Source: an optimization exercise on an open RTL-to-GDS flow (aim: small area). Production flows keep margins and buffers that such runs may drop. In this exercise RTL edits were held to simulation tests only and were not proved equivalent to the original. The series may have gaps, and a smaller design here may also do less where the tests do not look. Power is estimated from default activity; no workload was simulated.

[flow/config.mk]
export PLATFORM = sky130hd
export DESIGN_NAME = cpu
export DESIGN_NICKNAME = cpu
export VERILOG_FILES = /design/flow/design.v
export SDC_FILE = /design/flow/constraint.sdc
export NUM_CORES = 4
export LEC_CHECK = 0
export CAP_MARGIN = 20
export CORE_MARGIN = 2
export CORE_UTILIZATION = 40
export SLEW_MARGIN = 20
[flow/constraint.sdc]
create_clock -name core_clock -period 8.0 [get_ports {clk}]
set_input_delay 1.6000 -clock core_clock [delete_from_list [all_inputs] [get_ports {clk}]]
set_output_delay 1.6000 -clock core_clock [all_outputs]
set_load 0.01 [all_outputs]
[flow/design.v]
`timescale 1ns / 1ps
module cpu(
    input clk,
    input reset,
    input  [47-1 : 0] instr,    
    output [10-1 : 0]     pc,
    output                       dwe,      
    output [5-1 : 0]      dwaddr,
    output [31:0]                dwdata
);
reg [10-1 : 0] pc_r, newpc;
assign pc = pc_r;
reg [31:0] Data [0:32 - 1];
reg [47-1 : 0] command_1, command_2, command_3;
wire [5 - 1 : 0] op_2 = command_2 [47 - 1 -: 5];
wire [5 - 1 : 0] op_3 = command_3 [47 - 1 -: 5];
wire [10 - 1 : 0] addr1 = command_2[47 - 1 - 5                           -: 10];
wire [10 - 1 : 0] addr2 = command_2[47 - 1 - 5 - 10              -: 10];
wire [10 - 1 : 0] addr3 = command_2[47 - 1 - 5 - 10 - 10 -: 10];
wire [10 - 1 : 0] new_pc_addr = command_3 [47 - 1 - 5 -: 10];
wire [10 - 1 : 0] addr_to_load = command_3 [47 - 1 - 5  -: 10];
wire [31:0] literal = command_3 [47 - 1 - 5 - 10 -: 32];
reg [31:0] Reg_A, newReg_A;
reg [31:0] Reg_B, newReg_B;
reg [31:0] Reg_C, newReg_C;
reg flag_f, new_flag_f;
reg flag_is_pol, new_flag_is_pol;
integer i;
always@(posedge clk)
    if(reset)
        pc_r <= 0;
    else
        pc_r <= newpc;
always @(posedge clk)
begin
    if(reset)
        begin
            Reg_A <= 0;
            Reg_B <= 0;
            Reg_C <= 0;
            flag_f <= 0;
            flag_is_pol <= 1;
        end
    else
        begin
            Reg_A <= newReg_A;
            Reg_B <= newReg_B;
            Reg_C <= newReg_C;
            flag_f <= new_flag_f;
            flag_is_pol <= new_flag_is_pol;
        end
end
always @*
begin
    newReg_A = Reg_A;
    newReg_B = Reg_B;
    newReg_C = Reg_C;
    case(op_2)
        2, 3:
            begin
                newReg_A = Data[addr1[5-1:0]];
            end
        8,5:
            begin
                newReg_A = Data[addr1[5-1:0]];
                newReg_B = Data[addr2[5-1:0]];
            end
        4:
            begin
                newReg_A = Data[addr1[5-1:0]];
                newReg_B = Data[addr2[5-1:0]];
                newReg_C = Data[addr3[5-1:0]];
            end
        default: ;
    endcase
end
reg        we;
reg [31:0] wdata;
always @*
begin
    we = 1'b1;
    wdata = 32'b0;
    case(op_3)
        2:   wdata = Reg_A + 1;
        3:   wdata = Reg_A - 1;
        9: wdata = {31'b0, flag_is_pol};
        1:   wdata = literal;
        default: we = 1'b0;
    endcase
end
always @(posedge clk)
begin
    if(reset)
        begin
            for(i = 0; i < 32; i = i + 1)
                Data[i] <= 32'b0;
        end
    else if(we)
        Data[addr_to_load[5-1:0]] <= wdata;
end
assign dwe    = we;
assign dwaddr = addr_to_load[5-1:0];
assign dwdata = wdata;
wire bit_ab = (Reg_B < 32) ? Reg_A[Reg_B[4:0]] : 1'b0;
wire bit_ac = (Reg_C < 32) ? Reg_A[Reg_C[4:0]] : 1'b0;
always @*
begin
    new_flag_f = flag_f;
    new_flag_is_pol = flag_is_pol;
    case(op_3)
        5:
            new_flag_f = bit_ab;
        8:
            new_flag_f = (Reg_A < Reg_B || Reg_A == Reg_B);
        4:
            if(bit_ab != bit_ac)
                new_flag_is_pol = 0;
        default: ;
    endcase
end
always@*
begin
    if(( op_3 == 6 && flag_f)||op_3 == 7)
        newpc = new_pc_addr;
    else
        newpc = pc_r + 1;
end
always@(posedge clk)
begin
    if(reset)
        begin
            command_1 <= 0;
            command_2 <= 0;
            command_3 <= 0;
        end
    else
        begin
            command_1 <= instr;
            command_2 <= command_1;
            command_3 <= command_2;
        end
end
endmodule
[flow/run.sh]
#!/bin/bash
# synth_recipe.tcl (not shown) runs the flow's synth.tcl, then flattens the netlist and writes it again
# the make line also repeats each setting of config.mk as NAME=value (left out here)
make -C /OpenROAD-flow-scripts/flow DESIGN_CONFIG=/design/flow/config.mk WORK_HOME=/design/flow/orfs CLKGATE_MAP_FILE= SYNTH_SCRIPT=/design/flow/synth_recipe.tcl finish
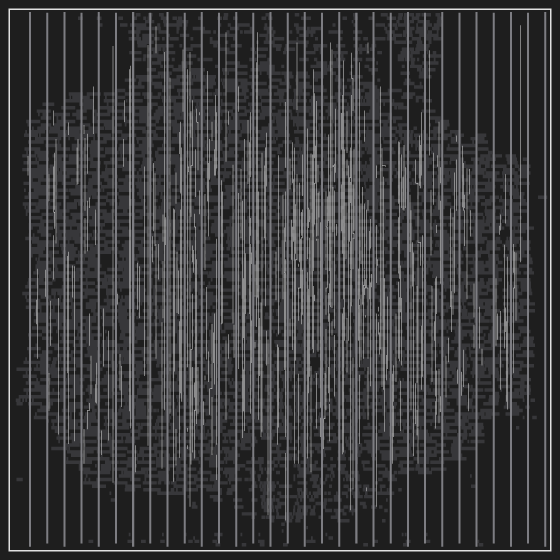
*Signal wires on met4, run 1*
Supply wires on this layer in gray. Cells faint in the background.
- wire length on this layer: 23.5 mm
- share of all routed wire: 8.4%
WL final: 280 mm
total number of vias: 49.2k

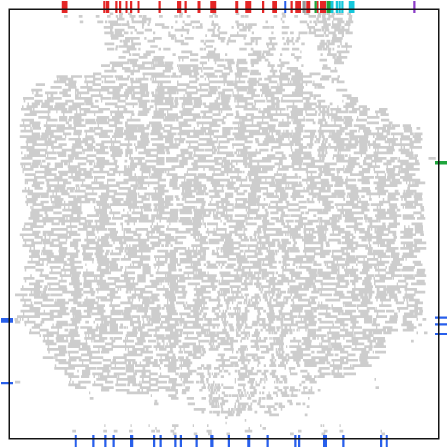
*I/O pins on the die edge, run 1*
Pins as bars across the die edge, other pins in gray.
- instr: red (pins 47; direction input; edge top)
- pc: cyan (pins 10; direction output; edge top)
- clk: purple (pins 1; direction input; edge top)
- dwdata: blue (pins 32; direction output; edge 24 bottom, 4 left, 3 right, 1 top)
- dwaddr: green (pins 5; direction output; edge 3 top, 2 right)

==> results.sh, run 1 <==
export IMPL_crit_arrival_ps=5200
export IMPL_ys_seq_area_share_pct=50.0
export IMPL_gp_congestion=0.903
export IMPL_tightestPinTransition_ps=1230
export IMPL_synth_cell_type_count=79
export IMPL_final_net_count=5024
export IMPL_buffers=256
export IMPL_r2r_slack_ps=3370
export IMPL_postRouteAntennaNets=0
export IMPL_synth_nets=5140
export IMPL_cts_buffers=146
export IMPL_hold_end="command_2[36]$_SDFF_PP0_"
export IMPL_io_pins=97
export IMPL_fin_tns_setup_ps=0
export IMPL_io_buffers=96
export IMPL_critPathRequiredTime_ps=6400
export IMPL_yosysTopAreaCell="edfxtp_1"
export IMPL_nFillCells=15800
export IMPL_synth_common_cells="nor2_1, edfxtp_1, mux4_2"
export IMPL_status="timing/DRC/antenna clean"
export IMPL_drv_slew=0
export IMPL_endpoint_kind="output port"
export IMPL_min_period_ps=6800
export IMPL_clockBufferDepth=3
export IMPL_cp_start_kind="flop"
export IMPL_synth_simple_area_share_pct=9.09
export IMPL_inv_count=75
export IMPL_synth_top_family_by_area="multiplexers"
export IMPL_drtIter0Drc=7228
export IMPL_path_buf_inv=4
export IMPL_critical_path_class="flop to output port"
export IMPL_worstPathMaxFanout=30
export IMPL_buf_share_pct=2.94
export IMPL_r2r_end="Data[24][31]$_SDFFCE_PN0P_"
export IMPL_pwr_share_clk_pct=41.2
export IMPL_fin_crit_sh_pct=85.0
export IMPL_drive_gt1_share_pct=27.8
export IMPL_synth_area_leaders="edfxtp_1, mux4_2, dfxtp_1"
export IMPL_diodes=13
export IMPL_hold_viol=0
export IMPL_cts_sink_count=1273
export IMPL_synthMuxAreaShare_pct=33.1
export IMPL_tritoncts="done"
export IMPL_antenna_found_initial=15
export IMPL_synthXorXnorAreaFrac_pct=0.355
export IMPL_power_leader="registers"
export IMPL_multi_input_area_um2=33600
export IMPL_grt_max_degree=131
export IMPL_p_clk_w=0.00663
export IMPL_route_detailed_drc=0
export IMPL_critPathMaxStageDelay_ps=620
export IMPL_synth_top_flop_cell="edfxtp_1"
export IMPL_firstDrtPassIters=6
export IMPL_num_rows=155
export IMPL_min_from="command_1[36]$_SDFF_PP0_"
export IMPL_use_met3_pct=7.66
export IMPL_setup_viol=0
export IMPL_ir_drop_uv=231
export IMPL_ys_async_sr_fraction_pct=0
export IMPL_start_util_pct=40.1
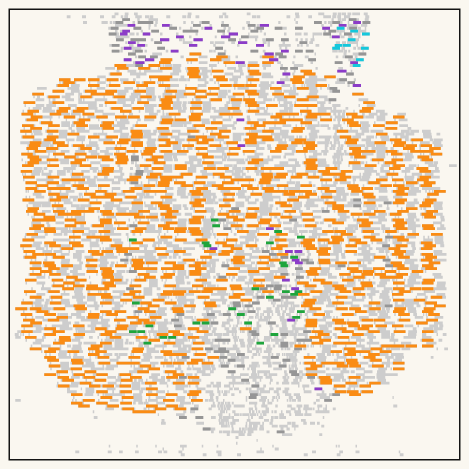
*Sequential cells grouped by signal name, run 1*
- Reg_B: green (flops 32)
- pc_r: cyan (flops 10; where top right)
- command_2: purple (flops 47)
- Data: orange (flops 1024)
fin util: 44.8%
Seq area share: 44.9%
sequential power: 0.00765 W
FF+latch area: 35800 um^2

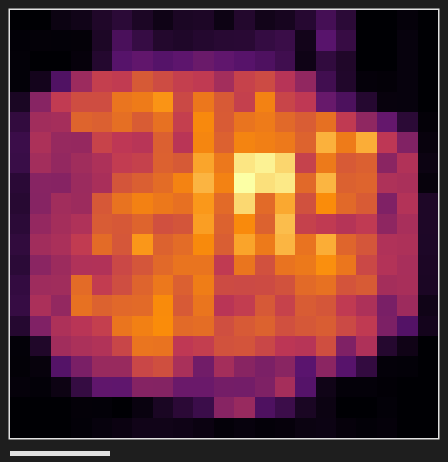
*Wiring heat map, run 1*
Bar = 100 um. 21 x 21 tiles, from black (low) to pale yellow (high), scaled to the fullest tile. Values are wire area over tile area, all layers added.
- tiles over half the peak: 41%
- nearly empty tiles: 14%
- densest ninth of the die: middle
- fullest tile: 0.72
- mean over tiles: 0.27
GR Util All Layers: 30.8%
DR WL/cell: 37.8 um

run 1: metrics by stage:
stage | setup WS, ps | cells | util, % | power [W] | area [um^2]
3_5_place_dp | 2070 | 7117 | 42.1 | 0.00957 | 75000
6_report | 1200 | 7401 | 44.8 | 0.0161 | 79700
2_1_floorplan | 1830 | 5027 | - | 0.00882 | 71500
3_3_place_gp | 2070 | 7117 | 42.1 | 0.00954 | 75000
4_1_cts | 1210 | 7387 | 44.7 | 0.0161 | 79600
5_1_grt | 907 | 7400 | 44.8 | 0.0165 | 79700
run 1: cell usage in the layout (no fill, tap or decap), drive strengths merged, types with 19 or more instances in the layout:
cell,count
nor3,31
buf,161
a22oi,21
clkdlybuf4s50,95
inv,82
nand2b,37
clkbuf,201
nand4,19
nor2,1167
clkinv,46
edfxtp,1024
o21ai,32
dfxtp,249
a211oi,115
nor2b,148
a21oi,46
mux2i,339
mux4,898
ha,63
nand2,80
run 1: sequential cells by signal, summed over array words and instances (netlist names):
register	cells
Reg_C	32
command_2	47
Reg_B	32
Reg_A	32
Data	1024
pc_r	10
command_1	47
flag_is_pol	1
flag_f	1
command_3	47
--- run 2 (diff from run 1) ---
==> flow/design.v (replaced) <==
`timescale 1ns / 1ps
module cpu(
    input clk,
    input reset,
    input  [46:0] instr,    
    output [9:0]  pc,
    output        dwe,      
    output [4:0]  dwaddr,
    output [31:0] dwdata
);
localparam LOAD = 4'd1, INCR = 4'd2, DECR = 4'd3, CHCKPOL = 4'd4, FINDSTRT = 4'd5,
           JMPF = 4'd6, JMP = 4'd7, CMPR = 4'd8, WRTRES = 4'd9;
wire [4:0] op_in = instr[46:42];
wire       op_ok = ~op_in[4] & ~(op_in[3] & (op_in[2] | op_in[1]));
reg  [3:0]  op1, op2;
reg  [36:0] p1, p2;
always @(posedge clk) begin
    op1 <= (op_ok & ~reset) ? op_in[3:0] : 4'd0;
    op2 <= reset ? 4'd0 : op1;
    p1  <= {instr[36:5], instr[43] ? instr[41:37] : instr[4:0]};
    p2  <= p1;
end
reg  [31:0] mem [0:31];
reg  [31:0] big;             
reg        we3, take3;
reg [4:0]  waddr3;
reg [31:0] data3;
wire [31:0] wd     = data3 & {32{~reset}};
wire        wd_big = (|data3[31:5]) & ~reset;
genvar w;
generate
    for (w = 0; w < 32; w = w + 1) begin : g_mem
        wire en = reset | (we3 & (waddr3 == w));
        always @(posedge clk)
            if (en) begin
                mem[w] <= wd;
                big[w] <= wd_big;
            end
    end
endgenerate
wire [4:0] ra1 = p2[36:32];
wire [4:0] ra2 = p2[26:22];
wire [4:0] ra3 = p2[16:12];
reg [31:0] A, B;
reg [4:0]  C;
reg        bigC;
integer k;
always @* begin
    A = 32'd0; B = 32'd0; C = 5'd0; bigC = 1'b0;
    for (k = 0; k < 32; k = k + 1) begin
        A    = A    | (mem[k]      & {32{ra1 == k}});
        B    = B    | (mem[k]      & {32{ra2 == k}});
        C    = C    | (mem[k][4:0] & {5{ra3 == k}});
        bigC = bigC | (big[k]      &    (ra3 == k));
    end
end
wire bigB   = |B[31:5];
wire bit_ab = ~bigB & A[B[4:0]];
wire bit_ac = ~bigC & A[C];
wire is_inc  = (op2 == INCR);
wire is_dec  = (op2 == DECR);
wire is_wr   = (op2 == WRTRES);
wire [32:0] cy;
assign cy[0] = 1'b1;
genvar b;
generate
    for (b = 0; b < 32; b = b + 1) begin : g_incdec
        assign cy[b+1] = cy[b] & (A[b] ^ is_dec);
    end
endgenerate
wire [31:0] incdec = A ^ cy[31:0];
reg flag_f, flag_is_pol;
always @(posedge clk) begin
    if (reset) begin
        flag_f      <= 1'b0;
        flag_is_pol <= 1'b1;
    end else begin
        if (op2 == FINDSTRT) flag_f <= bit_ab;
        if (op2 == CMPR)     flag_f <= (A <= B);
        if (op2 == CHCKPOL && bit_ab != bit_ac) flag_is_pol <= 1'b0;
    end
end
always @(posedge clk) begin
    we3    <= ~reset & (op2 == LOAD || is_inc || is_dec || is_wr);
    take3  <= ~reset & (op2 == JMP || (op2 == JMPF && flag_f));
    waddr3 <= p2[36:32];
    data3  <= (is_inc | is_dec) ? incdec :
              is_wr             ? {31'd0, flag_is_pol} :
                                  p2[31:0];
end
reg [9:0] pc_r;
always @(posedge clk)
    if (reset)
        pc_r <= 10'd0;
    else if (take3)
        pc_r <= {data3[4:0], waddr3};
    else
        pc_r <= pc_r + 10'd1;
assign pc     = pc_r;
assign dwe    = we3;
assign dwaddr = waddr3;
assign dwdata = data3;
endmodule
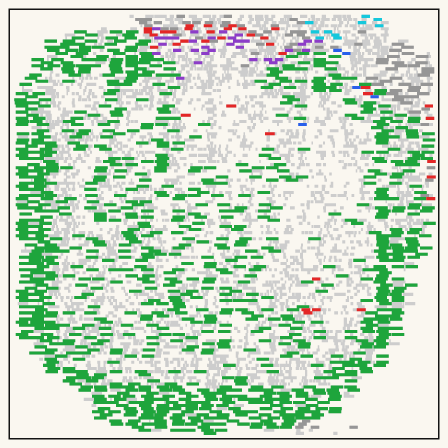
*Sequential cells grouped by signal name, run 2*
- pc_r: cyan (flops 10; where top right)
- mem: green (flops 1024; where all over the die)
- p2: red (flops 37; where all over the die)
- data3: purple (flops 32; where top middle)
- waddr3: blue (flops 5; where top right)
- not colored: 81

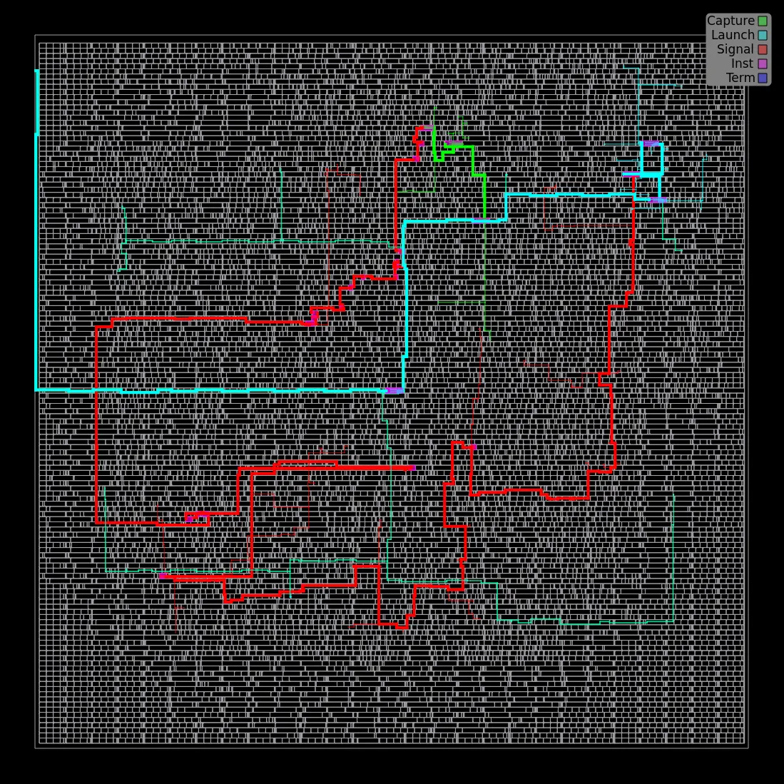
*The worst timing path, run 2*
Final Critical Period: 7410 ps
final std cells w/o fill: 6497
Final WS setup: 589 ps
setup TNS: 0 ps

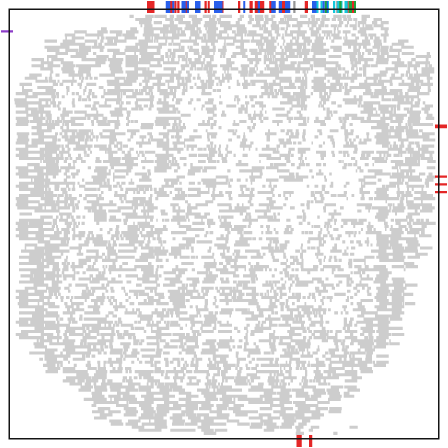
*I/O pins on the die edge, run 2*
Pins as bars across the die edge, other pins in gray.
- dwdata: blue (pins 32; direction output; edge top)
- pc: cyan (pins 10; direction output; edge top)
- clk: purple (pins 1; direction input; edge left)
- instr: red (pins 47; direction input; edge 37 top, 5 right, 5 bottom)
- dwaddr: green (pins 5; direction output; edge top)
- all pins by edge: 86 top, 5 right, 5 bottom, 1 left

==> run 2 against run 1 <==
  * Design area is 19% lower
  * Register-to-register slack worse by 2800 ps
  * Wire length is 23% higher
  * Still clean on timing, DRC and antenna
  * Clock skew is 22 ps higher
  * Sequential share of layout area is 8.1 points higher
  * Largest cell class unchanged
  * Die area is 22% lower
  * Worst setup slack worse by 610 ps
  * First-iteration DRC count is 67% higher
  * Total power hardly changed
==> results.sh, run 2 <==
export IMPL_cts_buffers=135
export IMPL_p_clk_w=0.00648
export IMPL_placed_area_um2=60200
export IMPL_ys_seq_area_share_pct=61.8
export IMPL_endpoint_kind="flop"
export IMPL_synthMuxAreaShare_pct=3.66
export IMPL_total_power_w=0.0161
export IMPL_critPathMaxStageDelay_ps=940
export IMPL_largest_register_ffs=1024
export IMPL_crit_arrival_ps=8100
export IMPL_worstPathMaxFanout=31
export IMPL_cp_start_kind="flop"
export IMPL_antenna_found_initial=48
export IMPL_dpl_cell_count=6208
export IMPL_drv_slew=0
export IMPL_final_net_count=4634
export IMPL_cts_sink_count=1189
export IMPL_start_util_pct=40.4
export IMPL_status="timing/DRC/antenna clean"
export IMPL_synth_nets=4489
export IMPL_post_drt_wl_per_cell_um=53.1
export IMPL_nFillCells=12300
export IMPL_pwr_share_clk_pct=40.2
export IMPL_gp_congestion=1.08
export IMPL_ys_async_sr_fraction_pct=0
export IMPL_top_register="mem"
export IMPL_drtIter0Drc=12100
export IMPL_synth_simple_area_share_pct=15.0
export IMPL_synth_cell_type_count=96
export IMPL_synth_area_leaders="edfxtp_1, a22oi_1, dfxtp_1"
export IMPL_num_rows=136
export IMPL_yosysTopAreaCell="edfxtp_1"
export IMPL_postRouteAntennaNets=0
export IMPL_io_buffers=96
export IMPL_dr_total_vias=52000
export IMPL_use_met3_pct=22.9
export IMPL_track_usage_pct=47.4
export IMPL_tritoncts="done"
export IMPL_hold_viol=0
export IMPL_finalWirelength_mm=345
export IMPL_tightestPinTransition_ps=1430
export IMPL_post_place_ws_ps=1100
export IMPL_ir_drop_uv=201
export IMPL_synth_top_flop_cell="edfxtp_1"
export IMPL_final_cell_mix="edfxtp_1, a22oi_1, and3_1"
export IMPL_synthXorXnorAreaFrac_pct=0.819
export IMPL_drive_gt1_share_pct=15.6
export IMPL_firstDrtPassIters=13
export IMPL_setup_viol=0
export IMPL_fin_crit_sh_pct=92.6
export IMPL_pg_seq_w=0.00757
export IMPL_path_buf_inv=1
export IMPL_io_pins=97
export IMPL_grt_max_degree=57
export IMPL_r2r_slack_ps=590
==> run 2: changes by cell type in the layout (fill, tap and decap cells not counted), sizes merged, moves of 84 or more <==
cell / delta
nor2: -1013
mux4: -894
a22oi: +445
and3: +303
nand3: +252
mux2i: -204
nand4: +120
dfxtp: -116
buf: +108
a2111oi: +95
a211oi: -93
nand2: +84
==> run 2: cell type report <==
type                    count  area [um^2]  share of cell area [%]
clock inverters            76          985                    1.52
diodes                     42          105                   0.162
multi-input cells        2832        20500                    31.5
well taps                1794         2240                    3.46
clock buffers             170         3560                    5.49
repair buffers            364         3030                    4.68
inverters                  30          113                   0.174
flip-flops and latches   1189        34400                    53.0
==> run 2: metal layers <==
layer,vias to the layer above,routed length (um)
li1,18300,-
met1,25400,118000
met2,6308,133000
met3,1936,58500
met4,40,34500
met5,-,442
==> run 2: final timing paths <==
path,from,endpoint,cells past startpoint
setup reg to reg,p2[32]$_DFF_P_,flag_f$_SDFFE_PP0P_,18
hold / removal,p1[21]$_DFF_P_,p2[21]$_DFF_P_,0
hold reg to reg,p1[21]$_DFF_P_,p2[21]$_DFF_P_,0
setup / recovery,p2[32]$_DFF_P_,flag_f$_SDFFE_PP0P_,18
--- run 3 (diff from run 2) ---
--- a/flow/design.v
+++ b/flow/design.v
@@ -39,20 +39,41 @@
     end
 endgenerate
+genvar b;
 wire [4:0] ra1 = p2[36:32];
 wire [4:0] ra2 = p2[26:22];
 wire [4:0] ra3 = p2[16:12];
-reg [31:0] A, B;
-reg [4:0]  C;
-reg        bigC;
-integer k;
-always @* begin
-    A = 32'd0; B = 32'd0; C = 5'd0; bigC = 1'b0;
-    for (k = 0; k < 32; k = k + 1) begin
-        A    = A    | (mem[k]      & {32{ra1 == k}});
-        B    = B    | (mem[k]      & {32{ra2 == k}});
-        C    = C    | (mem[k][4:0] & {5{ra3 == k}});
-        bigC = bigC | (big[k]      &    (ra3 == k));
+wire [31:0] s1, s2, s3;
+genvar w2;
+generate
+    for (w2 = 0; w2 < 32; w2 = w2 + 1) begin : g_sel
+        assign s1[w2] = (ra1 == w2);
+        assign s2[w2] = (ra2 == w2);
+        assign s3[w2] = (ra3 == w2);
     end
-end
+endgenerate
+wire [31:0] col [0:32];
+generate
+    for (b = 0; b < 32; b = b + 1) begin : g_col
+        for (w2 = 0; w2 < 32; w2 = w2 + 1) begin : g_w
+            assign col[b][w2] = mem[w2][b];
+        end
+    end
+    for (w2 = 0; w2 < 32; w2 = w2 + 1) begin : g_wbig
+        assign col[32][w2] = big[w2];
+    end
+endgenerate
+wire [31:0] A, B;
+wire [4:0]  C;
+wire        bigC;
+generate
+    for (b = 0; b < 32; b = b + 1) begin : g_rd
+        rd_or32 u_a (.s(s1), .d(col[b]), .y(A[b]));
+        rd_or32 u_b (.s(s2), .d(col[b]), .y(B[b]));
+        if (b < 5) begin : g_c
+            rd_or32 u_c (.s(s3), .d(col[b]), .y(C[b]));
+        end
+    end
+endgenerate
+rd_or32 u_bigc (.s(s3), .d(col[32]), .y(bigC));
 wire bigB   = |B[31:5];
 wire bit_ab = ~bigB & A[B[4:0]];
@@ -63,5 +84,4 @@
 wire [32:0] cy;
 assign cy[0] = 1'b1;
-genvar b;
 generate
     for (b = 0; b < 32; b = b + 1) begin : g_incdec
@@ -102,2 +122,30 @@
 assign dwdata = data3;
 endmodule
+module rd_or32(input [31:0] s, input [31:0] d, output y);
+wire [10:0] g;
+genvar i;
+generate
+    for (i = 0; i < 10; i = i + 1) begin : g_aoi
+        rd_aoi222 u (.a0(s[3*i]), .b0(d[3*i]), .a1(s[3*i+1]), .b1(d[3*i+1]),
+                     .a2(s[3*i+2]), .b2(d[3*i+2]), .y(g[i]));
+    end
+endgenerate
+rd_aoi22 u_last (.a0(s[30]), .b0(d[30]), .a1(s[31]), .b1(d[31]), .y(g[10]));
+wire h0, h1, h2;
+rd_nand4 u_n0 (.a(g[0]), .b(g[1]), .c(g[2]), .d(g[3]), .y(h0));
+rd_nand4 u_n1 (.a(g[4]), .b(g[5]), .c(g[6]), .d(g[7]), .y(h1));
+rd_nand3 u_n2 (.a(g[8]), .b(g[9]), .c(g[10]), .y(h2));
+assign y = h0 | h1 | h2;
+endmodule
+module rd_aoi222(input a0, b0, a1, b1, a2, b2, output y);
+assign y = ~((a0 & b0) | (a1 & b1) | (a2 & b2));
+endmodule
+module rd_aoi22(input a0, b0, a1, b1, output y);
+assign y = ~((a0 & b0) | (a1 & b1));
+endmodule
+module rd_nand4(input a, b, c, d, output y);
+assign y = ~(a & b & c & d);
+endmodule
+module rd_nand3(input a, b, c, output y);
+assign y = ~(a & b & c);
+endmodule
--- a/flow/config.mk
+++ b/flow/config.mk
@@ -10,2 +10,3 @@
 export CORE_UTILIZATION = 40
 export SLEW_MARGIN = 20
+export SYNTH_HIERARCHICAL = 1
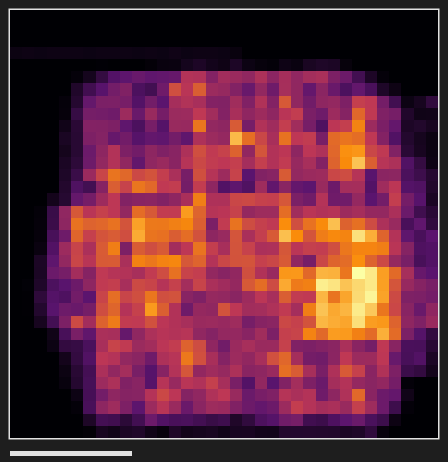
*Wiring heat map, run 3*
Bar = 100 um. 35 x 35 tiles, from black (low) to pale yellow (high), scaled to the fullest tile. Values are wire area over tile area, all layers added.
- fullest tile: 0.87
- mean over tiles: 0.27
- nearly empty tiles: 23%
- tiles over half the peak: 23%
- emptiest ninth of the die: top left
DR WL/cell: 36.8 um
WL final: 184 mm
total number of vias: 36.2k
GR Util All Layers: 28.5%

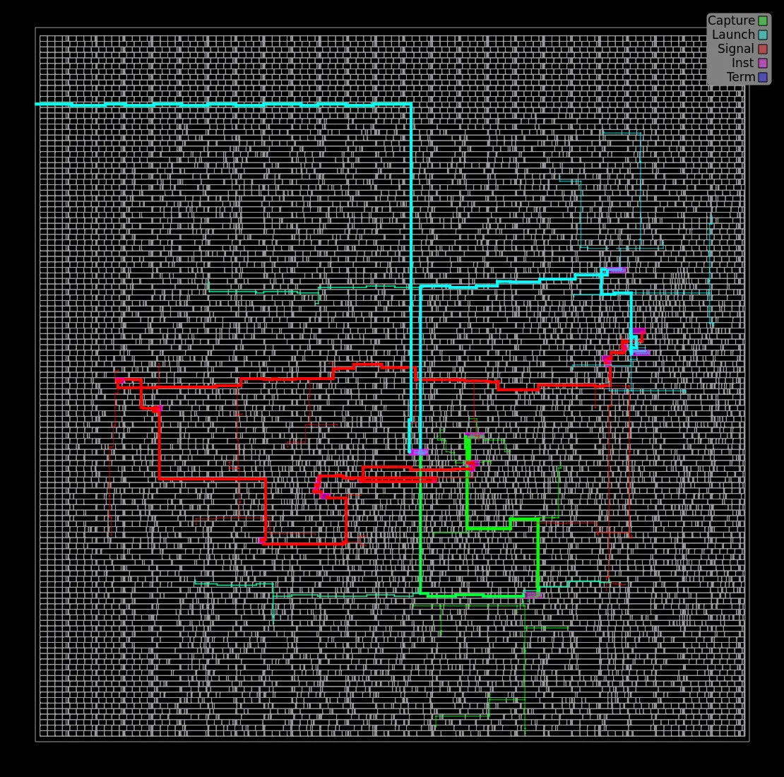
*The worst timing path, run 3*
Final WS setup: 2830 ps
Final Critical Period: 5170 ps
fin util: 47.6%

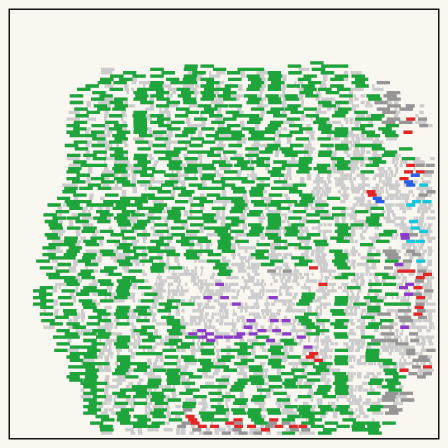
*Sequential cells grouped by signal name, run 3*
- waddr3: blue (flops 5; where right middle)
- data3: purple (flops 32)
- mem: green (flops 1024)
- pc_r: cyan (flops 10; where right middle)
- p2: red (flops 37)
Seq area share: 60.1%
sequential power: 0.00743 W
FF+latch area: 34400 um^2

==> run 3 against run 2 <==
  * Clock skew decreased by 34 ps
  * Die area decreased by 13%
  * Synthesized cell count decreased by 32%
  * Area after synthesis decreased by 13%
  * Sequential share of layout area increased by 7.1 points
  * Via count decreased by 30%
  * Wire length decreased by 47%
  * Hold slack about the same
  * Flip-flop and latch count unchanged
  * Global-route usage decreased by 19 points
  * Critical path depth decreased by 5
  * Count of clock-buffer cells in the layout decreased by 28
==> results.sh, run 3 <==
export IMPL_cp_endpoint="flag_f$_SDFFE_PP0P_"
export IMPL_inv_count=35
export IMPL_setup_viol=0
export IMPL_cts_sink_count=1189
export IMPL_hold_end="p2[21]$_DFF_P_"
export IMPL_io_pins=97
export IMPL_worstPathMaxFanout=32
export IMPL_drtIter0Drc=9190
export IMPL_multi_input_area_share_pct=25.5
export IMPL_ys_async_sr_fraction_pct=0
export IMPL_postRouteAntennaNets=0
export IMPL_buffers=229
export IMPL_crit_arrival_ps=5760
export IMPL_drive_gt1_share_pct=16.8
export IMPL_top_register="mem"
export IMPL_synth_cell_type_count=62
export IMPL_grt_max_degree=52
export IMPL_p_clk_w=0.00587
export IMPL_multi_input_comb_cells=1708
export IMPL_multi_input_area_um2=14600
export IMPL_tritoncts="done"
export IMPL_num_tap_cells=1612
export IMPL_largest_register_ffs=1024
export IMPL_dominant_cell_class="sequential cells"
export IMPL_gp_congestion=1.08
export IMPL_regToRegStartpoint="p2[33]$_DFF_P_"
export IMPL_min_from="p1[21]$_DFF_P_"
export IMPL_antenna_found_initial=4
export IMPL_endpoint_kind="flop"
export IMPL_cp_start_kind="flop"
export IMPL_start_util_pct=40.4
export IMPL_fin_crit_sh_pct=64.6
export IMPL_ys_seq_area_share_pct=70.9
export IMPL_placed_area_um2=53000
export IMPL_critPathMaxStageDelay_ps=800
export IMPL_seq_cells=1189
export IMPL_fin_tns_setup_ps=0
export IMPL_nClkBuffers=142
export IMPL_tightestPinTransition_ps=1130
export IMPL_min_path_cells=0
export IMPL_io_buffers=96
export IMPL_post_place_ws_ps=3120
export IMPL_cp_depth=13
export IMPL_status="timing/DRC/antenna clean"
export IMPL_r2r_end="flag_f$_SDFFE_PP0P_"
export IMPL_clk_share_pct=7.18
export IMPL_num_rows=127
export IMPL_firstDrtPassIters=14
export IMPL_path_buf_inv=1
export IMPL_cts_buffers=119
[run 3: cell count changes in the layout (fill, tap and decap cells not counted), sizes merged, moves of 61 or more]
| cell | before | now |
|---|---|---|
| nand2 | 164 | 72 |
| buf | 269 | 134 |
| a2111oi | 96 | 3 |
| a22o | 81 | 0 |
| a22oi | 466 | 70 |
| nor3 | 85 | 21 |
| and3 | 310 | 6 |
| mux2i | 135 | 8 |
| nand3 | 269 | 107 |
| a222oi | 12 | 700 |
| or3 | 17 | 78 |
[run 3: routing by layer]
layer	global-route usage (%)	share of wire [%]	wire, um
met5	0	0.0076	14
met4	17.9	7.7	14200
met3	7.43	14	26400
met2	42.0	43	78800
met1	37.6	35	64600
[run 3: kinds of logic after synthesis]
logic type               synth area share (%)
adder cells (fa/ha/maj)                 0.851
AND/OR/NAND/NOR                          7.88
buffers and inverters                   0.782
XOR/XNOR                                0.939
multiplexers                             1.00
flip-flops                               70.9
AO/OA/AOI/OAI                            17.7
--- run 4 (diff from run 3) ---
--- a/flow/config.mk
+++ b/flow/config.mk
@@ -9,4 +9,7 @@
 export CORE_MARGIN = 2
 export CORE_UTILIZATION = 40
+export CTS_BUF_LIST = sky130_fd_sc_hd__clkbuf_16
+export CTS_CLUSTER_DIAMETER = 80
+export CTS_CLUSTER_SIZE = 24
 export SLEW_MARGIN = 20
 export SYNTH_HIERARCHICAL = 1
==> run 4 against run 3 <==
  * Still clean on timing, DRC and antenna
  * Critical path type unchanged
  * Sequential power hardly changed
  * Core utilization down 2.0 points
  * Cell count shrank 2.5%
  * Via count shrank 1.5%
  * Wire length fell by 0.85%
  * Critical endpoint is now data3[31]$_DFF_P_
  * Count of clock-buffer cells in the layout is 82 lower
  * Clock skew increased by 20 ps
  * Critical path depth did not move
==> results.sh, run 4 <==
export IMPL_status="timing/DRC/antenna clean"
export IMPL_io_pins=97
export IMPL_min_period_ps=5300
export IMPL_r2r_end="data3[31]$_DFF_P_"
export IMPL_num_rows=127
export IMPL_worstPathMaxFanout=32
export IMPL_min_path_cells=0
export IMPL_placed_area_um2=53000
export IMPL_cts_sink_count=1189
export IMPL_gp_congestion=1.08
export IMPL_endpoint_kind="flop"
export IMPL_m1WireLength_mm=64.3
export IMPL_highest_layer="met4"
export IMPL_drtIter0Drc=9162
export IMPL_cp_start_kind="flop"
export IMPL_firstDrtPassIters=15
export IMPL_num_tap_cells=1612
export IMPL_setup_viol=0
export IMPL_multi_input_comb_cells=1708
export IMPL_clk_share_pct=3.07
export IMPL_post_place_ws_ps=3120
export IMPL_dr_wl_met3_mm=25.9
export IMPL_dr_wl_met2_mm=78.1
export IMPL_ys_async_sr_fraction_pct=0
export IMPL_grt_busiest_layer="met2"
export IMPL_use_met1_pct=37.3
export IMPL_tightestPinTransition_ps=1170
export IMPL_hold_end="p2[19]$_DFF_P_"
export IMPL_fin_tns_setup_ps=0
export IMPL_cts_buffers=57
-- run 4: cell counts after synthesis --
Identical to the previous run, type by type.
-- run 4: cell families (layout without fill, tap and decap cells) --
kind of cell / count (synthesis) / after routing / synth area share [%]
compound gates: 882 / 882 / 17.7
xor+xnor: 52 / 52 / 0.939
fa+ha+maj: 33 / 33 / 0.851
buf+inv: 96 / 361 / 0.782
flops: 1189 / 1189 / 70.9
mux: 29 / 29 / 1.00
other cells: 0 / 4 / 0
simple gates: 712 / 712 / 7.88
-- run 4: worst reg2reg max path, cell delays in order, from the launching register on --
cell and delay (ps):
dfxtp_1 500, nand3b_1 640, nor2_4 20, buf_4 300, a222oi_1 470, nand4_1 480
or3_1 680, nor4_1 490, nor4b_2 370, o221ai_2 220, or2_1 470, a2111oi_4 300
xnor2_1 160, o21ai_1 70
-- run 4: report_power, final --
group | switching (W) | internal (W)
clock | 0.00198 | 0.00137
combinational | 0.000879 | 0.000375
sequential | 0.000235 | 0.00718
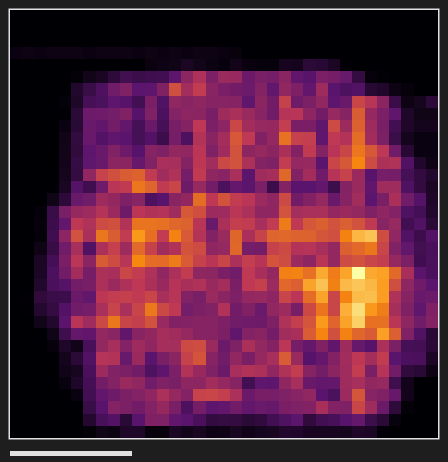
*Wiring heat map, run 4*
Bar = 100 um. 35 x 35 tiles, from black (low) to pale yellow (high), scaled to the fullest tile. Values are wire area over tile area, all layers added.
- tiles over half the peak: 16%
- nearly empty tiles: 23%
- emptiest ninth of the die: top left
- fullest tile: 0.96
- mean over tiles: 0.27

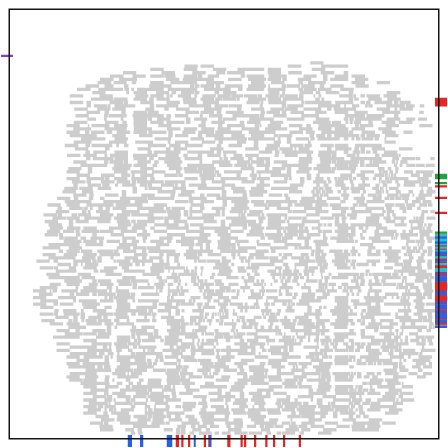
*I/O pins on the die edge, run 4*
Pins as bars across the die edge, other pins in gray.
- dwdata: blue (pins 32; direction output; edge 21 right, 11 bottom)
- instr: red (pins 47; direction input; edge 32 right, 15 bottom)
- dwaddr: green (pins 5; direction output; edge right)
- clk: purple (pins 1; direction input; edge left)
- pc: cyan (pins 10; direction output; edge right)
chip height: 352 um
die width: 352 um
number of port buffers: 96

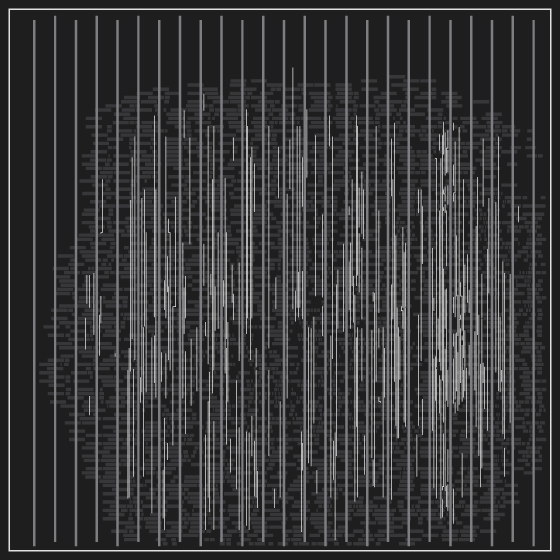
*Signal wires on met4, run 4*
Supply wires on this layer in gray. Cells faint in the background.
- wire length on this layer: 14200 um
- nets with wire on the layer: 190
- share of all routed wire: 7.8%
- main direction: vertical
- longest straight run: 169 um
WL final: 183 mm
total number of vias: 35.6k

--- run 5 (diff from run 4) ---
--- a/flow/config.mk
+++ b/flow/config.mk
@@ -8,5 +8,5 @@
 export CAP_MARGIN = 20
 export CORE_MARGIN = 2
-export CORE_UTILIZATION = 40
+export CORE_UTILIZATION = 60
 export CTS_BUF_LIST = sky130_fd_sc_hd__clkbuf_16
 export CTS_CLUSTER_DIAMETER = 80
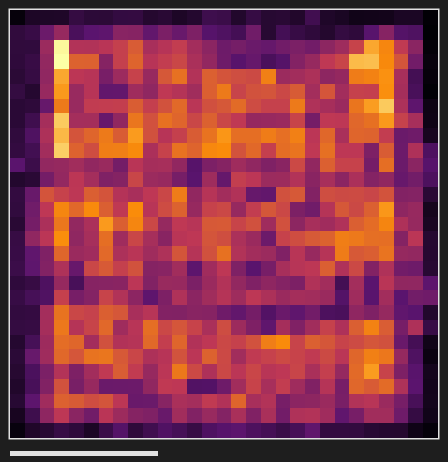
*Wiring heat map, run 5*
Bar = 100 um. 29 x 29 tiles, from black (low) to pale yellow (high), scaled to the fullest tile. Values are wire area over tile area, all layers added.
- mean over tiles: 0.39
- nearly empty tiles: 0.80%
- fullest tile: 0.94
- tiles over half the peak: 33%

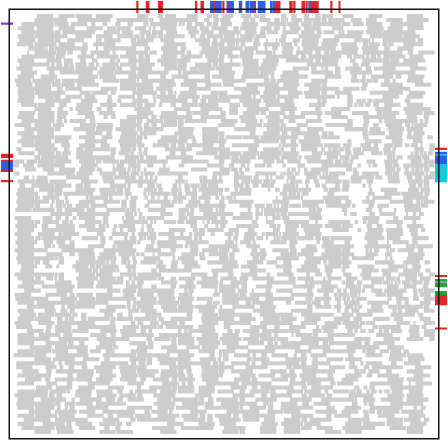
*I/O pins on the die edge, run 5*
Pins as bars across the die edge, other pins in gray.
- clk: purple (pins 1; direction input; edge left)
- dwdata: blue (pins 32; direction output; edge 23 top, 5 right, 4 left)
- instr: red (pins 47; direction input; edge 34 top, 8 right, 5 left)
- dwaddr: green (pins 5; direction output; edge right)
- pc: cyan (pins 10; direction output; edge right)
- all pins by edge: 58 top, 29 right, 10 left
chip height: 288 um
die width: 288 um

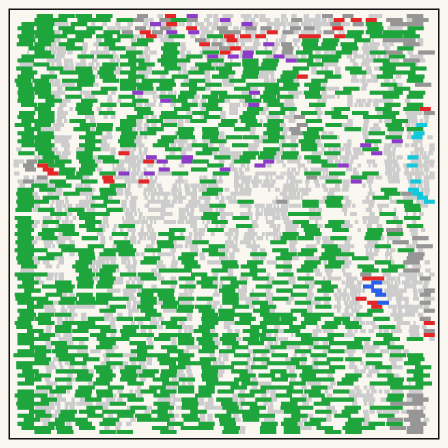
*Sequential cells grouped by signal name, run 5*
- pc_r: cyan (flops 10)
- waddr3: blue (flops 5)
- data3: purple (flops 32)
- p2: red (flops 37; where all over the die)
- mem: green (flops 1024; where all over the die)
- not colored: 81
Seq area share: 63.8%
fin util: 67.1%
sequential power: 0.00742 W

==> run 5 against run 4 <==
  * Maximum frequency is 2.0% higher
  * Count of clock-buffer cells in the layout is 1 lower
  * Die area is 33% lower
  * Flip-flop and latch count stayed put
  * Largest power group unchanged
  * Clock skew is 13 ps lower
  * Still clean on timing, DRC and antenna
  * Clock power is 1% lower
  * Hold slack better by 2.3 ps
  * Largest cell class unchanged
==> results.sh, run 5 <==
export IMPL_p_int_w=0.00894
export IMPL_powerComb_w=0.00124
export IMPL_drtIter0Drc=10200
export IMPL_pwr_share_clk_pct=27.7
export IMPL_postRouteAntennaNets=0
export IMPL_power_leader="registers"
export IMPL_min_period_ps=5190
export IMPL_ys_async_sr_fraction_pct=0
export IMPL_placed_area_um2=52000
export IMPL_post_place_ws_ps=3010
export IMPL_num_rows=104
export IMPL_grt_use_met2_pct=60.5
export IMPL_post_drt_wl_per_cell_um=40.5
export IMPL_gp_congestion=1.02
export IMPL_p_comb_share_pct=10.4
export IMPL_fp_coreArea_um2=80300
export IMPL_finalWirelength_mm=174
export IMPL_dr_total_vias=36300
export IMPL_firstDrtPassIters=15
export IMPL_switching_share_pct=25.3
export IMPL_num_tap_cells=1060
export IMPL_grt_busiest_layer="met2"
export IMPL_status="timing/DRC/antenna clean"
export IMPL_cts_buffers=57
export IMPL_fin_tns_setup_ps=0
export IMPL_use_met1_pct=55.6
export IMPL_highest_layer="met5"
export IMPL_dr_wl_met3_mm=27.6
export IMPL_setup_viol=0
export IMPL_io_buffers=96
export IMPL_clk_latency_ps=690
export IMPL_io_pins=97
export IMPL_hp_class="flop to flop"
export IMPL_cp_start_kind="flop"
export IMPL_via_per_inst=8.44
export IMPL_m1WireLength_mm=56.5
export IMPL_multi_input_comb_cells=1708
export IMPL_synth_common_cells="edfxtp_1, a222oi_1, nor2_1"
export IMPL_cts_sink_count=1189
export IMPL_worstPathMaxFanout=18
export IMPL_dr_wl_met2_mm=75.1
export IMPL_seqPwrFrac_pct=62.0
export IMPL_clk_share_pct=3.16
export IMPL_crit_start="p2[36]$_DFF_P_"
export IMPL_synth_edf_count=1056
export IMPL_p_clk_w=0.00331
export IMPL_p_sw_w=0.00303
[run 5: cell counts after synthesis]
Identical to the previous run, type by type.
[run 5: critical path, delay by kind of cell (launching register included)]
| kind | cells | cell delay, ps |
|---|---|---|
| compound gates | 4 | 1520 |
| simple gates | 7 | 2680 |
| buf+inv | 1 | 330 |
| flops | 1 | 390 |
| xor+xnor | 1 | 110 |
[run 5: final timing paths]
| check | endpoint | cells after the start | slack, ps |
|---|---|---|---|
| setup reg to reg | data3[25]$_DFF_P_ | 13 | 2810 |
| setup / recovery | data3[25]$_DFF_P_ | 13 | 2810 |
| hold / removal | p2[3]$_DFF_P_ | 0 | 330 |
| hold reg to reg | p2[3]$_DFF_P_ | 0 | 330 |
[run 5: kinds of logic after synthesis]
family | Yosys count | share of synthesized area, %
AO/OA/AOI/OAI | 882 | 17.7
XOR/XNOR | 52 | 0.939
adder cells (fa/ha/maj) | 33 | 0.851
buffers and inverters | 96 | 0.782
flip-flops | 1189 | 70.9
multiplexers | 29 | 1.00
AND/OR/NAND/NOR | 712 | 7.88
### Signal wires on met4, run 5

Supply wires on this layer in gray. Cells faint in the background.
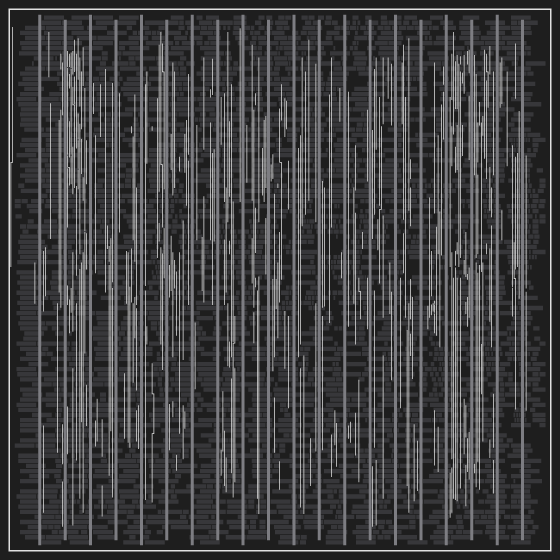

--- run 6 (diff from run 5) ---
--- a/flow/config.mk
+++ b/flow/config.mk
@@ -8,8 +8,8 @@
 export CAP_MARGIN = 20
 export CORE_MARGIN = 2
-export CORE_UTILIZATION = 60
-export CTS_BUF_LIST = sky130_fd_sc_hd__clkbuf_16
-export CTS_CLUSTER_DIAMETER = 80
-export CTS_CLUSTER_SIZE = 24
+export CORE_UTILIZATION = 40
+export CTS_BUF_LIST = sky130_fd_sc_hd__clkbuf_8
+export CTS_CLUSTER_DIAMETER = 60
+export CTS_CLUSTER_SIZE = 12
 export SLEW_MARGIN = 20
 export SYNTH_HIERARCHICAL = 1
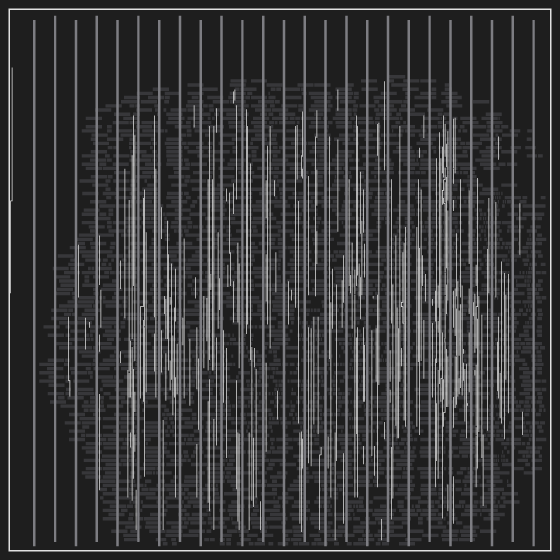
*Signal wires on met4, run 6*
Supply wires on this layer in gray. Cells faint in the background.
- share of all routed wire: 7.9%
- nets with wire on the layer: 198
- wire length on this layer: 14600 um
- longest straight run: 171 um

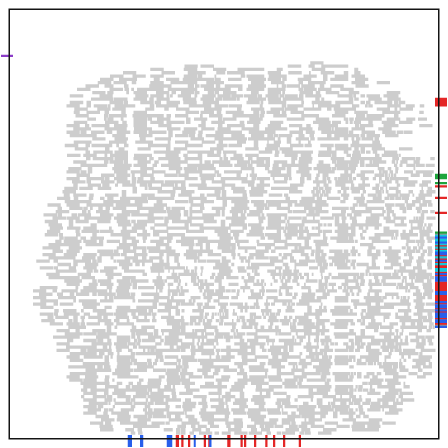
*I/O pins on the die edge, run 6*
Pins as bars across the die edge, other pins in gray.
- clk: purple (pins 1; direction input; edge left)
- instr: red (pins 47; direction input; edge 32 right, 15 bottom)
- dwaddr: green (pins 5; direction output; edge right)
- dwdata: blue (pins 32; direction output; edge 21 right, 11 bottom)
- pc: cyan (pins 10; direction output; edge right)
- all pins by edge: 70 right, 26 bottom, 1 left

==> run 6 against run 5 <==
  * Flip-flop and latch count is the same
  * Design area grew 2.4%
  * Clock skew up 12 ps
  * First-iteration DRC count fell by 9.5%
  * Register-to-register slack gained 20 ps
  * Via count shrank 0.76%
  * Non-clock buffer count grew 16
  * Count of clock-buffer cells in the layout grew 58
  * Area after synthesis is the same
  * Synthesized cell count unchanged
  * Highest routed layer is now met4
  * Total power is 2.7% higher
==> results.sh, run 6 <==
export IMPL_dr_wl_met3_mm=26.6
export IMPL_p_sw_w=0.00327
export IMPL_post_place_ws_ps=3120
export IMPL_die_h_um=352
export IMPL_clk_share_pct=3.73
export IMPL_pwr_share_clk_pct=29.5
export IMPL_sh_seq_area_pct=62.4
export IMPL_dr_wl_met2_mm=78.5
export IMPL_dr_total_vias=36100
export IMPL_r2r_end="data3[31]$_DFF_P_"
export IMPL_multi_input_comb_cells=1708
export IMPL_r2r_slack_ps=2830
export IMPL_clk_latency_ps=840
export IMPL_post_drt_wl_per_cell_um=37.0
export IMPL_num_tap_cells=1612
export IMPL_synthXorXnorAreaFrac_pct=0.939
export IMPL_ys_async_sr_fraction_pct=0
export IMPL_status="timing/DRC/antenna clean"
export IMPL_powerComb_w=0.00126
export IMPL_p_comb_share_pct=10.2
export IMPL_cts_sink_count=1189
export IMPL_firstDrtPassIters=22
export IMPL_gp_congestion=1.08
export IMPL_power_leader="registers"
export IMPL_cp_endpoint="data3[31]$_DFF_P_"
export IMPL_drtIter0Drc=9225
export IMPL_grt_busiest_layer="met2"
export IMPL_setup_viol=0
export IMPL_synthAdderAreaFrac_pct=0.851
export IMPL_hp_class="flop to flop"
export IMPL_io_pins=97
export IMPL_rr_worst_depth=13
export IMPL_io_buffers=96
export IMPL_switching_share_pct=26.6
export IMPL_seqPwrFrac_pct=60.3
export IMPL_synth_top_family_by_area="compound AO/OA/AOI/OAI gates"
export IMPL_via_per_inst=7.26
export IMPL_fp_coreArea_um2=120000
export IMPL_synth_simple_area_share_pct=7.88
export IMPL_cts_buffers=116
export IMPL_num_rows=127
export IMPL_finalWirelength_mm=184
export IMPL_die_w_um=352
export IMPL_postRouteAntennaNets=0
export IMPL_grt_use_met2_pct=42.1
export IMPL_m1WireLength_mm=64.3
export IMPL_crit_start="p2[34]$_DFF_P_"
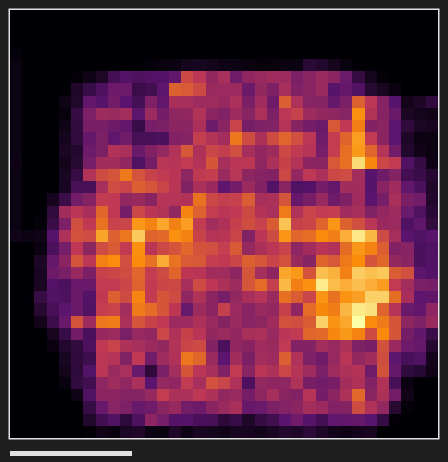
*Wiring heat map, run 6*
Bar = 100 um. 35 x 35 tiles, from black (low) to pale yellow (high), scaled to the fullest tile. Values are wire area over tile area, all layers added.
- fullest tile: 0.87
- densest ninth of the die: middle
- tiles over half the peak: 23%
- nearly empty tiles: 23%
- mean over tiles: 0.27

[run 6: cell count changes in the layout (fill, tap and decap cells not counted), sizes merged]
cell	before	now
bufinv	1	3
clkbuf	59	117
inv	64	90
diode	3	9
clkinvlp	0	3
buf	118	134
[run 6: worst min path at each step]
stage | depth (start not counted) | start | to | slack [ps]
after floorplan | 0 | p1[0]$_DFF_P_ | p2[0]$_DFF_P_ | 310
after global placement | 0 | p1[6]$_DFF_P_ | p2[6]$_DFF_P_ | 310
after detailed placement | 0 | p1[15]$_DFF_P_ | p2[15]$_DFF_P_ | 310
after CTS | 0 | p1[9]$_DFF_P_ | p2[9]$_DFF_P_ | 320
after global routing | 0 | p1[9]$_DFF_P_ | p2[9]$_DFF_P_ | 330
final | 0 | p1[11]$_DFF_P_ | p2[11]$_DFF_P_ | 320
[run 6: critical path, delay by kind of cell (launching register included)]
family | cells | cell delay, ps
flip-flops | 1 | 510
XOR/XNOR | 1 | 160
AND/OR/NAND/NOR | 7 | 3010
AO/OA/AOI/OAI | 4 | 1040
buffers and inverters | 1 | 290
--- run 7 (diff from run 6) ---
==> flow/flow/run.sh (new file) <==
#!/bin/bash
# Standard ORFS layout (standard.sh), with these changes:
#  - CTS with larger sink clusters, clkbuf_16 only, and no dummy loads
#  - port buffers of the smallest buffer cell
#  - power recovery (downsizing of gates off the critical paths) after global route
set -euo pipefail
CTS_ARGS="-sink_clustering_enable -repair_clock_nets -dont_use_dummy_load -sink_clustering_size 24 -sink_clustering_max_diameter 80 -buf_list sky130_fd_sc_hd__clkbuf_16"
bash standard.sh "CTS_ARGS=$CTS_ARGS" \
  "BUFFER_PORTS_ARGS=-buffer_cell sky130_fd_sc_hd__buf_1" \
  RECOVER_POWER=100 \
  finish > make_finish.log 2>&1
==> flow/standard.sh (new file) <==
#!/bin/bash
# synth_recipe.tcl (not shown) runs the flow's synth.tcl, then flattens the netlist and writes it again
# the make line also repeats each setting of config.mk as NAME=value (left out here)
make -C /OpenROAD-flow-scripts/flow DESIGN_CONFIG=/design/flow/config.mk WORK_HOME=/design/flow/orfs CLKGATE_MAP_FILE= SYNTH_SCRIPT=/design/flow/synth_recipe.tcl "${@:-finish}"
--- a/flow/config.mk
+++ b/flow/config.mk
@@ -9,7 +9,4 @@
 export CORE_MARGIN = 2
 export CORE_UTILIZATION = 40
-export CTS_BUF_LIST = sky130_fd_sc_hd__clkbuf_8
-export CTS_CLUSTER_DIAMETER = 60
-export CTS_CLUSTER_SIZE = 12
 export SLEW_MARGIN = 20
 export SYNTH_HIERARCHICAL = 1
removed: flow/run.sh
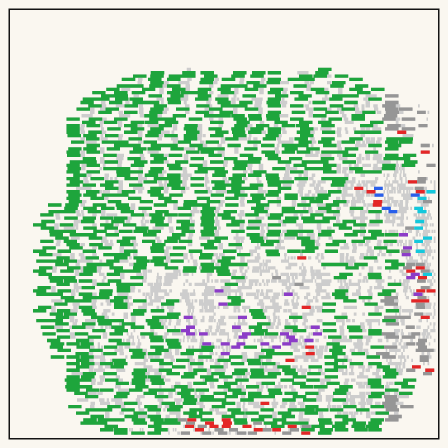
*Sequential cells grouped by signal name, run 7*
- pc_r: cyan (flops 10; where right middle)
- p2: red (flops 37)
- mem: green (flops 1024; where all over the die)
- waddr3: blue (flops 5; where right middle)
- data3: purple (flops 32)
- not colored: 81
Seq area share: 64.1%
sequential power: 0.00744 W
fin util: 44.6%

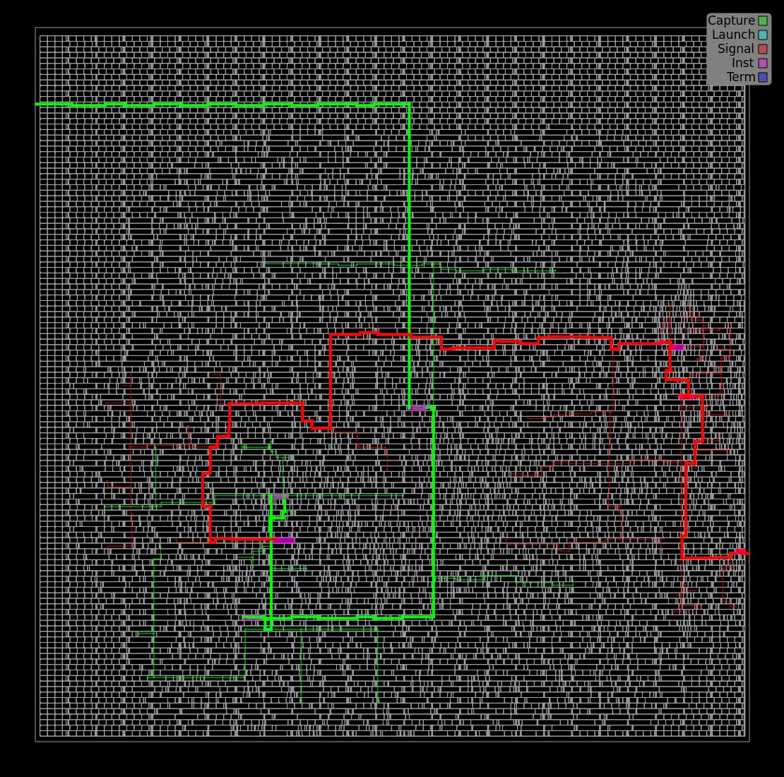
*The worst timing path, run 7*
final std cells w/o fill: 4832
Final WS setup: 1430 ps

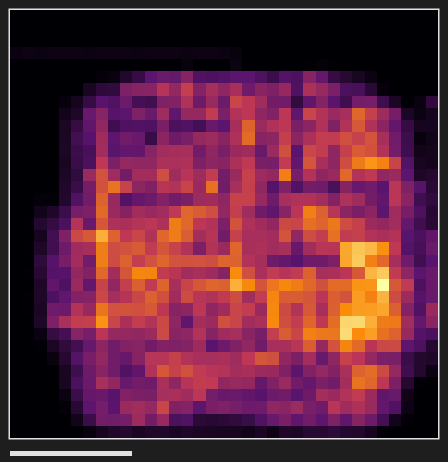
*Wiring heat map, run 7*
Bar = 100 um. 35 x 35 tiles, from black (low) to pale yellow (high), scaled to the fullest tile. Values are wire area over tile area, all layers added.
- nearly empty tiles: 23%
- fullest tile: 0.93
- emptiest ninth of the die: top left

==> run 7 against run 6 <==
  * Design area shrank 2.8%
  * Total power shrank 3.6%
  * Worst setup slack lost 1400 ps
  * Now fails the layout checks on max-capacitance violations, max-slew violations
  * First-iteration DRC count grew 3.1%
  * Largest power group unchanged
  * Synthesized cell count is the same
  * Combinational power shrank 4%
  * Non-clock buffer count shrank 4
  * Global-route usage is essentially flat
  * Critical path type is now primary input to flop
  * Area after synthesis is the same
  * Maximum frequency shrank 21%
  * Sequential power is essentially flat
==> results.sh, run 7 <==
export IMPL_status="finished with violations"
export IMPL_so_faults="max-capacitance violations, max-slew violations"
export IMPL_cts_buffers=59
export IMPL_gp_congestion=0.991
export IMPL_num_tap_cells=1612
export IMPL_p_comb_share_pct=10.2
export IMPL_total_power_w=0.0119
export IMPL_clockBufferDepth=3
export IMPL_drtIter0Drc=9511
export IMPL_p_sw_w=0.00301
export IMPL_hp_class="flop to flop"
export IMPL_synthXorXnorAreaFrac_pct=0.939
export IMPL_synthAdderAreaFrac_pct=0.851
export IMPL_skew_ps=48.5
export IMPL_htree_levels=2
export IMPL_io_buffers=96
export IMPL_maxCapViolations=57
export IMPL_synth_top_family_by_area="compound AO/OA/AOI/OAI gates"
export IMPL_path_common_cell="clkbuf_1"
export IMPL_ys_async_sr_fraction_pct=0
export IMPL_critPathMaxStageDelay_ps=2200
export IMPL_multi_input_comb_cells=1708
export IMPL_clk_latency_ps=720
export IMPL_cts_sink_count=1189
export IMPL_synth_simple_area_share_pct=7.88
export IMPL_fp_coreArea_um2=120000
export IMPL_clock_fmax_ghz=0.152
export IMPL_postRouteAntennaNets=0
export IMPL_seqPwrFrac_pct=62.8
export IMPL_powerComb_w=0.00121
export IMPL_num_rows=127
export IMPL_postSynthCellCount=2993
export IMPL_multi_input_area_share_pct=27.0
export IMPL_clk_share_pct=2.76
export IMPL_dpl_cell_count=4769
export IMPL_crit_arrival_ps=6820
export IMPL_dr_total_vias=36000
export IMPL_hold_viol=0
export IMPL_post_drt_wl_per_cell_um=38.5
export IMPL_drv_slew=1831
export IMPL_switching_share_pct=25.4
export IMPL_die_h_um=352
export IMPL_firstDrtPassIters=14
export IMPL_via_per_inst=7.44
export IMPL_yosysMostFrequentCell="edfxtp_1"
export IMPL_p_int_w=0.00884
export IMPL_die_w_um=352
export IMPL_setup_viol=0
export IMPL_io_pins=97
export IMPL_power_leader="registers"
export IMPL_finalWirelength_mm=186
export IMPL_pwr_share_clk_pct=27.1
## run 7: routing by layer
| metal | share of wire, % | track usage [%] |
|---|---|---|
| met5 | 0.014 | 0 |
| met4 | 8.1 | 18.5 |
| met3 | 14 | 5.92 |
| met2 | 43 | 42.7 |
| met1 | 35 | 37.9 |
## run 7: critical path, delay by kind of cell
| family | cells | cell delay [ps] |
|---|---|---|
| AO/OA/AOI/OAI | 1 | 200 |
| buffers and inverters | 5 | 4900 |
## run 7: cell families after synthesis
group | count (synthesis)
fa+ha+maj | 33
simple gates | 712
buf+inv | 96
mux | 29
xor+xnor | 52
flops | 1189
compound gates | 882
## run 7: final timing paths
check / from / endpoint / slack, ps / cells past startpoint
setup / recovery: reset / mem[20][21]$_DFFE_PP_ / 1430 / 6
hold reg to reg: p1[9]$_DFF_P_ / p2[9]$_DFF_P_ / 330 / 0
setup reg to reg: p2[36]$_DFF_P_ / data3[29]$_DFF_P_ / 1600 / 13
hold / removal: p1[9]$_DFF_P_ / p2[9]$_DFF_P_ / 330 / 0
--- run 8 (diff from run 7) ---
--- a/flow/design.v
+++ b/flow/design.v
@@ -77,17 +77,14 @@
 rd_or32 u_bigc (.s(s3), .d(col[32]), .y(bigC));
 wire bigB   = |B[31:5];
-wire bit_ab = ~bigB & A[B[4:0]];
-wire bit_ac = ~bigC & A[C];
+wire sel_ab, sel_ac;
+bitsel32 u_selab (.a(A), .i(B[4:0]), .y(sel_ab));
+bitsel32 u_selac (.a(A), .i(C),      .y(sel_ac));
+wire bit_ab = ~bigB & sel_ab;
+wire bit_ac = ~bigC & sel_ac;
 wire is_inc  = (op2 == INCR);
 wire is_dec  = (op2 == DECR);
 wire is_wr   = (op2 == WRTRES);
-wire [32:0] cy;
-assign cy[0] = 1'b1;
-generate
-    for (b = 0; b < 32; b = b + 1) begin : g_incdec
-        assign cy[b+1] = cy[b] & (A[b] ^ is_dec);
-    end
-endgenerate
-wire [31:0] incdec = A ^ cy[31:0];
+wire [31:0] incdec;
+incdec32 u_incdec (.a(A), .dec(is_dec), .y(incdec));
 reg flag_f, flag_is_pol;
 always @(posedge clk) begin
@@ -150,2 +147,80 @@
 assign y = ~(a & b & c);
 endmodule
+module incdec32(input [31:0] a, input dec, output [31:0] y);
+wire [31:0] x, nx;       
+wire [32:0] k;           
+wire [3:0]  all;         
+wire [3:0]  cin;
+genvar i;
+generate
+    for (i = 0; i < 32; i = i + 1) begin : g_x
+        if (i % 2 == 0) begin : g_e
+            g_xor2 u_x (.a(a[i]), .b(dec), .y(x[i]));
+        end else begin : g_o
+            g_xnor2 u_x (.a(a[i]), .b(dec), .y(nx[i]));
+            assign x[i] = ~nx[i];
+        end
+    end
+    for (i = 0; i < 4; i = i + 1) begin : g_blk
+        wire n0, n1;
+        g_nand4 u_n0 (.a(x[8*i]), .b(x[8*i+1]), .c(x[8*i+2]), .d(x[8*i+3]), .y(n0));
+        g_nand4 u_n1 (.a(x[8*i+4]), .b(x[8*i+5]), .c(x[8*i+6]), .d(x[8*i+7]), .y(n1));
+        g_nor2 u_all (.a(n0), .b(n1), .y(all[i]));
+    end
+endgenerate
+assign cin[0] = 1'b1;
+assign cin[1] = all[0];
+assign cin[2] = all[0] & all[1];
+assign cin[3] = all[0] & all[1] & all[2];
+generate
+    for (i = 0; i < 32; i = i + 1) begin : g_c
+        if (i % 8 == 0) begin : g_start
+            assign k[i] = cin[i/8];
+        end
+        if (i == 0) begin : g_0
+            g_xnor2 u_c (.a(a[0]), .b(dec), .y(k[1]));
+            assign y[0] = ~a[0];
+        end else if (i % 2 == 0) begin : g_e
+            g_nand2 u_c (.a(k[i]), .b(x[i]), .y(k[i+1]));
+            g_xor2 u_y (.a(a[i]), .b(k[i]), .y(y[i]));
+        end else begin : g_o
+            if (i % 8 != 7) begin : g_n
+                g_nor2 u_c (.a(k[i]), .b(nx[i]), .y(k[i+1]));
+            end
+            g_xnor2 u_y (.a(a[i]), .b(k[i]), .y(y[i]));
+        end
+    end
+endgenerate
+endmodule
+module bitsel32(input [31:0] a, input [4:0] i, output y);
+wire [7:0] l1;
+wire [1:0] l2;
+genvar j;
+generate
+    for (j = 0; j < 8; j = j + 1) begin : g_l1
+        g_mux4 u (.d(a[4*j+3:4*j]), .s(i[1:0]), .y(l1[j]));
+    end
+    for (j = 0; j < 2; j = j + 1) begin : g_l2
+        g_mux4 u (.d(l1[4*j+3:4*j]), .s(i[3:2]), .y(l2[j]));
+    end
+endgenerate
+assign y = i[4] ? l2[1] : l2[0];
+endmodule
+module g_mux4(input [3:0] d, input [1:0] s, output y);
+assign y = d[s];
+endmodule
+module g_xor2(input a, b, output y);
+assign y = a ^ b;
+endmodule
+module g_xnor2(input a, b, output y);
+assign y = ~(a ^ b);
+endmodule
+module g_nand2(input a, b, output y);
+assign y = ~(a & b);
+endmodule
+module g_nor2(input a, b, output y);
+assign y = ~(a | b);
+endmodule
+module g_nand4(input a, b, c, d, output y);
+assign y = ~(a & b & c & d);
+endmodule
==> flow/flow/run.sh (replaced) <==
#!/bin/bash
# Standard ORFS layout (standard.sh), with these changes:
#  - CTS with larger sink clusters, clkbuf_16 only, and no dummy loads
#  - port buffers of the smallest buffer cell
set -euo pipefail
CTS_ARGS="-sink_clustering_enable -repair_clock_nets -dont_use_dummy_load -sink_clustering_size 24 -sink_clustering_max_diameter 80 -buf_list sky130_fd_sc_hd__clkbuf_16"
bash standard.sh "CTS_ARGS=$CTS_ARGS" \
  "BUFFER_PORTS_ARGS=-buffer_cell sky130_fd_sc_hd__buf_1" \
  finish > make_finish.log 2>&1
--- a/flow/config.mk
+++ b/flow/config.mk
@@ -8,5 +8,5 @@
 export CAP_MARGIN = 20
 export CORE_MARGIN = 2
-export CORE_UTILIZATION = 40
+export CORE_UTILIZATION = 60
 export SLEW_MARGIN = 20
 export SYNTH_HIERARCHICAL = 1
==> run 8 against run 7 <==
  * Now clean on timing, DRC and antenna
  * Register-to-register slack better by 990 ps
  * Largest cell class unchanged
  * Design area fell by 1.4%
  * First-iteration DRC count rose by 2.9%
  * Flip-flop and latch count unchanged
  * Total power is 0.97% lower
  * Non-clock buffer count decreased by 17
==> results.sh, run 8 <==
export IMPL_hold_end="p2[31]$_DFF_P_"
export IMPL_rr_worst_depth=20
export IMPL_skew_ps=84.7
export IMPL_min_from="p1[31]$_DFF_P_"
export IMPL_dr_total_vias=35500
export IMPL_status="timing/DRC/antenna clean"
export IMPL_grt_use_met2_pct=61.9
export IMPL_dr_wl_met3_mm=27.3
export IMPL_die_w_um=288
export IMPL_ys_async_sr_fraction_pct=0
export IMPL_synth_top_family_by_area="compound AO/OA/AOI/OAI gates"
export IMPL_clockBufferDepth=3
export IMPL_powerComb_w=0.00121
export IMPL_p_sw_w=0.00290
export IMPL_htree_levels=2
export IMPL_m1WireLength_mm=55.5
export IMPL_postSynthCellCount=2873
export IMPL_gp_congestion=1.03
export IMPL_grt_busiest_layer="met2"
export IMPL_switching_share_pct=24.7
export IMPL_highest_layer="met4"
export IMPL_clk_latency_ps=690
export IMPL_maxCapViolations=0
export IMPL_num_rows=103
export IMPL_pwr_share_clk_pct=26.4
export IMPL_synthXorXnorAreaFrac_pct=1.29
export IMPL_regToRegStartpoint="p2[32]$_DFF_P_"
export IMPL_r2r_slack_ps=2590
export IMPL_r2r_end="data3[31]$_DFF_P_"
export IMPL_yosysMostFrequentCell="edfxtp_1"
export IMPL_io_pins=97
export IMPL_hold_viol=0
export IMPL_post_drt_wl_per_cell_um=41.4
export IMPL_clock_fmax_ghz=0.185
export IMPL_power_leader="registers"
export IMPL_use_met3_pct=8.93
export IMPL_p_int_w=0.00884
export IMPL_critPathMaxStageDelay_ps=670
export IMPL_finalWirelength_mm=172
export IMPL_drv_slew=0
export IMPL_die_h_um=288
export IMPL_via_per_inst=8.53
[run 8: cell types whose count changed after synthesis, sizes merged, moves of 8 or more]
cell / previous run / this run
inv: 35 / 48
xor2: 19 / 35
buf: 12 / 3
o21ai: 51 / 7
nor4: 21 / 13
o21bai: 1 / 16
nor2: 158 / 137
nand2: 72 / 31
a22o: 0 / 31
nand3: 107 / 80
nor3: 21 / 7
clkbuf: 49 / 34
a21o: 3 / 15
[run 8: critical path: cells and delay by family (launching register included)]
kind | cells | cell delay (ps)
AO/OA/AOI/OAI | 2 | 610
XOR/XNOR | 2 | 300
buffers and inverters | 2 | 440
flip-flops | 1 | 380
AND/OR/NAND/NOR | 14 | 3570
[run 8: per-stage QoR]
stage               instances  total power (W)  hold slack (ps)  area [um^2]
CTS                      4150           0.0117              333        52700
finish                   4159           0.0117              333        52900
global route             4152           0.0120              336        52800
floorplan                2873          0.00812              310        48200
detailed placement       4092          0.00871              313        51200
global placement         4092          0.00866              311        51200
[run 8: area by class of cell]
class	count	area share, %
Inverter	48	0.341
Multi-Input combinational cell	1599	27.0
Tap cell	1050	2.49
Sequential cell	1189	65.0
Antenna cell	7	0.0331
Clock buffer	58	2.75
Timing Repair Buffer	208	2.33
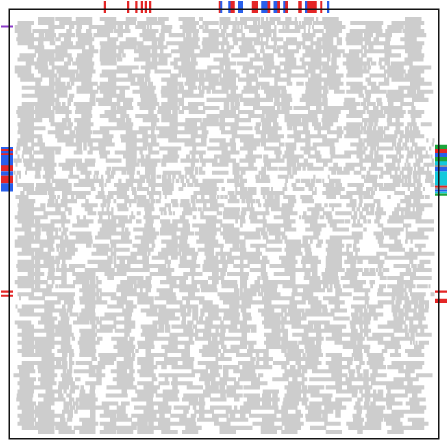
*I/O pins on the die edge, run 8*
Pins as bars across the die edge, other pins in gray.
- pc: cyan (pins 10; direction output; edge right)
- dwaddr: green (pins 5; direction output; edge right)
- instr: red (pins 47; direction input; edge 30 top, 11 left, 6 right)
- dwdata: blue (pins 32; direction output; edge 14 top, 13 left, 5 right)
- clk: purple (pins 1; direction input; edge left)
- all pins by edge: 44 top, 28 right, 25 left

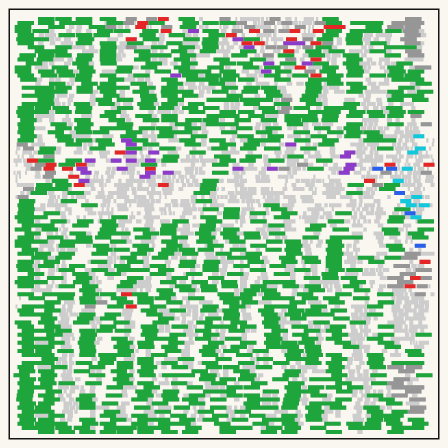
*Sequential cells grouped by signal name, run 8*
- p2: red (flops 37)
- pc_r: cyan (flops 10; where right middle)
- mem: green (flops 1024; where all over the die)
- waddr3: blue (flops 5; where right middle)
- data3: purple (flops 32)
fin util: 66.7%
sequential power: 0.00743 W
Seq area share: 65.0%

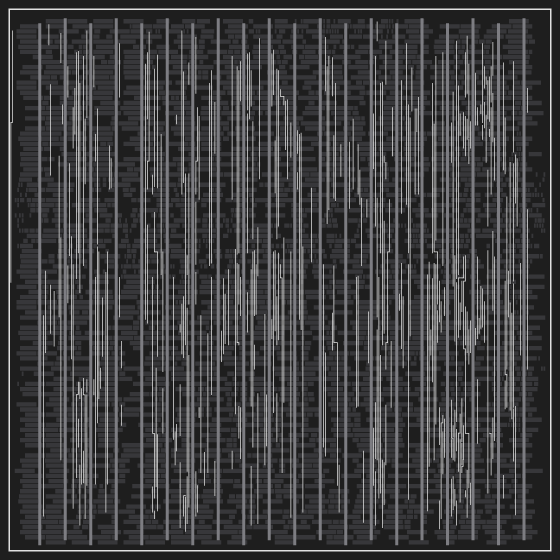
*Signal wires on met4, run 8*
Supply wires on this layer in gray. Cells faint in the background.
- main direction: vertical
- nets with wire on the layer: 236
- share of all routed wire: 8.6%
- wire length on this layer: 14800 um
- longest straight run: 141 um

--- run 9 (diff from run 8) ---
==> flow/run.sh (new file) <==
#!/bin/bash
# synth_recipe.tcl (not shown) runs the flow's synth.tcl, then flattens the netlist and writes it again
# the make line also repeats each setting of config.mk as NAME=value (left out here)
make -C /OpenROAD-flow-scripts/flow DESIGN_CONFIG=/design/flow/config.mk WORK_HOME=/design/flow/orfs CLKGATE_MAP_FILE= SYNTH_SCRIPT=/design/flow/synth_recipe.tcl finish
--- a/flow/config.mk
+++ b/flow/config.mk
@@ -9,4 +9,7 @@
 export CORE_MARGIN = 2
 export CORE_UTILIZATION = 60
+export CTS_BUF_LIST = sky130_fd_sc_hd__clkbuf_16
+export CTS_CLUSTER_DIAMETER = 80
+export CTS_CLUSTER_SIZE = 24
 export SLEW_MARGIN = 20
 export SYNTH_HIERARCHICAL = 1
removed: flow/flow/run.sh
removed: flow/standard.sh
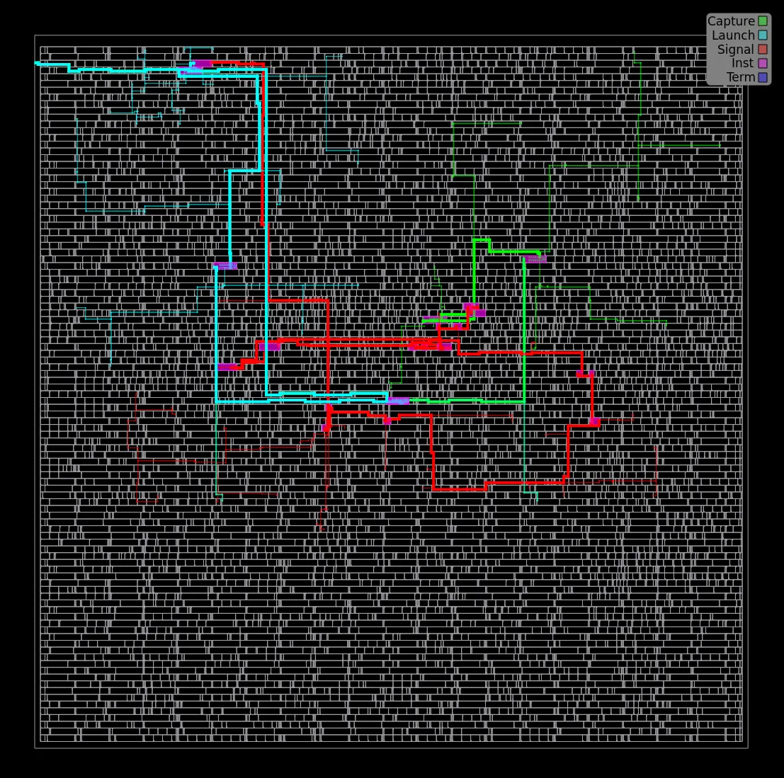
*The worst timing path, run 9*
final std cells w/o fill: 4210
Final WS setup: 2450 ps
fin util: 67.8%
Final Critical Period: 5550 ps

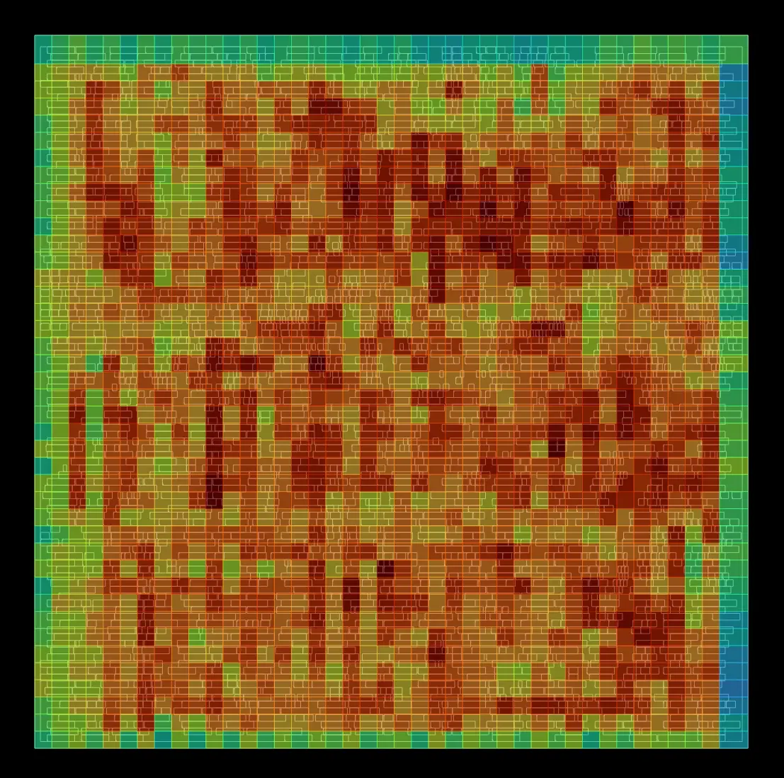
*Routing congestion map, run 9*
GRT Max-Usage Layer: met2
GR Util All Layers: 41.4%
met3 usage: 10.7%
DR WL/cell: 41.3 um
GR Util met2: 60.3%

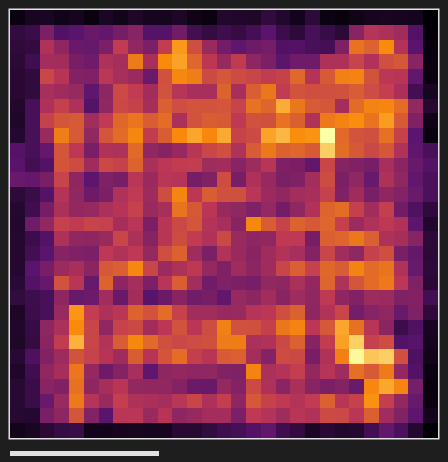
*Wiring heat map, run 9*
Bar = 100 um. 29 x 29 tiles, from black (low) to pale yellow (high), scaled to the fullest tile. Values are wire area over tile area, all layers added.
- tiles over half the peak: 34%
- nearly empty tiles: 0.40%
- mean over tiles: 0.39
- fullest tile: 0.94
total number of vias: 35.7k
WL final: 174 mm

==> run 9 against run 8 <==
  * Cell count rose by 1.2%
  * Flip-flop and latch count stayed put
  * Clock skew shrank 45 ps
  * Via count is 0.67% higher
  * Critical endpoint is now flag_is_pol$_SDFFE_PP1P_
  * Largest cell class unchanged
  * Largest power group unchanged
==> results.sh, run 9 <==
export IMPL_postSynthCellCount=2873
export IMPL_total_power_w=0.0120
export IMPL_dominant_cell_class="sequential cells"
export IMPL_skew_ps=39.6
export IMPL_io_pins=97
export IMPL_dr_wl_met3_mm=27.2
export IMPL_cts_sink_count=1189
export IMPL_inv_count=48
export IMPL_cp_depth=15
export IMPL_maxCapViolations=0
export IMPL_status="timing/DRC/antenna clean"
export IMPL_final_area_um2=53700
export IMPL_hold_end="p2[27]$_DFF_P_"
export IMPL_clockBufferDepth=3
export IMPL_firstDrtPassIters=15
export IMPL_postRouteAntennaNets=0
export IMPL_dpl_cell_count=4099
export IMPL_num_tap_cells=1050
export IMPL_drv_slew=0
export IMPL_yosysTopAreaCellShare_pct=65.8
export IMPL_crit_start="p2[26]$_DFF_P_"
export IMPL_multi_input_comb_cells=1599
export IMPL_rsz0062_at_grt="false"
export IMPL_yosysMostFrequentCell="edfxtp_1"
export IMPL_via_per_inst=8.48
export IMPL_nClkBuffers=59
export IMPL_pwr_share_clk_pct=28.0
export IMPL_m1WireLength_mm=56.6
export IMPL_r2r_slack_ps=2450
export IMPL_ys_async_sr_fraction_pct=0
export IMPL_htree_levels=2
export IMPL_top_register="mem"
export IMPL_buf_share_pct=3.46
export IMPL_regToRegStartpoint="p2[26]$_DFF_P_"
export IMPL_buffers=214
export IMPL_gp_congestion=0.952
export IMPL_rr_worst_depth=15
export IMPL_clk_share_pct=3.35
export IMPL_path_buf_inv=1
export IMPL_cp_top_family="simple AND/OR/NAND/NOR gates"
export IMPL_switching_share_pct=25.2
export IMPL_p_int_w=0.00901
export IMPL_clk_latency_ps=700
export IMPL_multi_input_area_share_pct=26.4
export IMPL_diodes=2
export IMPL_seqCellArea_um2=34400
export IMPL_min_from="p1[27]$_DFF_P_"
export IMPL_num_rows=103
export IMPL_die_w_um=288
export IMPL_critPathMaxStageDelay_ps=840
export IMPL_hold_viol=0
export IMPL_p_sw_w=0.00303
export IMPL_highest_layer="met5"
export IMPL_placed_area_um2=51800
-- run 9: kinds of logic (layout without fill, tap and decap cells) --
family	count (synthesis)	count (layout)	share of synthesized area [%]
xor+xnor	71	71	1.29
simple gates	586	586	6.65
fa+ha+maj	33	33	0.856
flops	1189	1189	71.3
mux	31	31	1.20
compound gates	878	878	18.1
buf+inv	85	370	0.664
other cells	0	2	0
-- run 9: modules after synthesis, one instance, submodules excluded --
module	cell area (um^2)	flip-flops and latches	copies in the design	cells
bitsel32	15.0	0	2	1
cpu	37400	1189	1	1687
g_mux4	22.5	0	20	1
g_nand2	3.75	0	15	1
g_nand4	6.26	0	6	1
g_nor2	3.75	0	15	1
g_xnor2	8.76	0	32	1
g_xor2	8.76	0	31	1
incdec32	61.3	0	1	15
rd_aoi22	12.5	0	70	1
rd_aoi222	10.0	0	700	1
rd_nand3	5.00	0	70	1
rd_nand4	6.26	0	140	1
rd_or32	6.26	0	70	1
-- run 9: power groups by stage --
stage	Sequential, W	Clock (W)	Combinational, W
after floorplan	0.00747	0	0.000652
after global placement	0.00752	0	0.00117
after detailed placement	0.00755	0	0.00119
after CTS	0.00741	0.00338	0.00119
after global routing	0.00746	0.00360	0.00128
final	0.00743	0.00338	0.00124
--- run 10 (diff from run 9) ---
--- a/flow/design.v
+++ b/flow/design.v
@@ -26,10 +26,13 @@
 reg [4:0]  waddr3;
 reg [31:0] data3;
-wire [31:0] wd     = data3 & {32{~reset}};
-wire        wd_big = (|data3[31:5]) & ~reset;
+reg         rst_d;
+always @(posedge clk)
+    rst_d <= reset;
+wire [31:0] wd     = data3;
+wire        wd_big = |data3[31:5];
 genvar w;
 generate
     for (w = 0; w < 32; w = w + 1) begin : g_mem
-        wire en = reset | (we3 & (waddr3 == w));
+        wire en = rst_d | (we3 & (waddr3 == w));
         always @(posedge clk)
             if (en) begin
@@ -98,11 +101,14 @@
     end
 end
+wire d3_id   = (is_inc | is_dec) & ~reset;
+wire d3_zero = is_wr | reset;
+wire d3_pol  = is_wr & flag_is_pol & ~reset;
 always @(posedge clk) begin
     we3    <= ~reset & (op2 == LOAD || is_inc || is_dec || is_wr);
     take3  <= ~reset & (op2 == JMP || (op2 == JMPF && flag_f));
     waddr3 <= p2[36:32];
-    data3  <= (is_inc | is_dec) ? incdec :
-              is_wr             ? {31'd0, flag_is_pol} :
-                                  p2[31:0];
+    data3  <= d3_id   ? incdec :
+              d3_zero ? {31'd0, d3_pol} :
+                        p2[31:0];
 end
 reg [9:0] pc_r;
@@ -120,5 +126,5 @@
 endmodule
 module rd_or32(input [31:0] s, input [31:0] d, output y);
-wire [10:0] g;
+wire [9:0] g;
 genvar i;
 generate
@@ -128,22 +134,25 @@
     end
 endgenerate
-rd_aoi22 u_last (.a0(s[30]), .b0(d[30]), .a1(s[31]), .b1(d[31]), .y(g[10]));
-wire h0, h1, h2;
+wire h0, h1, h2, h;
 rd_nand4 u_n0 (.a(g[0]), .b(g[1]), .c(g[2]), .d(g[3]), .y(h0));
 rd_nand4 u_n1 (.a(g[4]), .b(g[5]), .c(g[6]), .d(g[7]), .y(h1));
-rd_nand3 u_n2 (.a(g[8]), .b(g[9]), .c(g[10]), .y(h2));
-assign y = h0 | h1 | h2;
+rd_nand2 u_n2 (.a(g[8]), .b(g[9]), .y(h2));
+rd_or3 u_or (.a(h0), .b(h1), .c(h2), .y(h));
+rd_ao221 u_last (.a0(s[30]), .b0(d[30]), .a1(s[31]), .b1(d[31]), .c(h), .y(y));
 endmodule
 module rd_aoi222(input a0, b0, a1, b1, a2, b2, output y);
 assign y = ~((a0 & b0) | (a1 & b1) | (a2 & b2));
 endmodule
-module rd_aoi22(input a0, b0, a1, b1, output y);
-assign y = ~((a0 & b0) | (a1 & b1));
+module rd_ao221(input a0, b0, a1, b1, c, output y);
+assign y = (a0 & b0) | (a1 & b1) | c;
+endmodule
+module rd_or3(input a, b, c, output y);
+assign y = a | b | c;
+endmodule
+module rd_nand2(input a, b, output y);
+assign y = ~(a & b);
 endmodule
 module rd_nand4(input a, b, c, d, output y);
 assign y = ~(a & b & c & d);
-endmodule
-module rd_nand3(input a, b, c, output y);
-assign y = ~(a & b & c);
 endmodule
 module incdec32(input [31:0] a, input dec, output [31:0] y);
==> flow/flow/run.sh (new file) <==
#!/bin/bash
# Standard ORFS layout (standard.sh), with these changes:
#  - CTS with larger sink clusters, clkbuf_16 only, and no dummy loads
#  - port buffers of the smallest buffer cell
set -euo pipefail
CTS_ARGS="-sink_clustering_enable -repair_clock_nets -dont_use_dummy_load -sink_clustering_size 24 -sink_clustering_max_diameter 80 -buf_list sky130_fd_sc_hd__clkbuf_16"
bash standard.sh "CTS_ARGS=$CTS_ARGS" \
  "BUFFER_PORTS_ARGS=-buffer_cell sky130_fd_sc_hd__buf_1" \
  finish > make_finish.log 2>&1
==> flow/standard.sh (new file) <==
#!/bin/bash
# synth_recipe.tcl (not shown) runs the flow's synth.tcl, then flattens the netlist and writes it again
# the make line also repeats each setting of config.mk as NAME=value (left out here)
make -C /OpenROAD-flow-scripts/flow DESIGN_CONFIG=/design/flow/config.mk WORK_HOME=/design/flow/orfs CLKGATE_MAP_FILE= SYNTH_SCRIPT=/design/flow/synth_recipe.tcl "${@:-finish}"
==> flow/config.mk (replaced) <==
export PLATFORM = sky130hd
export DESIGN_NAME = cpu
export DESIGN_NICKNAME = cpu
export VERILOG_FILES = /design/flow/design.v
export SDC_FILE = /design/flow/constraint.sdc
export NUM_CORES = 4
export LEC_CHECK = 0
export CAP_MARGIN = 5
export CORE_MARGIN = 2
export CORE_UTILIZATION = 60
export SLEW_MARGIN = 5
export SYNTH_HIERARCHICAL = 1
removed: flow/run.sh
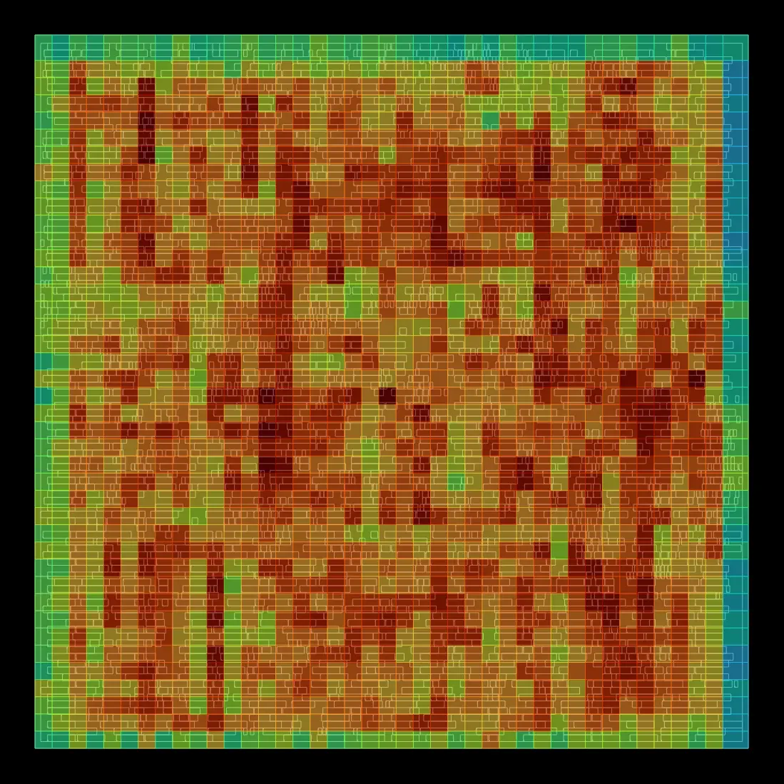
*Routing congestion map, run 10*
GR Util All Layers: 40.6%
GR Util met2: 59.3%
met3 usage: 8.92%
fin util: 66.1%

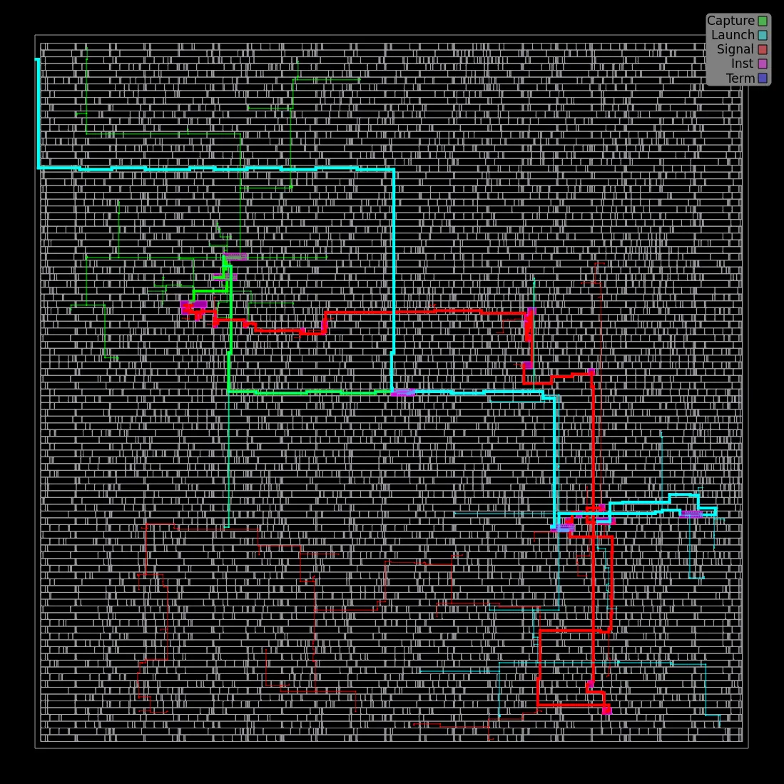
*The worst timing path, run 10*
final std cells w/o fill: 4138
Final WS setup: 2280 ps
Final Critical Period: 5720 ps

==> run 10 against run 9 <==
  * Largest power group unchanged
  * Register-to-register slack got worse by 170 ps
  * Synthesized cell count fell by 1.0%
  * Core utilization fell by 1.7 points
  * Still clean
  * Total power fell by 1.7%
  * Sequential share of layout area rose by 2.0 points
  * Design area fell by 3.0%
  * Critical path type unchanged
  * Critical endpoint is now data3[31]$_DFF_P_
  * Largest cell class unchanged
  * Hold slack improved by 6.0 ps
  * Count of clock-buffer cells in the layout fell by 2
  * Highest routed layer is now met4
==> results.sh, run 10 <==
export IMPL_buffers=216
export IMPL_multi_input_area_share_pct=26.0
export IMPL_clk_latency_ps=700
export IMPL_htree_levels=2
export IMPL_critPathMaxStageDelay_ps=670
export IMPL_endpoint_kind="flop"
export IMPL_fin_tns_setup_ps=0
export IMPL_path_buf_inv=2
export IMPL_via_per_inst=8.49
export IMPL_total_power_w=0.0118
export IMPL_status="timing/DRC/antenna clean"
export IMPL_final_area_um2=52100
export IMPL_yosysMostFrequentCell="edfxtp_1"
export IMPL_power_density_nw_per_um2=227
export IMPL_inv_count=49
export IMPL_num_tap_cells=1050
export IMPL_postSynthCellCount=2843
export IMPL_placed_area_um2=50700
export IMPL_place_hpwl_mm=102
export IMPL_nClkBuffers=57
export IMPL_die_h_um=286
export IMPL_diodes=4
export IMPL_rsz0062_at_grt="false"
export IMPL_yosysTopAreaCellShare_pct=66.4
export IMPL_gr_total_overflow=0
export IMPL_num_rows=103
export IMPL_dr_total_vias=35100
export IMPL_worstPathMaxFanout=32
export IMPL_multi_input_comb_cells=1572
export IMPL_layout_commonest_cell="edfxtp_1"
export IMPL_finalWirelength_mm=169
export IMPL_p_int_w=0.00888
export IMPL_hold_viol=0
export IMPL_skew_ps=57.2
export IMPL_dpl_cell_count=4077
export IMPL_cts_sink_count=1190
export IMPL_switching_share_pct=25.0
export IMPL_top_register="mem"
export IMPL_fp_coreArea_um2=78900
export IMPL_firstDrtPassIters=17
export IMPL_dominant_cell_class="sequential cells"
export IMPL_maxCapViolations=0
export IMPL_ys_seq_area_share_pct=72.0
export IMPL_power_leader="registers"
export IMPL_cp_top_family="simple AND/OR/NAND/NOR gates"
export IMPL_postRouteAntennaNets=0
export IMPL_io_pins=97
export IMPL_buf_share_pct=2.42
export IMPL_clk_share_pct=2.74
export IMPL_leakagePower_nw=17.6
export IMPL_powerComb_w=0.00126
export IMPL_clockBufferDepth=3
export IMPL_nFillCells=5463
export IMPL_post_drt_wl_per_cell_um=40.8
export IMPL_cts_setup_buffers=0
export IMPL_grt_pass1_vias=33600
export IMPL_synth_area_leaders="edfxtp_1, a222oi_1, dfxtp_1"
export IMPL_die_w_um=286
export IMPL_p_sw_w=0.00295
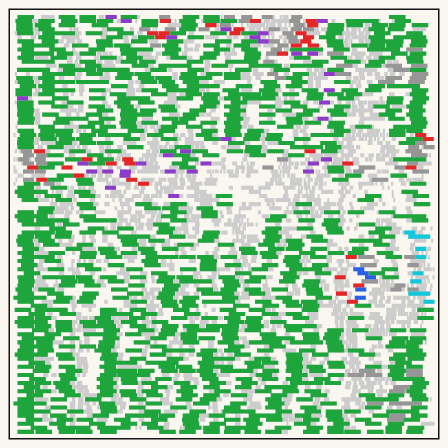
*Sequential cells grouped by signal name, run 10*
- waddr3: blue (flops 5)
- data3: purple (flops 32)
- pc_r: cyan (flops 10; where right middle)
- p2: red (flops 37)
- mem: green (flops 1024; where all over the die)
- not colored: 82
FF+latch area: 34400 um^2
Seq area share: 66.0%
sequential power: 0.00746 W

run 10: cell count changes after synthesis, moves of 5 or more:
cell,change
a22oi_2,-70
nor2b_1,-32
nand2_1,+75
nand4_1,+5
nand3_1,-72
a221o_1,+70
run 10: path summary, 6_finish.rpt:
| check | endpoint | from | slack [ps] | cells past startpoint |
|---|---|---|---|---|
| setup / recovery | data3[31]$_DFF_P_ | p2[35]$_DFF_P_ | 2280 | 21 |
| hold / removal | p2[11]$_DFF_P_ | p1[11]$_DFF_P_ | 330 | 0 |
| setup reg to reg | data3[31]$_DFF_P_ | p2[35]$_DFF_P_ | 2280 | 21 |
| hold reg to reg | p2[11]$_DFF_P_ | p1[11]$_DFF_P_ | 330 | 0 |
run 10: cell families after synthesis:
group	count (synthesis)	share of synthesized area, %
compound gates	876	17.8
flops	1190	72.0
mux	30	1.19
buf+inv	81	0.636
xor+xnor	70	1.28
fa+ha+maj	33	0.864
simple gates	563	6.23
run 10: layer usage:
metal / wire (um) / vias up / GRT usage (%)
met5: 0 / - / 0
met4: 14400 / 0 / 27.4
met3: 25500 / 702 / 8.92
met2: 72200 / 3627 / 59.3
met1: 56700 / 17000 / 55.2
li1: - / 13800 / -
--- run 11 (diff from run 10) ---
--- a/flow/config.mk
+++ b/flow/config.mk
@@ -6,7 +6,7 @@
 export NUM_CORES = 4
 export LEC_CHECK = 0
-export CAP_MARGIN = 5
+export CAP_MARGIN = 20
 export CORE_MARGIN = 2
 export CORE_UTILIZATION = 60
-export SLEW_MARGIN = 5
+export SLEW_MARGIN = 20
 export SYNTH_HIERARCHICAL = 1
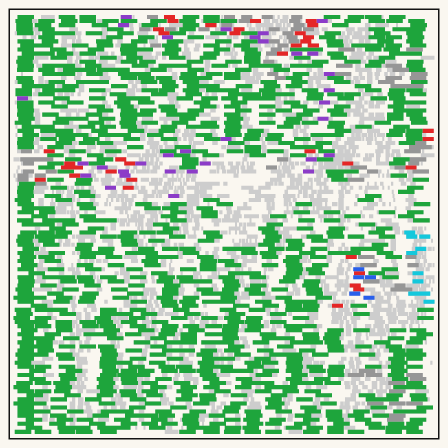
*Sequential cells grouped by signal name, run 11*
- data3: purple (flops 32)
- mem: green (flops 1024; where all over the die)
- p2: red (flops 37)
- pc_r: cyan (flops 10; where right middle)
- waddr3: blue (flops 5)
- not colored: 82
Seq area share: 65.8%
fin util: 66.3%
FF+latch area: 34400 um^2

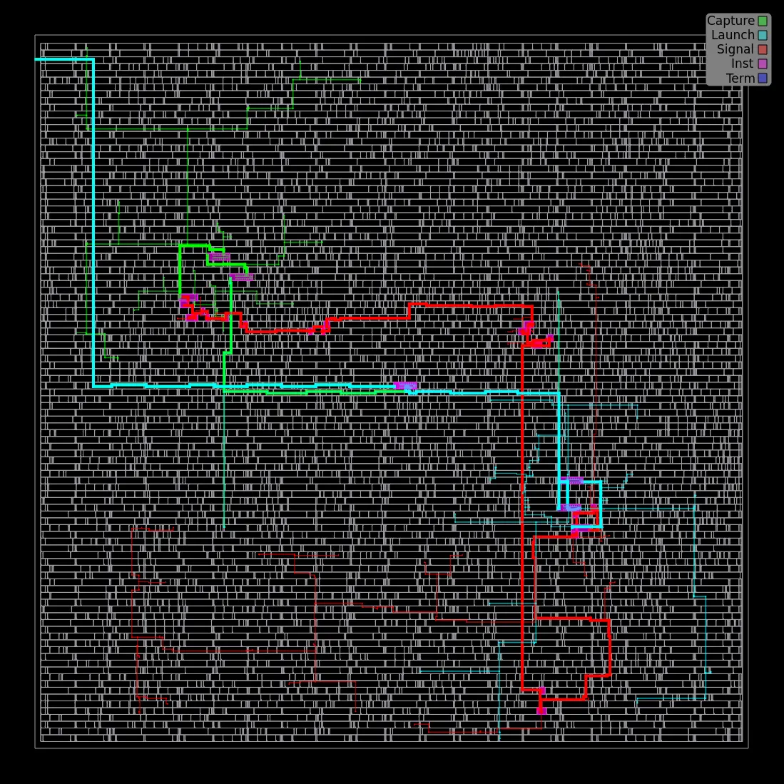
*The worst timing path, run 11*
final std cells w/o fill: 4143
Final Critical Period: 5670 ps
Final WS setup: 2330 ps

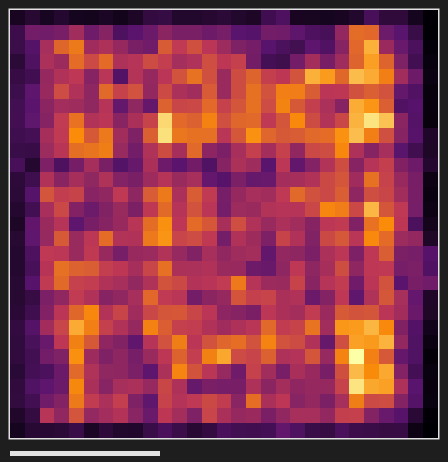
*Wiring heat map, run 11*
Bar = 100 um. 29 x 29 tiles, from black (low) to pale yellow (high), scaled to the fullest tile. Values are wire area over tile area, all layers added.
- mean over tiles: 0.38
- nearly empty tiles: 0.80%
- tiles over half the peak: 33%
- fullest tile: 0.91
WL final: 169 mm
DR WL/cell: 40.8 um
GR Util All Layers: 40.6%
total number of vias: 35.2k

==> run 11 against run 10 <==
  * Still clean on timing, DRC and antenna
  * Flip-flop and latch count is the same
  * Sequential share of layout area shrank 0.19 points
  * Critical path depth is the same
  * Core utilization grew 0.20 points
  * Maximum frequency grew 0.96%
  * Area after synthesis is the same
  * Global-route usage is essentially flat
  * Wire length grew 0.12%
  * Design area grew 0.30%
  * Non-clock buffer count grew 5
  * Worst setup slack gained 55 ps
==> results.sh, run 11 <==
export IMPL_clk_latency_ps=710
export IMPL_layout_commonest_cell="edfxtp_1"
export IMPL_use_met1_pct=55.5
export IMPL_via_per_inst=8.49
export IMPL_yosysTopAreaCellShare_pct=66.4
export IMPL_cp_endpoint="data3[31]$_DFF_P_"
export IMPL_power_density_nw_per_um2=227
export IMPL_worstPathMaxFanout=32
export IMPL_firstDrtPassIters=17
export IMPL_r2r_slack_ps=2330
export IMPL_highest_layer="met5"
export IMPL_final_area_um2=52300
export IMPL_clockBufferDepth=3
export IMPL_skew_ps=78.4
export IMPL_dr_wl_met3_mm=26.1
export IMPL_dpl_cell_count=4082
export IMPL_rr_worst_depth=21
export IMPL_maxCapViolations=0
export IMPL_num_rows=103
export IMPL_fp_coreArea_um2=78900
export IMPL_synth_compound_area_share_pct=17.8
export IMPL_use_met3_pct=8.44
export IMPL_io_pins=97
export IMPL_endpoint_kind="flop"
export IMPL_r2r_end="data3[31]$_DFF_P_"
export IMPL_yosysMostFrequentCell="edfxtp_1"
export IMPL_status="timing/DRC/antenna clean"
export IMPL_dr_wl_met2_mm=72.4
export IMPL_cts_setup_buffers=0
export IMPL_synthMuxAreaShare_pct=1.19
export IMPL_total_power_w=0.0118
export IMPL_die_w_um=286
export IMPL_leakagePower_nw=17.7
export IMPL_place_hpwl_mm=102
export IMPL_nFillCells=5467
export IMPL_synthXorXnorAreaFrac_pct=1.28
export IMPL_placed_area_um2=50800
export IMPL_crit_start="p2[35]$_DFF_P_"
export IMPL_path_buf_inv=2
export IMPL_htree_levels=2
export IMPL_postRouteAntennaNets=0
export IMPL_grt_busiest_layer="met2"
export IMPL_rsz0062_at_grt="false"
export IMPL_grt_use_met2_pct=59.4
export IMPL_cts_sink_count=1190
export IMPL_fin_tns_setup_ps=0
export IMPL_gr_total_overflow=0
-- run 11: modules after synthesis, one instance, submodules excluded, a selection --
module     cells inside  times used  flops+latches  cell area (um^2)
g_mux4                1          20              0              22.5
rd_ao221              1          70              0              10.0
g_xnor2               1          32              0              8.76
g_nand2               1          15              0              3.75
g_xor2                1          31              0              8.76
incdec32             15           1              0              61.3
rd_aoi222             1         700              0              10.0
rd_nand4              1         140              0              6.26
rd_or3                1          70              0              6.26
g_nor2                1          15              0              3.75
bitsel32              1           2              0              15.0
g_nand4               1           6              0              6.26
rd_nand2              1          70              0              3.75
cpu                1657           1           1190             37300
-- run 11: final cells by class --
cell class	count	area, um^2	share of cell area [%]
repair buffers	221	1380	2.63
diodes	4	10.0	0.0191
flip-flops and latches	1190	34400	65.8
inverters	49	184	0.352
clock buffers	57	1430	2.73
multi-input cells	1572	13600	26.0
well taps	1050	1310	2.51
-- run 11: power by group --
| group | internal [W] | switching, W |
|---|---|---|
| registers | 0.00721 | 0.000254 |
| logic | 0.000411 | 0.000864 |
| clock network | 0.00127 | 0.00184 |
| total | 0.00889 | 0.00296 |
--- run 12 (diff from run 11) ---
--- a/flow/config.mk
+++ b/flow/config.mk
@@ -6,7 +6,7 @@
 export NUM_CORES = 4
 export LEC_CHECK = 0
-export CAP_MARGIN = 20
+export CAP_MARGIN = 5
 export CORE_MARGIN = 2
-export CORE_UTILIZATION = 60
-export SLEW_MARGIN = 20
+export CORE_UTILIZATION = 70
+export SLEW_MARGIN = 5
 export SYNTH_HIERARCHICAL = 1
==> run 12 against run 11 <==
  * Still clean on timing, DRC and antenna
  * Synthesized cell count unchanged
  * Non-clock buffer count down 1
  * Sequential power about the same
  * Clock power shrank 2%
  * Register-to-register slack got worse by 390 ps
  * Total power down 0.35%
  * Critical path type unchanged
==> results.sh, run 12 <==
export IMPL_maxCapViolations=0
export IMPL_num_rows=95
export IMPL_place_hpwl_mm=99.3
export IMPL_use_met3_pct=13.5
export IMPL_highest_layer="met5"
export IMPL_endpoint_kind="flop"
export IMPL_pg_seq_w=0.00747
export IMPL_postRouteAntennaNets=0
export IMPL_track_usage_pct=47.0
export IMPL_switching_share_pct=24.9
export IMPL_power_leader="registers"
export IMPL_seqCellArea_um2=34400
export IMPL_p_sw_w=0.00294
export IMPL_nFillCells=3813
export IMPL_status="timing/DRC/antenna clean"
export IMPL_cts_sink_count=1190
export IMPL_seqPwrFrac_pct=63.3
export IMPL_via_per_inst=9.18
export IMPL_total_power_w=0.0118
export IMPL_dr_wl_met2_mm=70.8
export IMPL_fin_crit_sh_pct=75.7
export IMPL_placed_area_um2=50400
export IMPL_synthXorXnorAreaFrac_pct=1.28
export IMPL_p_clk_w=0.00305
export IMPL_yosysMostFrequentCell="edfxtp_1"
export IMPL_rsz0062_at_grt="false"
export IMPL_postLayoutCoreUtil_pct=76.9
export IMPL_synthMuxAreaShare_pct=1.19
export IMPL_clk_latency_ps=710
export IMPL_layout_commonest_cell="edfxtp_1"
export IMPL_min_period_ps=6050
export IMPL_final_area_um2=51800
export IMPL_dr_total_vias=36400
export IMPL_use_met1_pct=61.3
export IMPL_clockBufferDepth=3
export IMPL_leakagePower_nw=17.6
export IMPL_yosysTopAreaCellShare_pct=66.4
export IMPL_powerComb_w=0.00128
export IMPL_dr_wl_met3_mm=30.3
export IMPL_finalWirelength_mm=168
export IMPL_power_density_nw_per_um2=228
export IMPL_grt_busiest_layer="met2"
export IMPL_worstPathMaxFanout=32
export IMPL_cts_setup_buffers=0
export IMPL_final_cells=3968
export IMPL_cts_resized_gates=0
export IMPL_io_pins=97
export IMPL_fp_coreArea_um2=67400
export IMPL_grt_use_met2_pct=68.4
-- run 12: cell counts after synthesis --
Identical to the previous run, type by type.
-- run 12: worst paths after layout --
check	startpoint	to	slack (ps)	cells after the start
worst min-delay path	p1[16]$_DFF_P_	p2[16]$_DFF_P_	330	0
worst max register to register	p2[33]$_DFF_P_	data3[15]$_DFF_P_	1950	20
worst min register to register	p1[16]$_DFF_P_	p2[16]$_DFF_P_	330	0
worst max-delay path	p2[33]$_DFF_P_	data3[15]$_DFF_P_	1950	20
-- run 12: critical path, cell delays in order (launching register included) --
cell	delay (ps)
dfxtp_1	480
or3_1	400
nor2_2	90
buf_4	350
a222oi_1	540
nand4_1	520
or3_1	540
a221o_1	380
xnor2_1	180
inv_1	90
nand4_1	100
nor2_1	460
nand2_1	180
nor2_1	180
nand2_1	110
nor2_1	230
nand2_1	140
nor2_1	180
nand2_1	90
xnor2_1	360
a22o_1	340
-- run 12: layout make-up --
type / count / area share, %
well taps: 873 / 2.11
clock buffers: 56 / 2.70
flip-flops and latches: 1190 / 66.3
repair buffers: 220 / 2.49
multi-input cells: 1572 / 26.0
inverters: 49 / 0.355
diodes: 8 / 0.0386
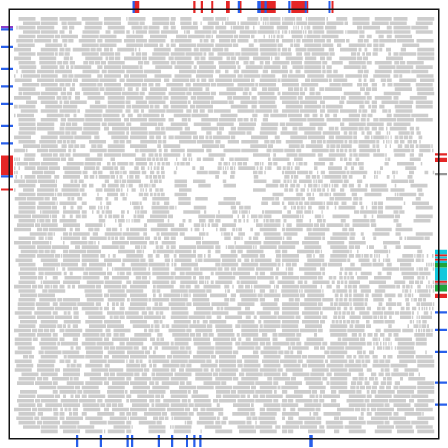
*I/O pins on the die edge, run 12*
Pins as bars across the die edge, other pins in gray.
- dwaddr: green (pins 5; direction output; edge right)
- instr: red (pins 47; direction input; edge 29 top, 10 left, 8 right)
- dwdata: blue (pins 32; direction output; edge 11 bottom, 8 top, 8 left, 5 right)
- clk: purple (pins 1; direction input; edge left)
- pc: cyan (pins 10; direction output; edge right)
- all pins by edge: 37 top, 30 right, 19 left, 11 bottom
chip height: 265 um
die width: 265 um

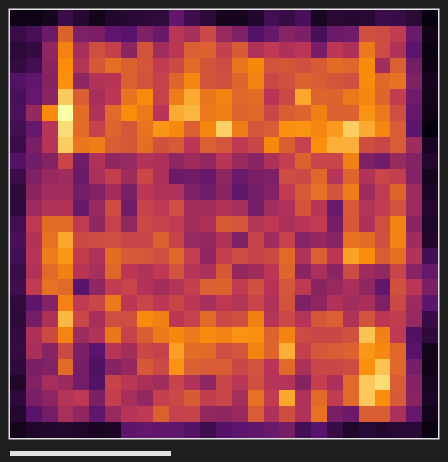
*Wiring heat map, run 12*
Bar = 100 um. 27 x 27 tiles, from black (low) to pale yellow (high), scaled to the fullest tile. Values are wire area over tile area, all layers added.
- tiles over half the peak: 48%
- fullest tile: 0.98
- emptiest ninth of the die: bottom left
- nearly empty tiles: 0.10%
- mean over tiles: 0.46

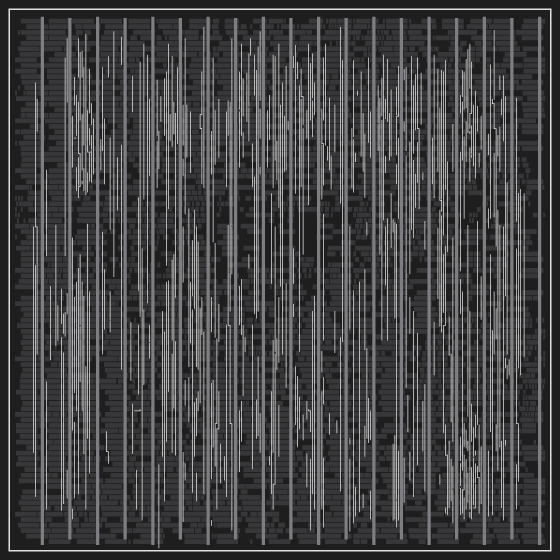
*Signal wires on met4, run 12*
Supply wires on this layer in gray. Cells faint in the background.
- main direction: vertical
- nets with wire on the layer: 284
- longest straight run: 144 um

--- run 13 (diff from run 12) ---
==> flow/flow/run.sh (replaced) <==
#!/bin/bash
# Standard ORFS layout (standard.sh), with these changes:
#  - CTS with larger sink clusters, clkbuf_16 only, and no dummy loads
#  - port buffers of the smallest buffer cell
set -euo pipefail
CTS_ARGS="-sink_clustering_enable -repair_clock_nets -dont_use_dummy_load -sink_clustering_size 30 -sink_clustering_max_diameter 80 -buf_list sky130_fd_sc_hd__clkbuf_16"
bash standard.sh "CTS_ARGS=$CTS_ARGS" \
  "BUFFER_PORTS_ARGS=-buffer_cell sky130_fd_sc_hd__buf_1" \
  finish > make_finish.log 2>&1
--- a/flow/config.mk
+++ b/flow/config.mk
@@ -8,5 +8,5 @@
 export CAP_MARGIN = 5
 export CORE_MARGIN = 2
-export CORE_UTILIZATION = 70
+export CORE_UTILIZATION = 60
 export SLEW_MARGIN = 5
 export SYNTH_HIERARCHICAL = 1
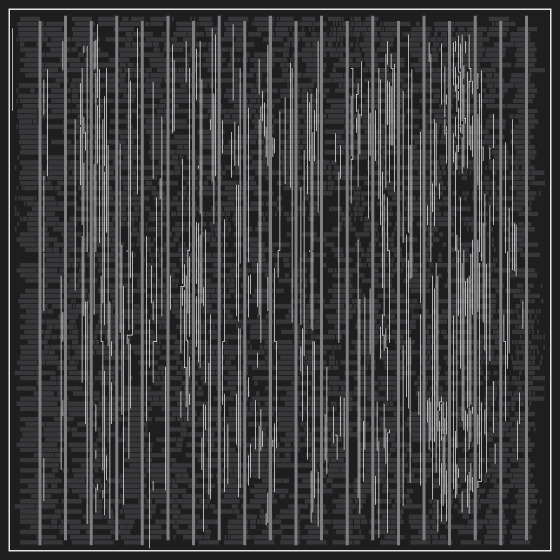
*Signal wires on met4, run 13*
Supply wires on this layer in gray. Cells faint in the background.
- longest straight run: 139 um
- main direction: vertical
- share of all routed wire: 8.8%
- nets with wire on the layer: 232

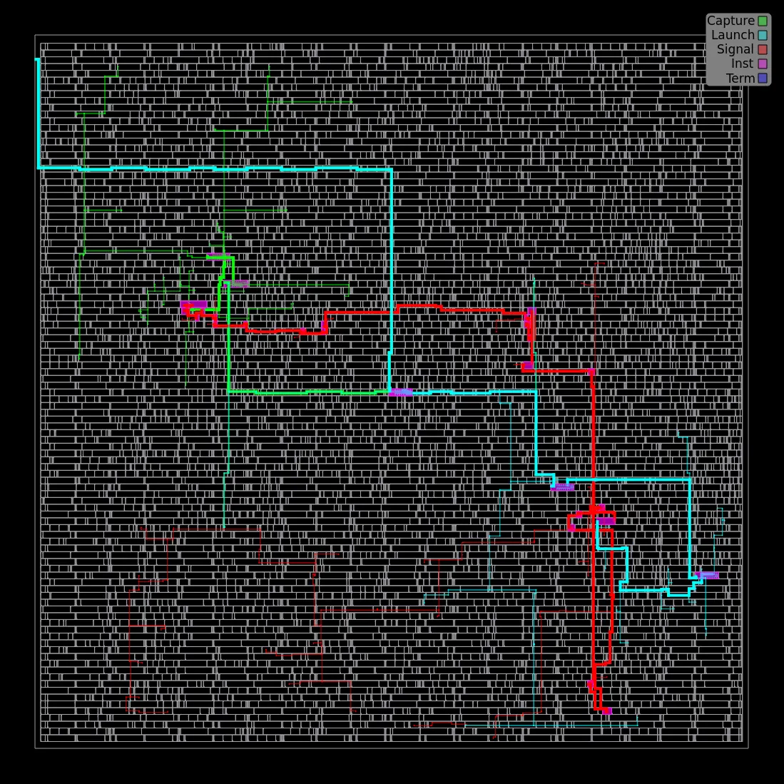
*The worst timing path, run 13*
final std cells w/o fill: 4133
Final Critical Period: 5670 ps
Final WS setup: 2330 ps

==> run 13 against run 12 <==
  * Cell count is 4.2% higher
  * Critical path type unchanged
  * Largest power group unchanged
  * Sequential share of layout area decreased by 0.13 points
  * First-iteration DRC count fell by 12%
  * Core utilization is 11 points lower
  * Hold slack better by 11 ps
  * Area after synthesis stayed put
==> results.sh, run 13 <==
export IMPL_worstPathMaxFanout=32
export IMPL_yosysTopAreaCellShare_pct=66.4
export IMPL_cts_sink_count=1190
export IMPL_use_met3_pct=8.66
export IMPL_nFillCells=5475
export IMPL_crit_chain="nand2b_1 > nor2_2 > buf_4 > a222oi_1 > nand4_1 > or3_1 > a221o_1 > xnor2_1 > inv_1 > nand4_1 > nor2_1 > and3_1 > nand2_1 > nor2_1 > nand2_1 > nor2_1 > nand2_1 > nor2_1 > nand2_1 > xnor2_1 > a22o_1"
export IMPL_track_usage_pct=40.5
export IMPL_hold_end="p2[7]$_DFF_P_"
export IMPL_synthXorXnorAreaFrac_pct=1.28
export IMPL_r2r_end="data3[31]$_DFF_P_"
export IMPL_die_w_um=286
export IMPL_layout_commonest_cell="edfxtp_1"
export IMPL_min_from="p1[7]$_DFF_P_"
export IMPL_leakagePower_nw=17.5
export IMPL_clockBufferDepth=3
export IMPL_r2r_slack_ps=2330
export IMPL_num_rows=103
export IMPL_regToRegStartpoint="p2[35]$_DFF_P_"
export IMPL_fin_crit_sh_pct=70.8
export IMPL_seqCellArea_um2=34400
export IMPL_dr_total_vias=35100
export IMPL_rsz0062_at_grt="false"
export IMPL_grt_busiest_layer="met2"
export IMPL_switching_share_pct=24.9
export IMPL_final_area_um2=52000
export IMPL_cp_endpoint="data3[31]$_DFF_P_"
export IMPL_clk_latency_ps=690
export IMPL_critPathMaxStageDelay_ps=670
export IMPL_maxCapViolations=0
export IMPL_total_power_w=0.0116
export IMPL_die_h_um=286
export IMPL_slowest_stage="nand2b_1"
export IMPL_yosysMostFrequentCell="edfxtp_1"
export IMPL_io_pins=97
export IMPL_power_density_nw_per_um2=224
export IMPL_fp_coreArea_um2=78900
export IMPL_p_sw_w=0.00290
export IMPL_status="timing/DRC/antenna clean"
export IMPL_synthMuxAreaShare_pct=1.19
export IMPL_cts_resized_gates=0
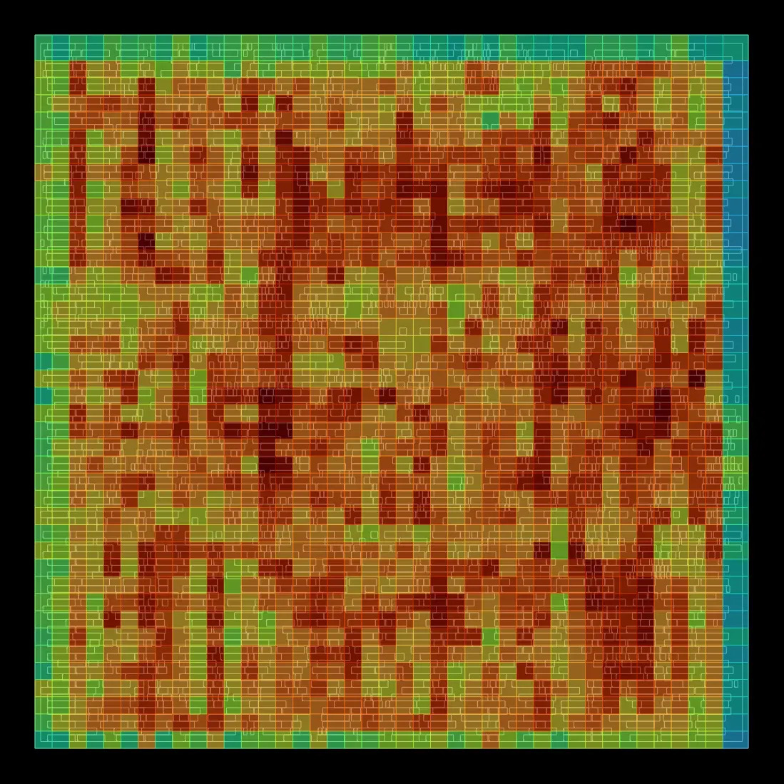
*Routing congestion map, run 13*
DR WL/cell: 40.8 um
global routing usage on met1: 54.9%
fin util: 65.9%
GR Util met2: 59.2%

==> run 13: cell counts after synthesis <==
Identical to the previous run, type by type.
==> run 13: kinds of logic after synthesis <==
logic type                 Yosys count
xor gates and xnor gates            70
adders and majority gates           33
AOI/OAI and AO/OA                  876
and+or+nand+nor                    563
DFF                               1190
buffers and inverters               81
muxes                               30
==> run 13: cell type report <==
type | count | area share [%]
sequential | 1190 | 66.2
tap | 1050 | 2.53
antenna | 6 | 0.0289
clock buffer | 50 | 2.41
timing repair buffer | 216 | 2.43
multi-input combinational | 1572 | 26.1
inverter | 49 | 0.354
==> run 13: power by group through the flow <==
stage	logic, W	clock network, W	registers [W]
after floorplan	0.000663	0	0.00754
after global placement	0.00119	0	0.00756
after detailed placement	0.00121	0	0.00759
after CTS	0.00122	0.00292	0.00745
after global routing	0.00131	0.00310	0.00750
final	0.00126	0.00291	0.00747
==> run 13: per-layer routing <==
metal / wire, um / part of all wire, %
met1: 55900 / 33
met3: 25800 / 15
met4: 14700 / 8.7
met2: 72000 / 43
met5: 0 / 0
--- run 14 (diff from run 13) ---
--- a/flow/config.mk
+++ b/flow/config.mk
@@ -6,7 +6,7 @@
 export NUM_CORES = 4
 export LEC_CHECK = 0
-export CAP_MARGIN = 5
+export CAP_MARGIN = 0
 export CORE_MARGIN = 2
-export CORE_UTILIZATION = 60
-export SLEW_MARGIN = 5
+export CORE_UTILIZATION = 70
+export SLEW_MARGIN = 0
 export SYNTH_HIERARCHICAL = 1
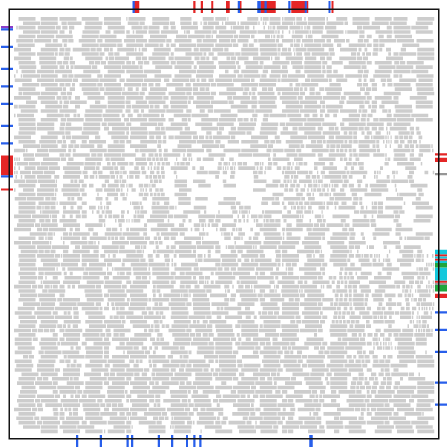
*I/O pins on the die edge, run 14*
Pins as bars across the die edge, other pins in gray.
- clk: purple (pins 1; direction input; edge left)
- dwaddr: green (pins 5; direction output; edge right)
- instr: red (pins 47; direction input; edge 29 top, 10 left, 8 right)
- dwdata: blue (pins 32; direction output; edge 11 bottom, 8 top, 8 left, 5 right)
- pc: cyan (pins 10; direction output; edge right)
- all pins by edge: 37 top, 30 right, 19 left, 11 bottom

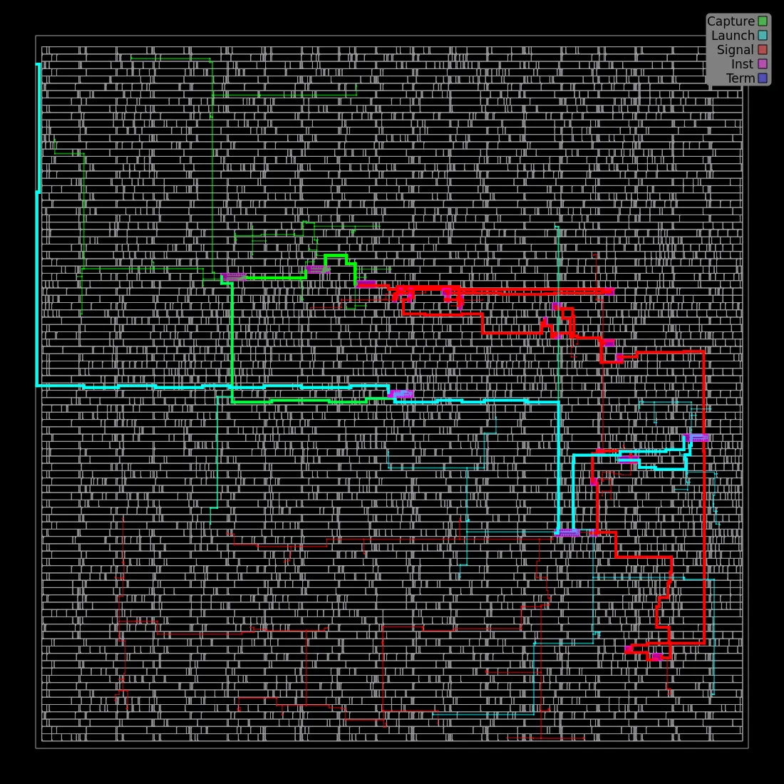
*The worst timing path, run 14*
final std cells w/o fill: 3959
fin util: 76.7%
Final Critical Period: 5890 ps
Final WS setup: 2110 ps

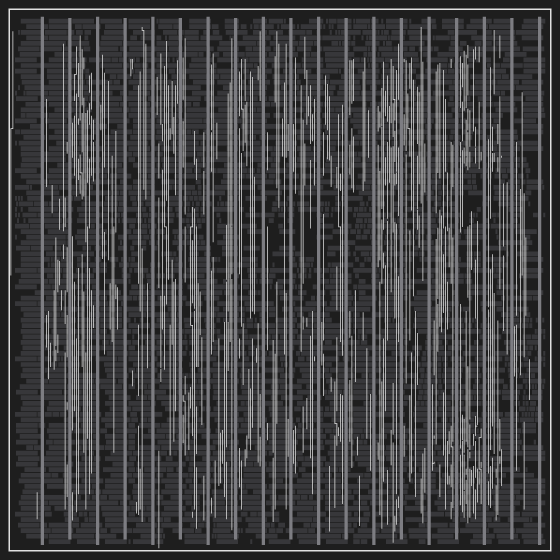
*Signal wires on met4, run 14*
Supply wires on this layer in gray. Cells faint in the background.
- nets with wire on the layer: 293
- main direction: vertical
- share of all routed wire: 10%
WL final: 167 mm
total number of vias: 36.2k

==> run 14 against run 13 <==
  * Combinational power about the same
  * Highest routed layer unchanged
  * Still clean on timing, DRC and antenna
  * Clock power decreased by 1%
  * Largest power group unchanged
  * Sequential share of layout area increased by 0.36 points
  * Die area decreased by 14%
  * Largest cell class unchanged
  * Flip-flop and latch count unchanged
  * Register-to-register slack got worse by 220 ps
==> results.sh, run 14 <==
export IMPL_post_drt_wl_per_cell_um=42.1
export IMPL_r2r_slack_ps=2110
export IMPL_leakagePower_nw=17.5
export IMPL_die_w_um=265
export IMPL_seqPwrFrac_pct=64.4
export IMPL_clk_latency_ps=690
export IMPL_nFillCells=3822
export IMPL_final_area_um2=51700
export IMPL_powerComb_w=0.00127
export IMPL_hold_end="p2[10]$_DFF_P_"
export IMPL_regToRegStartpoint="p2[32]$_DFF_P_"
export IMPL_status="timing/DRC/antenna clean"
export IMPL_cp_endpoint="data3[15]$_DFF_P_"
export IMPL_fp_coreArea_um2=67400
export IMPL_r2r_end="data3[15]$_DFF_P_"
export IMPL_switching_share_pct=24.9
export IMPL_die_h_um=265
export IMPL_yosysMostFrequentCell="edfxtp_1"
export IMPL_maxCapViolations=0
export IMPL_p_clk_w=0.00287
export IMPL_place_hpwl_mm=99.3
export IMPL_max_slew_margin_rel_pct=11.2
export IMPL_min_from="p1[10]$_DFF_P_"
export IMPL_worstPathMaxFanout=32
export IMPL_clockBufferDepth=3
export IMPL_cts_sink_count=1190
export IMPL_crit_chain="or3_1 > nor2_2 > buf_4 > a222oi_1 > nand4_1 > or3_1 > a221o_1 > xor2_1 > nand4_1 > nor2_1 > nand2_1 > nor2_1 > nand2_1 > nor2_1 > nand2_1 > nor2_1 > nand2_1 > xnor2_1 > a22o_1"
export IMPL_ys_async_sr_fraction_pct=0
export IMPL_io_pins=97
export IMPL_syn_area_per_cell_um2=16.8
export IMPL_track_usage_pct=46.6
export IMPL_yosysTopAreaCellShare_pct=66.4
export IMPL_p_sw_w=0.00289
export IMPL_slowest_stage="a222oi_1"
export IMPL_num_rows=95
export IMPL_pg_seq_w=0.00747
export IMPL_total_power_w=0.0116
export IMPL_power_density_nw_per_um2=225
export IMPL_layout_commonest_cell="edfxtp_1"
export IMPL_final_cell_mix="edfxtp_1, a222oi_1, nand4_1"
export IMPL_fin_crit_sh_pct=73.6
export IMPL_critPathMaxStageDelay_ps=510
export IMPL_cts_resized_gates=0
export IMPL_cts_hold_buf=0
export IMPL_power_leader="registers"
export IMPL_seqCellArea_um2=34400
==> run 14: cell count changes in the layout (fill, tap and decap cells not counted), sizes merged <==
cell / previous run / this run
buf: 216 / 220
clkbuf: 50 / 49
==> run 14: layout make-up <==
class | count | share of cell area [%]
multi-input cells | 1572 | 26.1
diodes | 6 | 0.0291
repair buffers | 220 | 2.50
well taps | 873 | 2.11
inverters | 49 | 0.356
flip-flops and latches | 1190 | 66.6
clock buffers | 49 | 2.37
==> run 14: logic make-up after synthesis <==
kind of cell	after synthesis	share of synthesized area, %
DFF	1190	72.0
AOI/OAI and AO/OA	876	17.8
muxes	30	1.19
adders and majority gates	33	0.864
and+or+nand+nor	563	6.23
buffers and inverters	81	0.636
xor gates and xnor gates	70	1.28
==> run 14: routing by layer <==
| layer | global-route usage, % | vias to the layer above | wire length (um) |
|---|---|---|---|
| met5 | 0.485 | - | 0 |
| met4 | 35.6 | 0 | 16800 |
| met3 | 13.0 | 981 | 29700 |
| met2 | 67.5 | 4447 | 70200 |
| met1 | 60.6 | 17000 | 50000 |
| li1 | - | 13800 | - |

==> screenshots <==
Signal wires on met4.
Supply wires on this layer in gray. Cells faint in the background.
picture 1
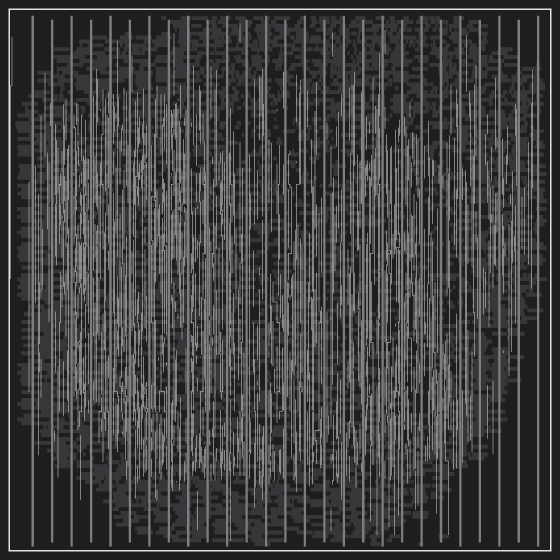
picture 2
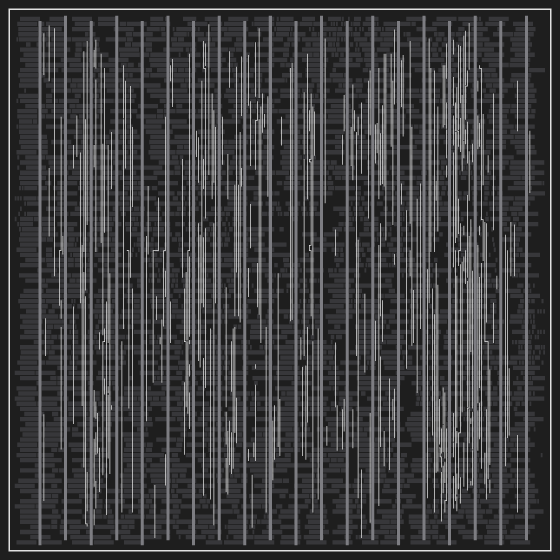
picture 3
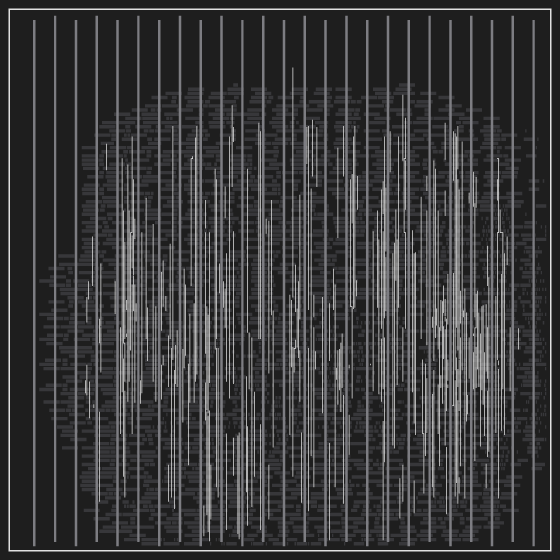
picture 4
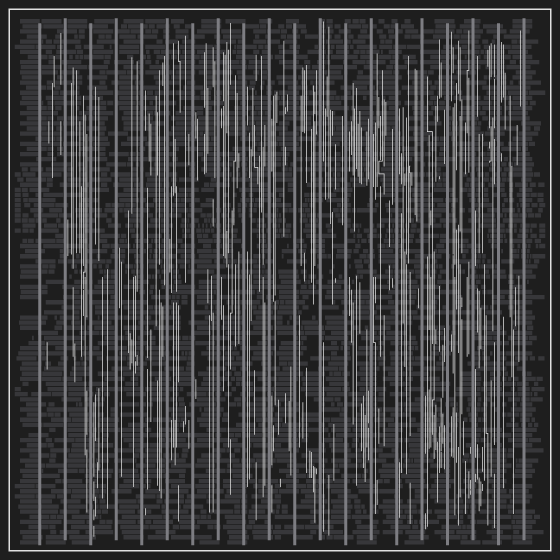
picture 4: run 9
picture 3: run 7
picture 2: run 11
picture 1: run 2

Key to picture 4:
- longest straight run: 144 um
- main direction: vertical
- nets with wire on the layer: 228
- share of all routed wire: 8.7%


==> gallery <==
Sequential cells grouped by signal name.
panel A
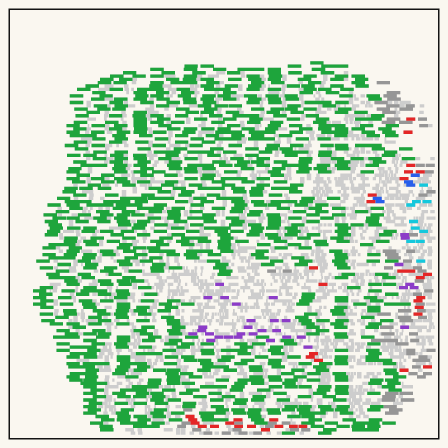
panel B
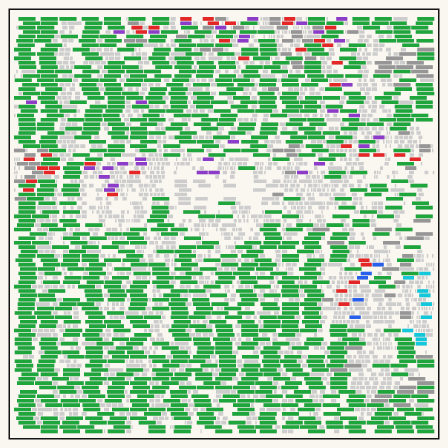
- most cells: panel A
- run 12 = panel B
- run 4 = panel A

what the ideal ports hide:
No port has a modelled driver above. Below, the same layouts with a new extraction and two added sets of constraints.
Step 1 sets driving cells, clkbuf_16 on the clock port and buf_2 on the other inputs (assumed; they add their load-dependent delay and slew).
Step 2 times the ports against the registers' clock, not the clock port: input delays grow and output delays shrink by t, the midpoint of the rising clock arrivals with the driver on.
a / b / c = ideal ports / drivers / drivers and shift; a / b = the first two.
run | shift t [ns] | setup slack, ns | hold slack, ns
run 1 | 0.889 | 1.196 / 1.105 / 1.993 | 0.431 / 0.431 / 0.431
run 2 | 0.883 | 0.589 / 0.590 / 0.590 | 0.322 / 0.322 / 0.322
run 3 | 0.794 | 2.831 / 2.831 / 2.831 | 0.322 / 0.322 / 0.322
run 4 | 0.779 | 2.703 / 2.703 / 2.703 | 0.325 / 0.325 / 0.325
run 5 | 0.740 | 2.808 / 2.808 / 2.808 | 0.327 / 0.327 / 0.327
run 6 | 0.892 | 2.831 / 2.831 / 2.831 | 0.318 / 0.318 / 0.318
run 7 | 0.768 | 1.427 / 1.479 / 0.711 | 0.331 / 0.331 / 0.331
run 8 | 0.717 | 2.593 / 2.593 / 2.593 | 0.333 / 0.333 / 0.333
run 9 | 0.746 | 2.450 / 2.450 / 2.450 | 0.327 / 0.327 / 0.327
run 10 | 0.740 | 2.278 / 2.277 / 2.277 | 0.333 / 0.333 / 0.333
run 11 | 0.747 | 2.332 / 2.332 / 2.332 | 0.328 / 0.328 / 0.328
run 12 | 0.746 | 1.947 / 1.947 / 1.947 | 0.325 / 0.325 / 0.325
run 13 | 0.721 | 2.335 / 2.335 / 2.335 | 0.336 / 0.336 / 0.336
run 14 | 0.715 | 2.110 / 2.110 / 2.110 | 0.331 / 0.331 / 0.331
The setup slack of run 7, which loses most, moves by +0.052 ns with the drivers and by -0.716 ns with both steps.
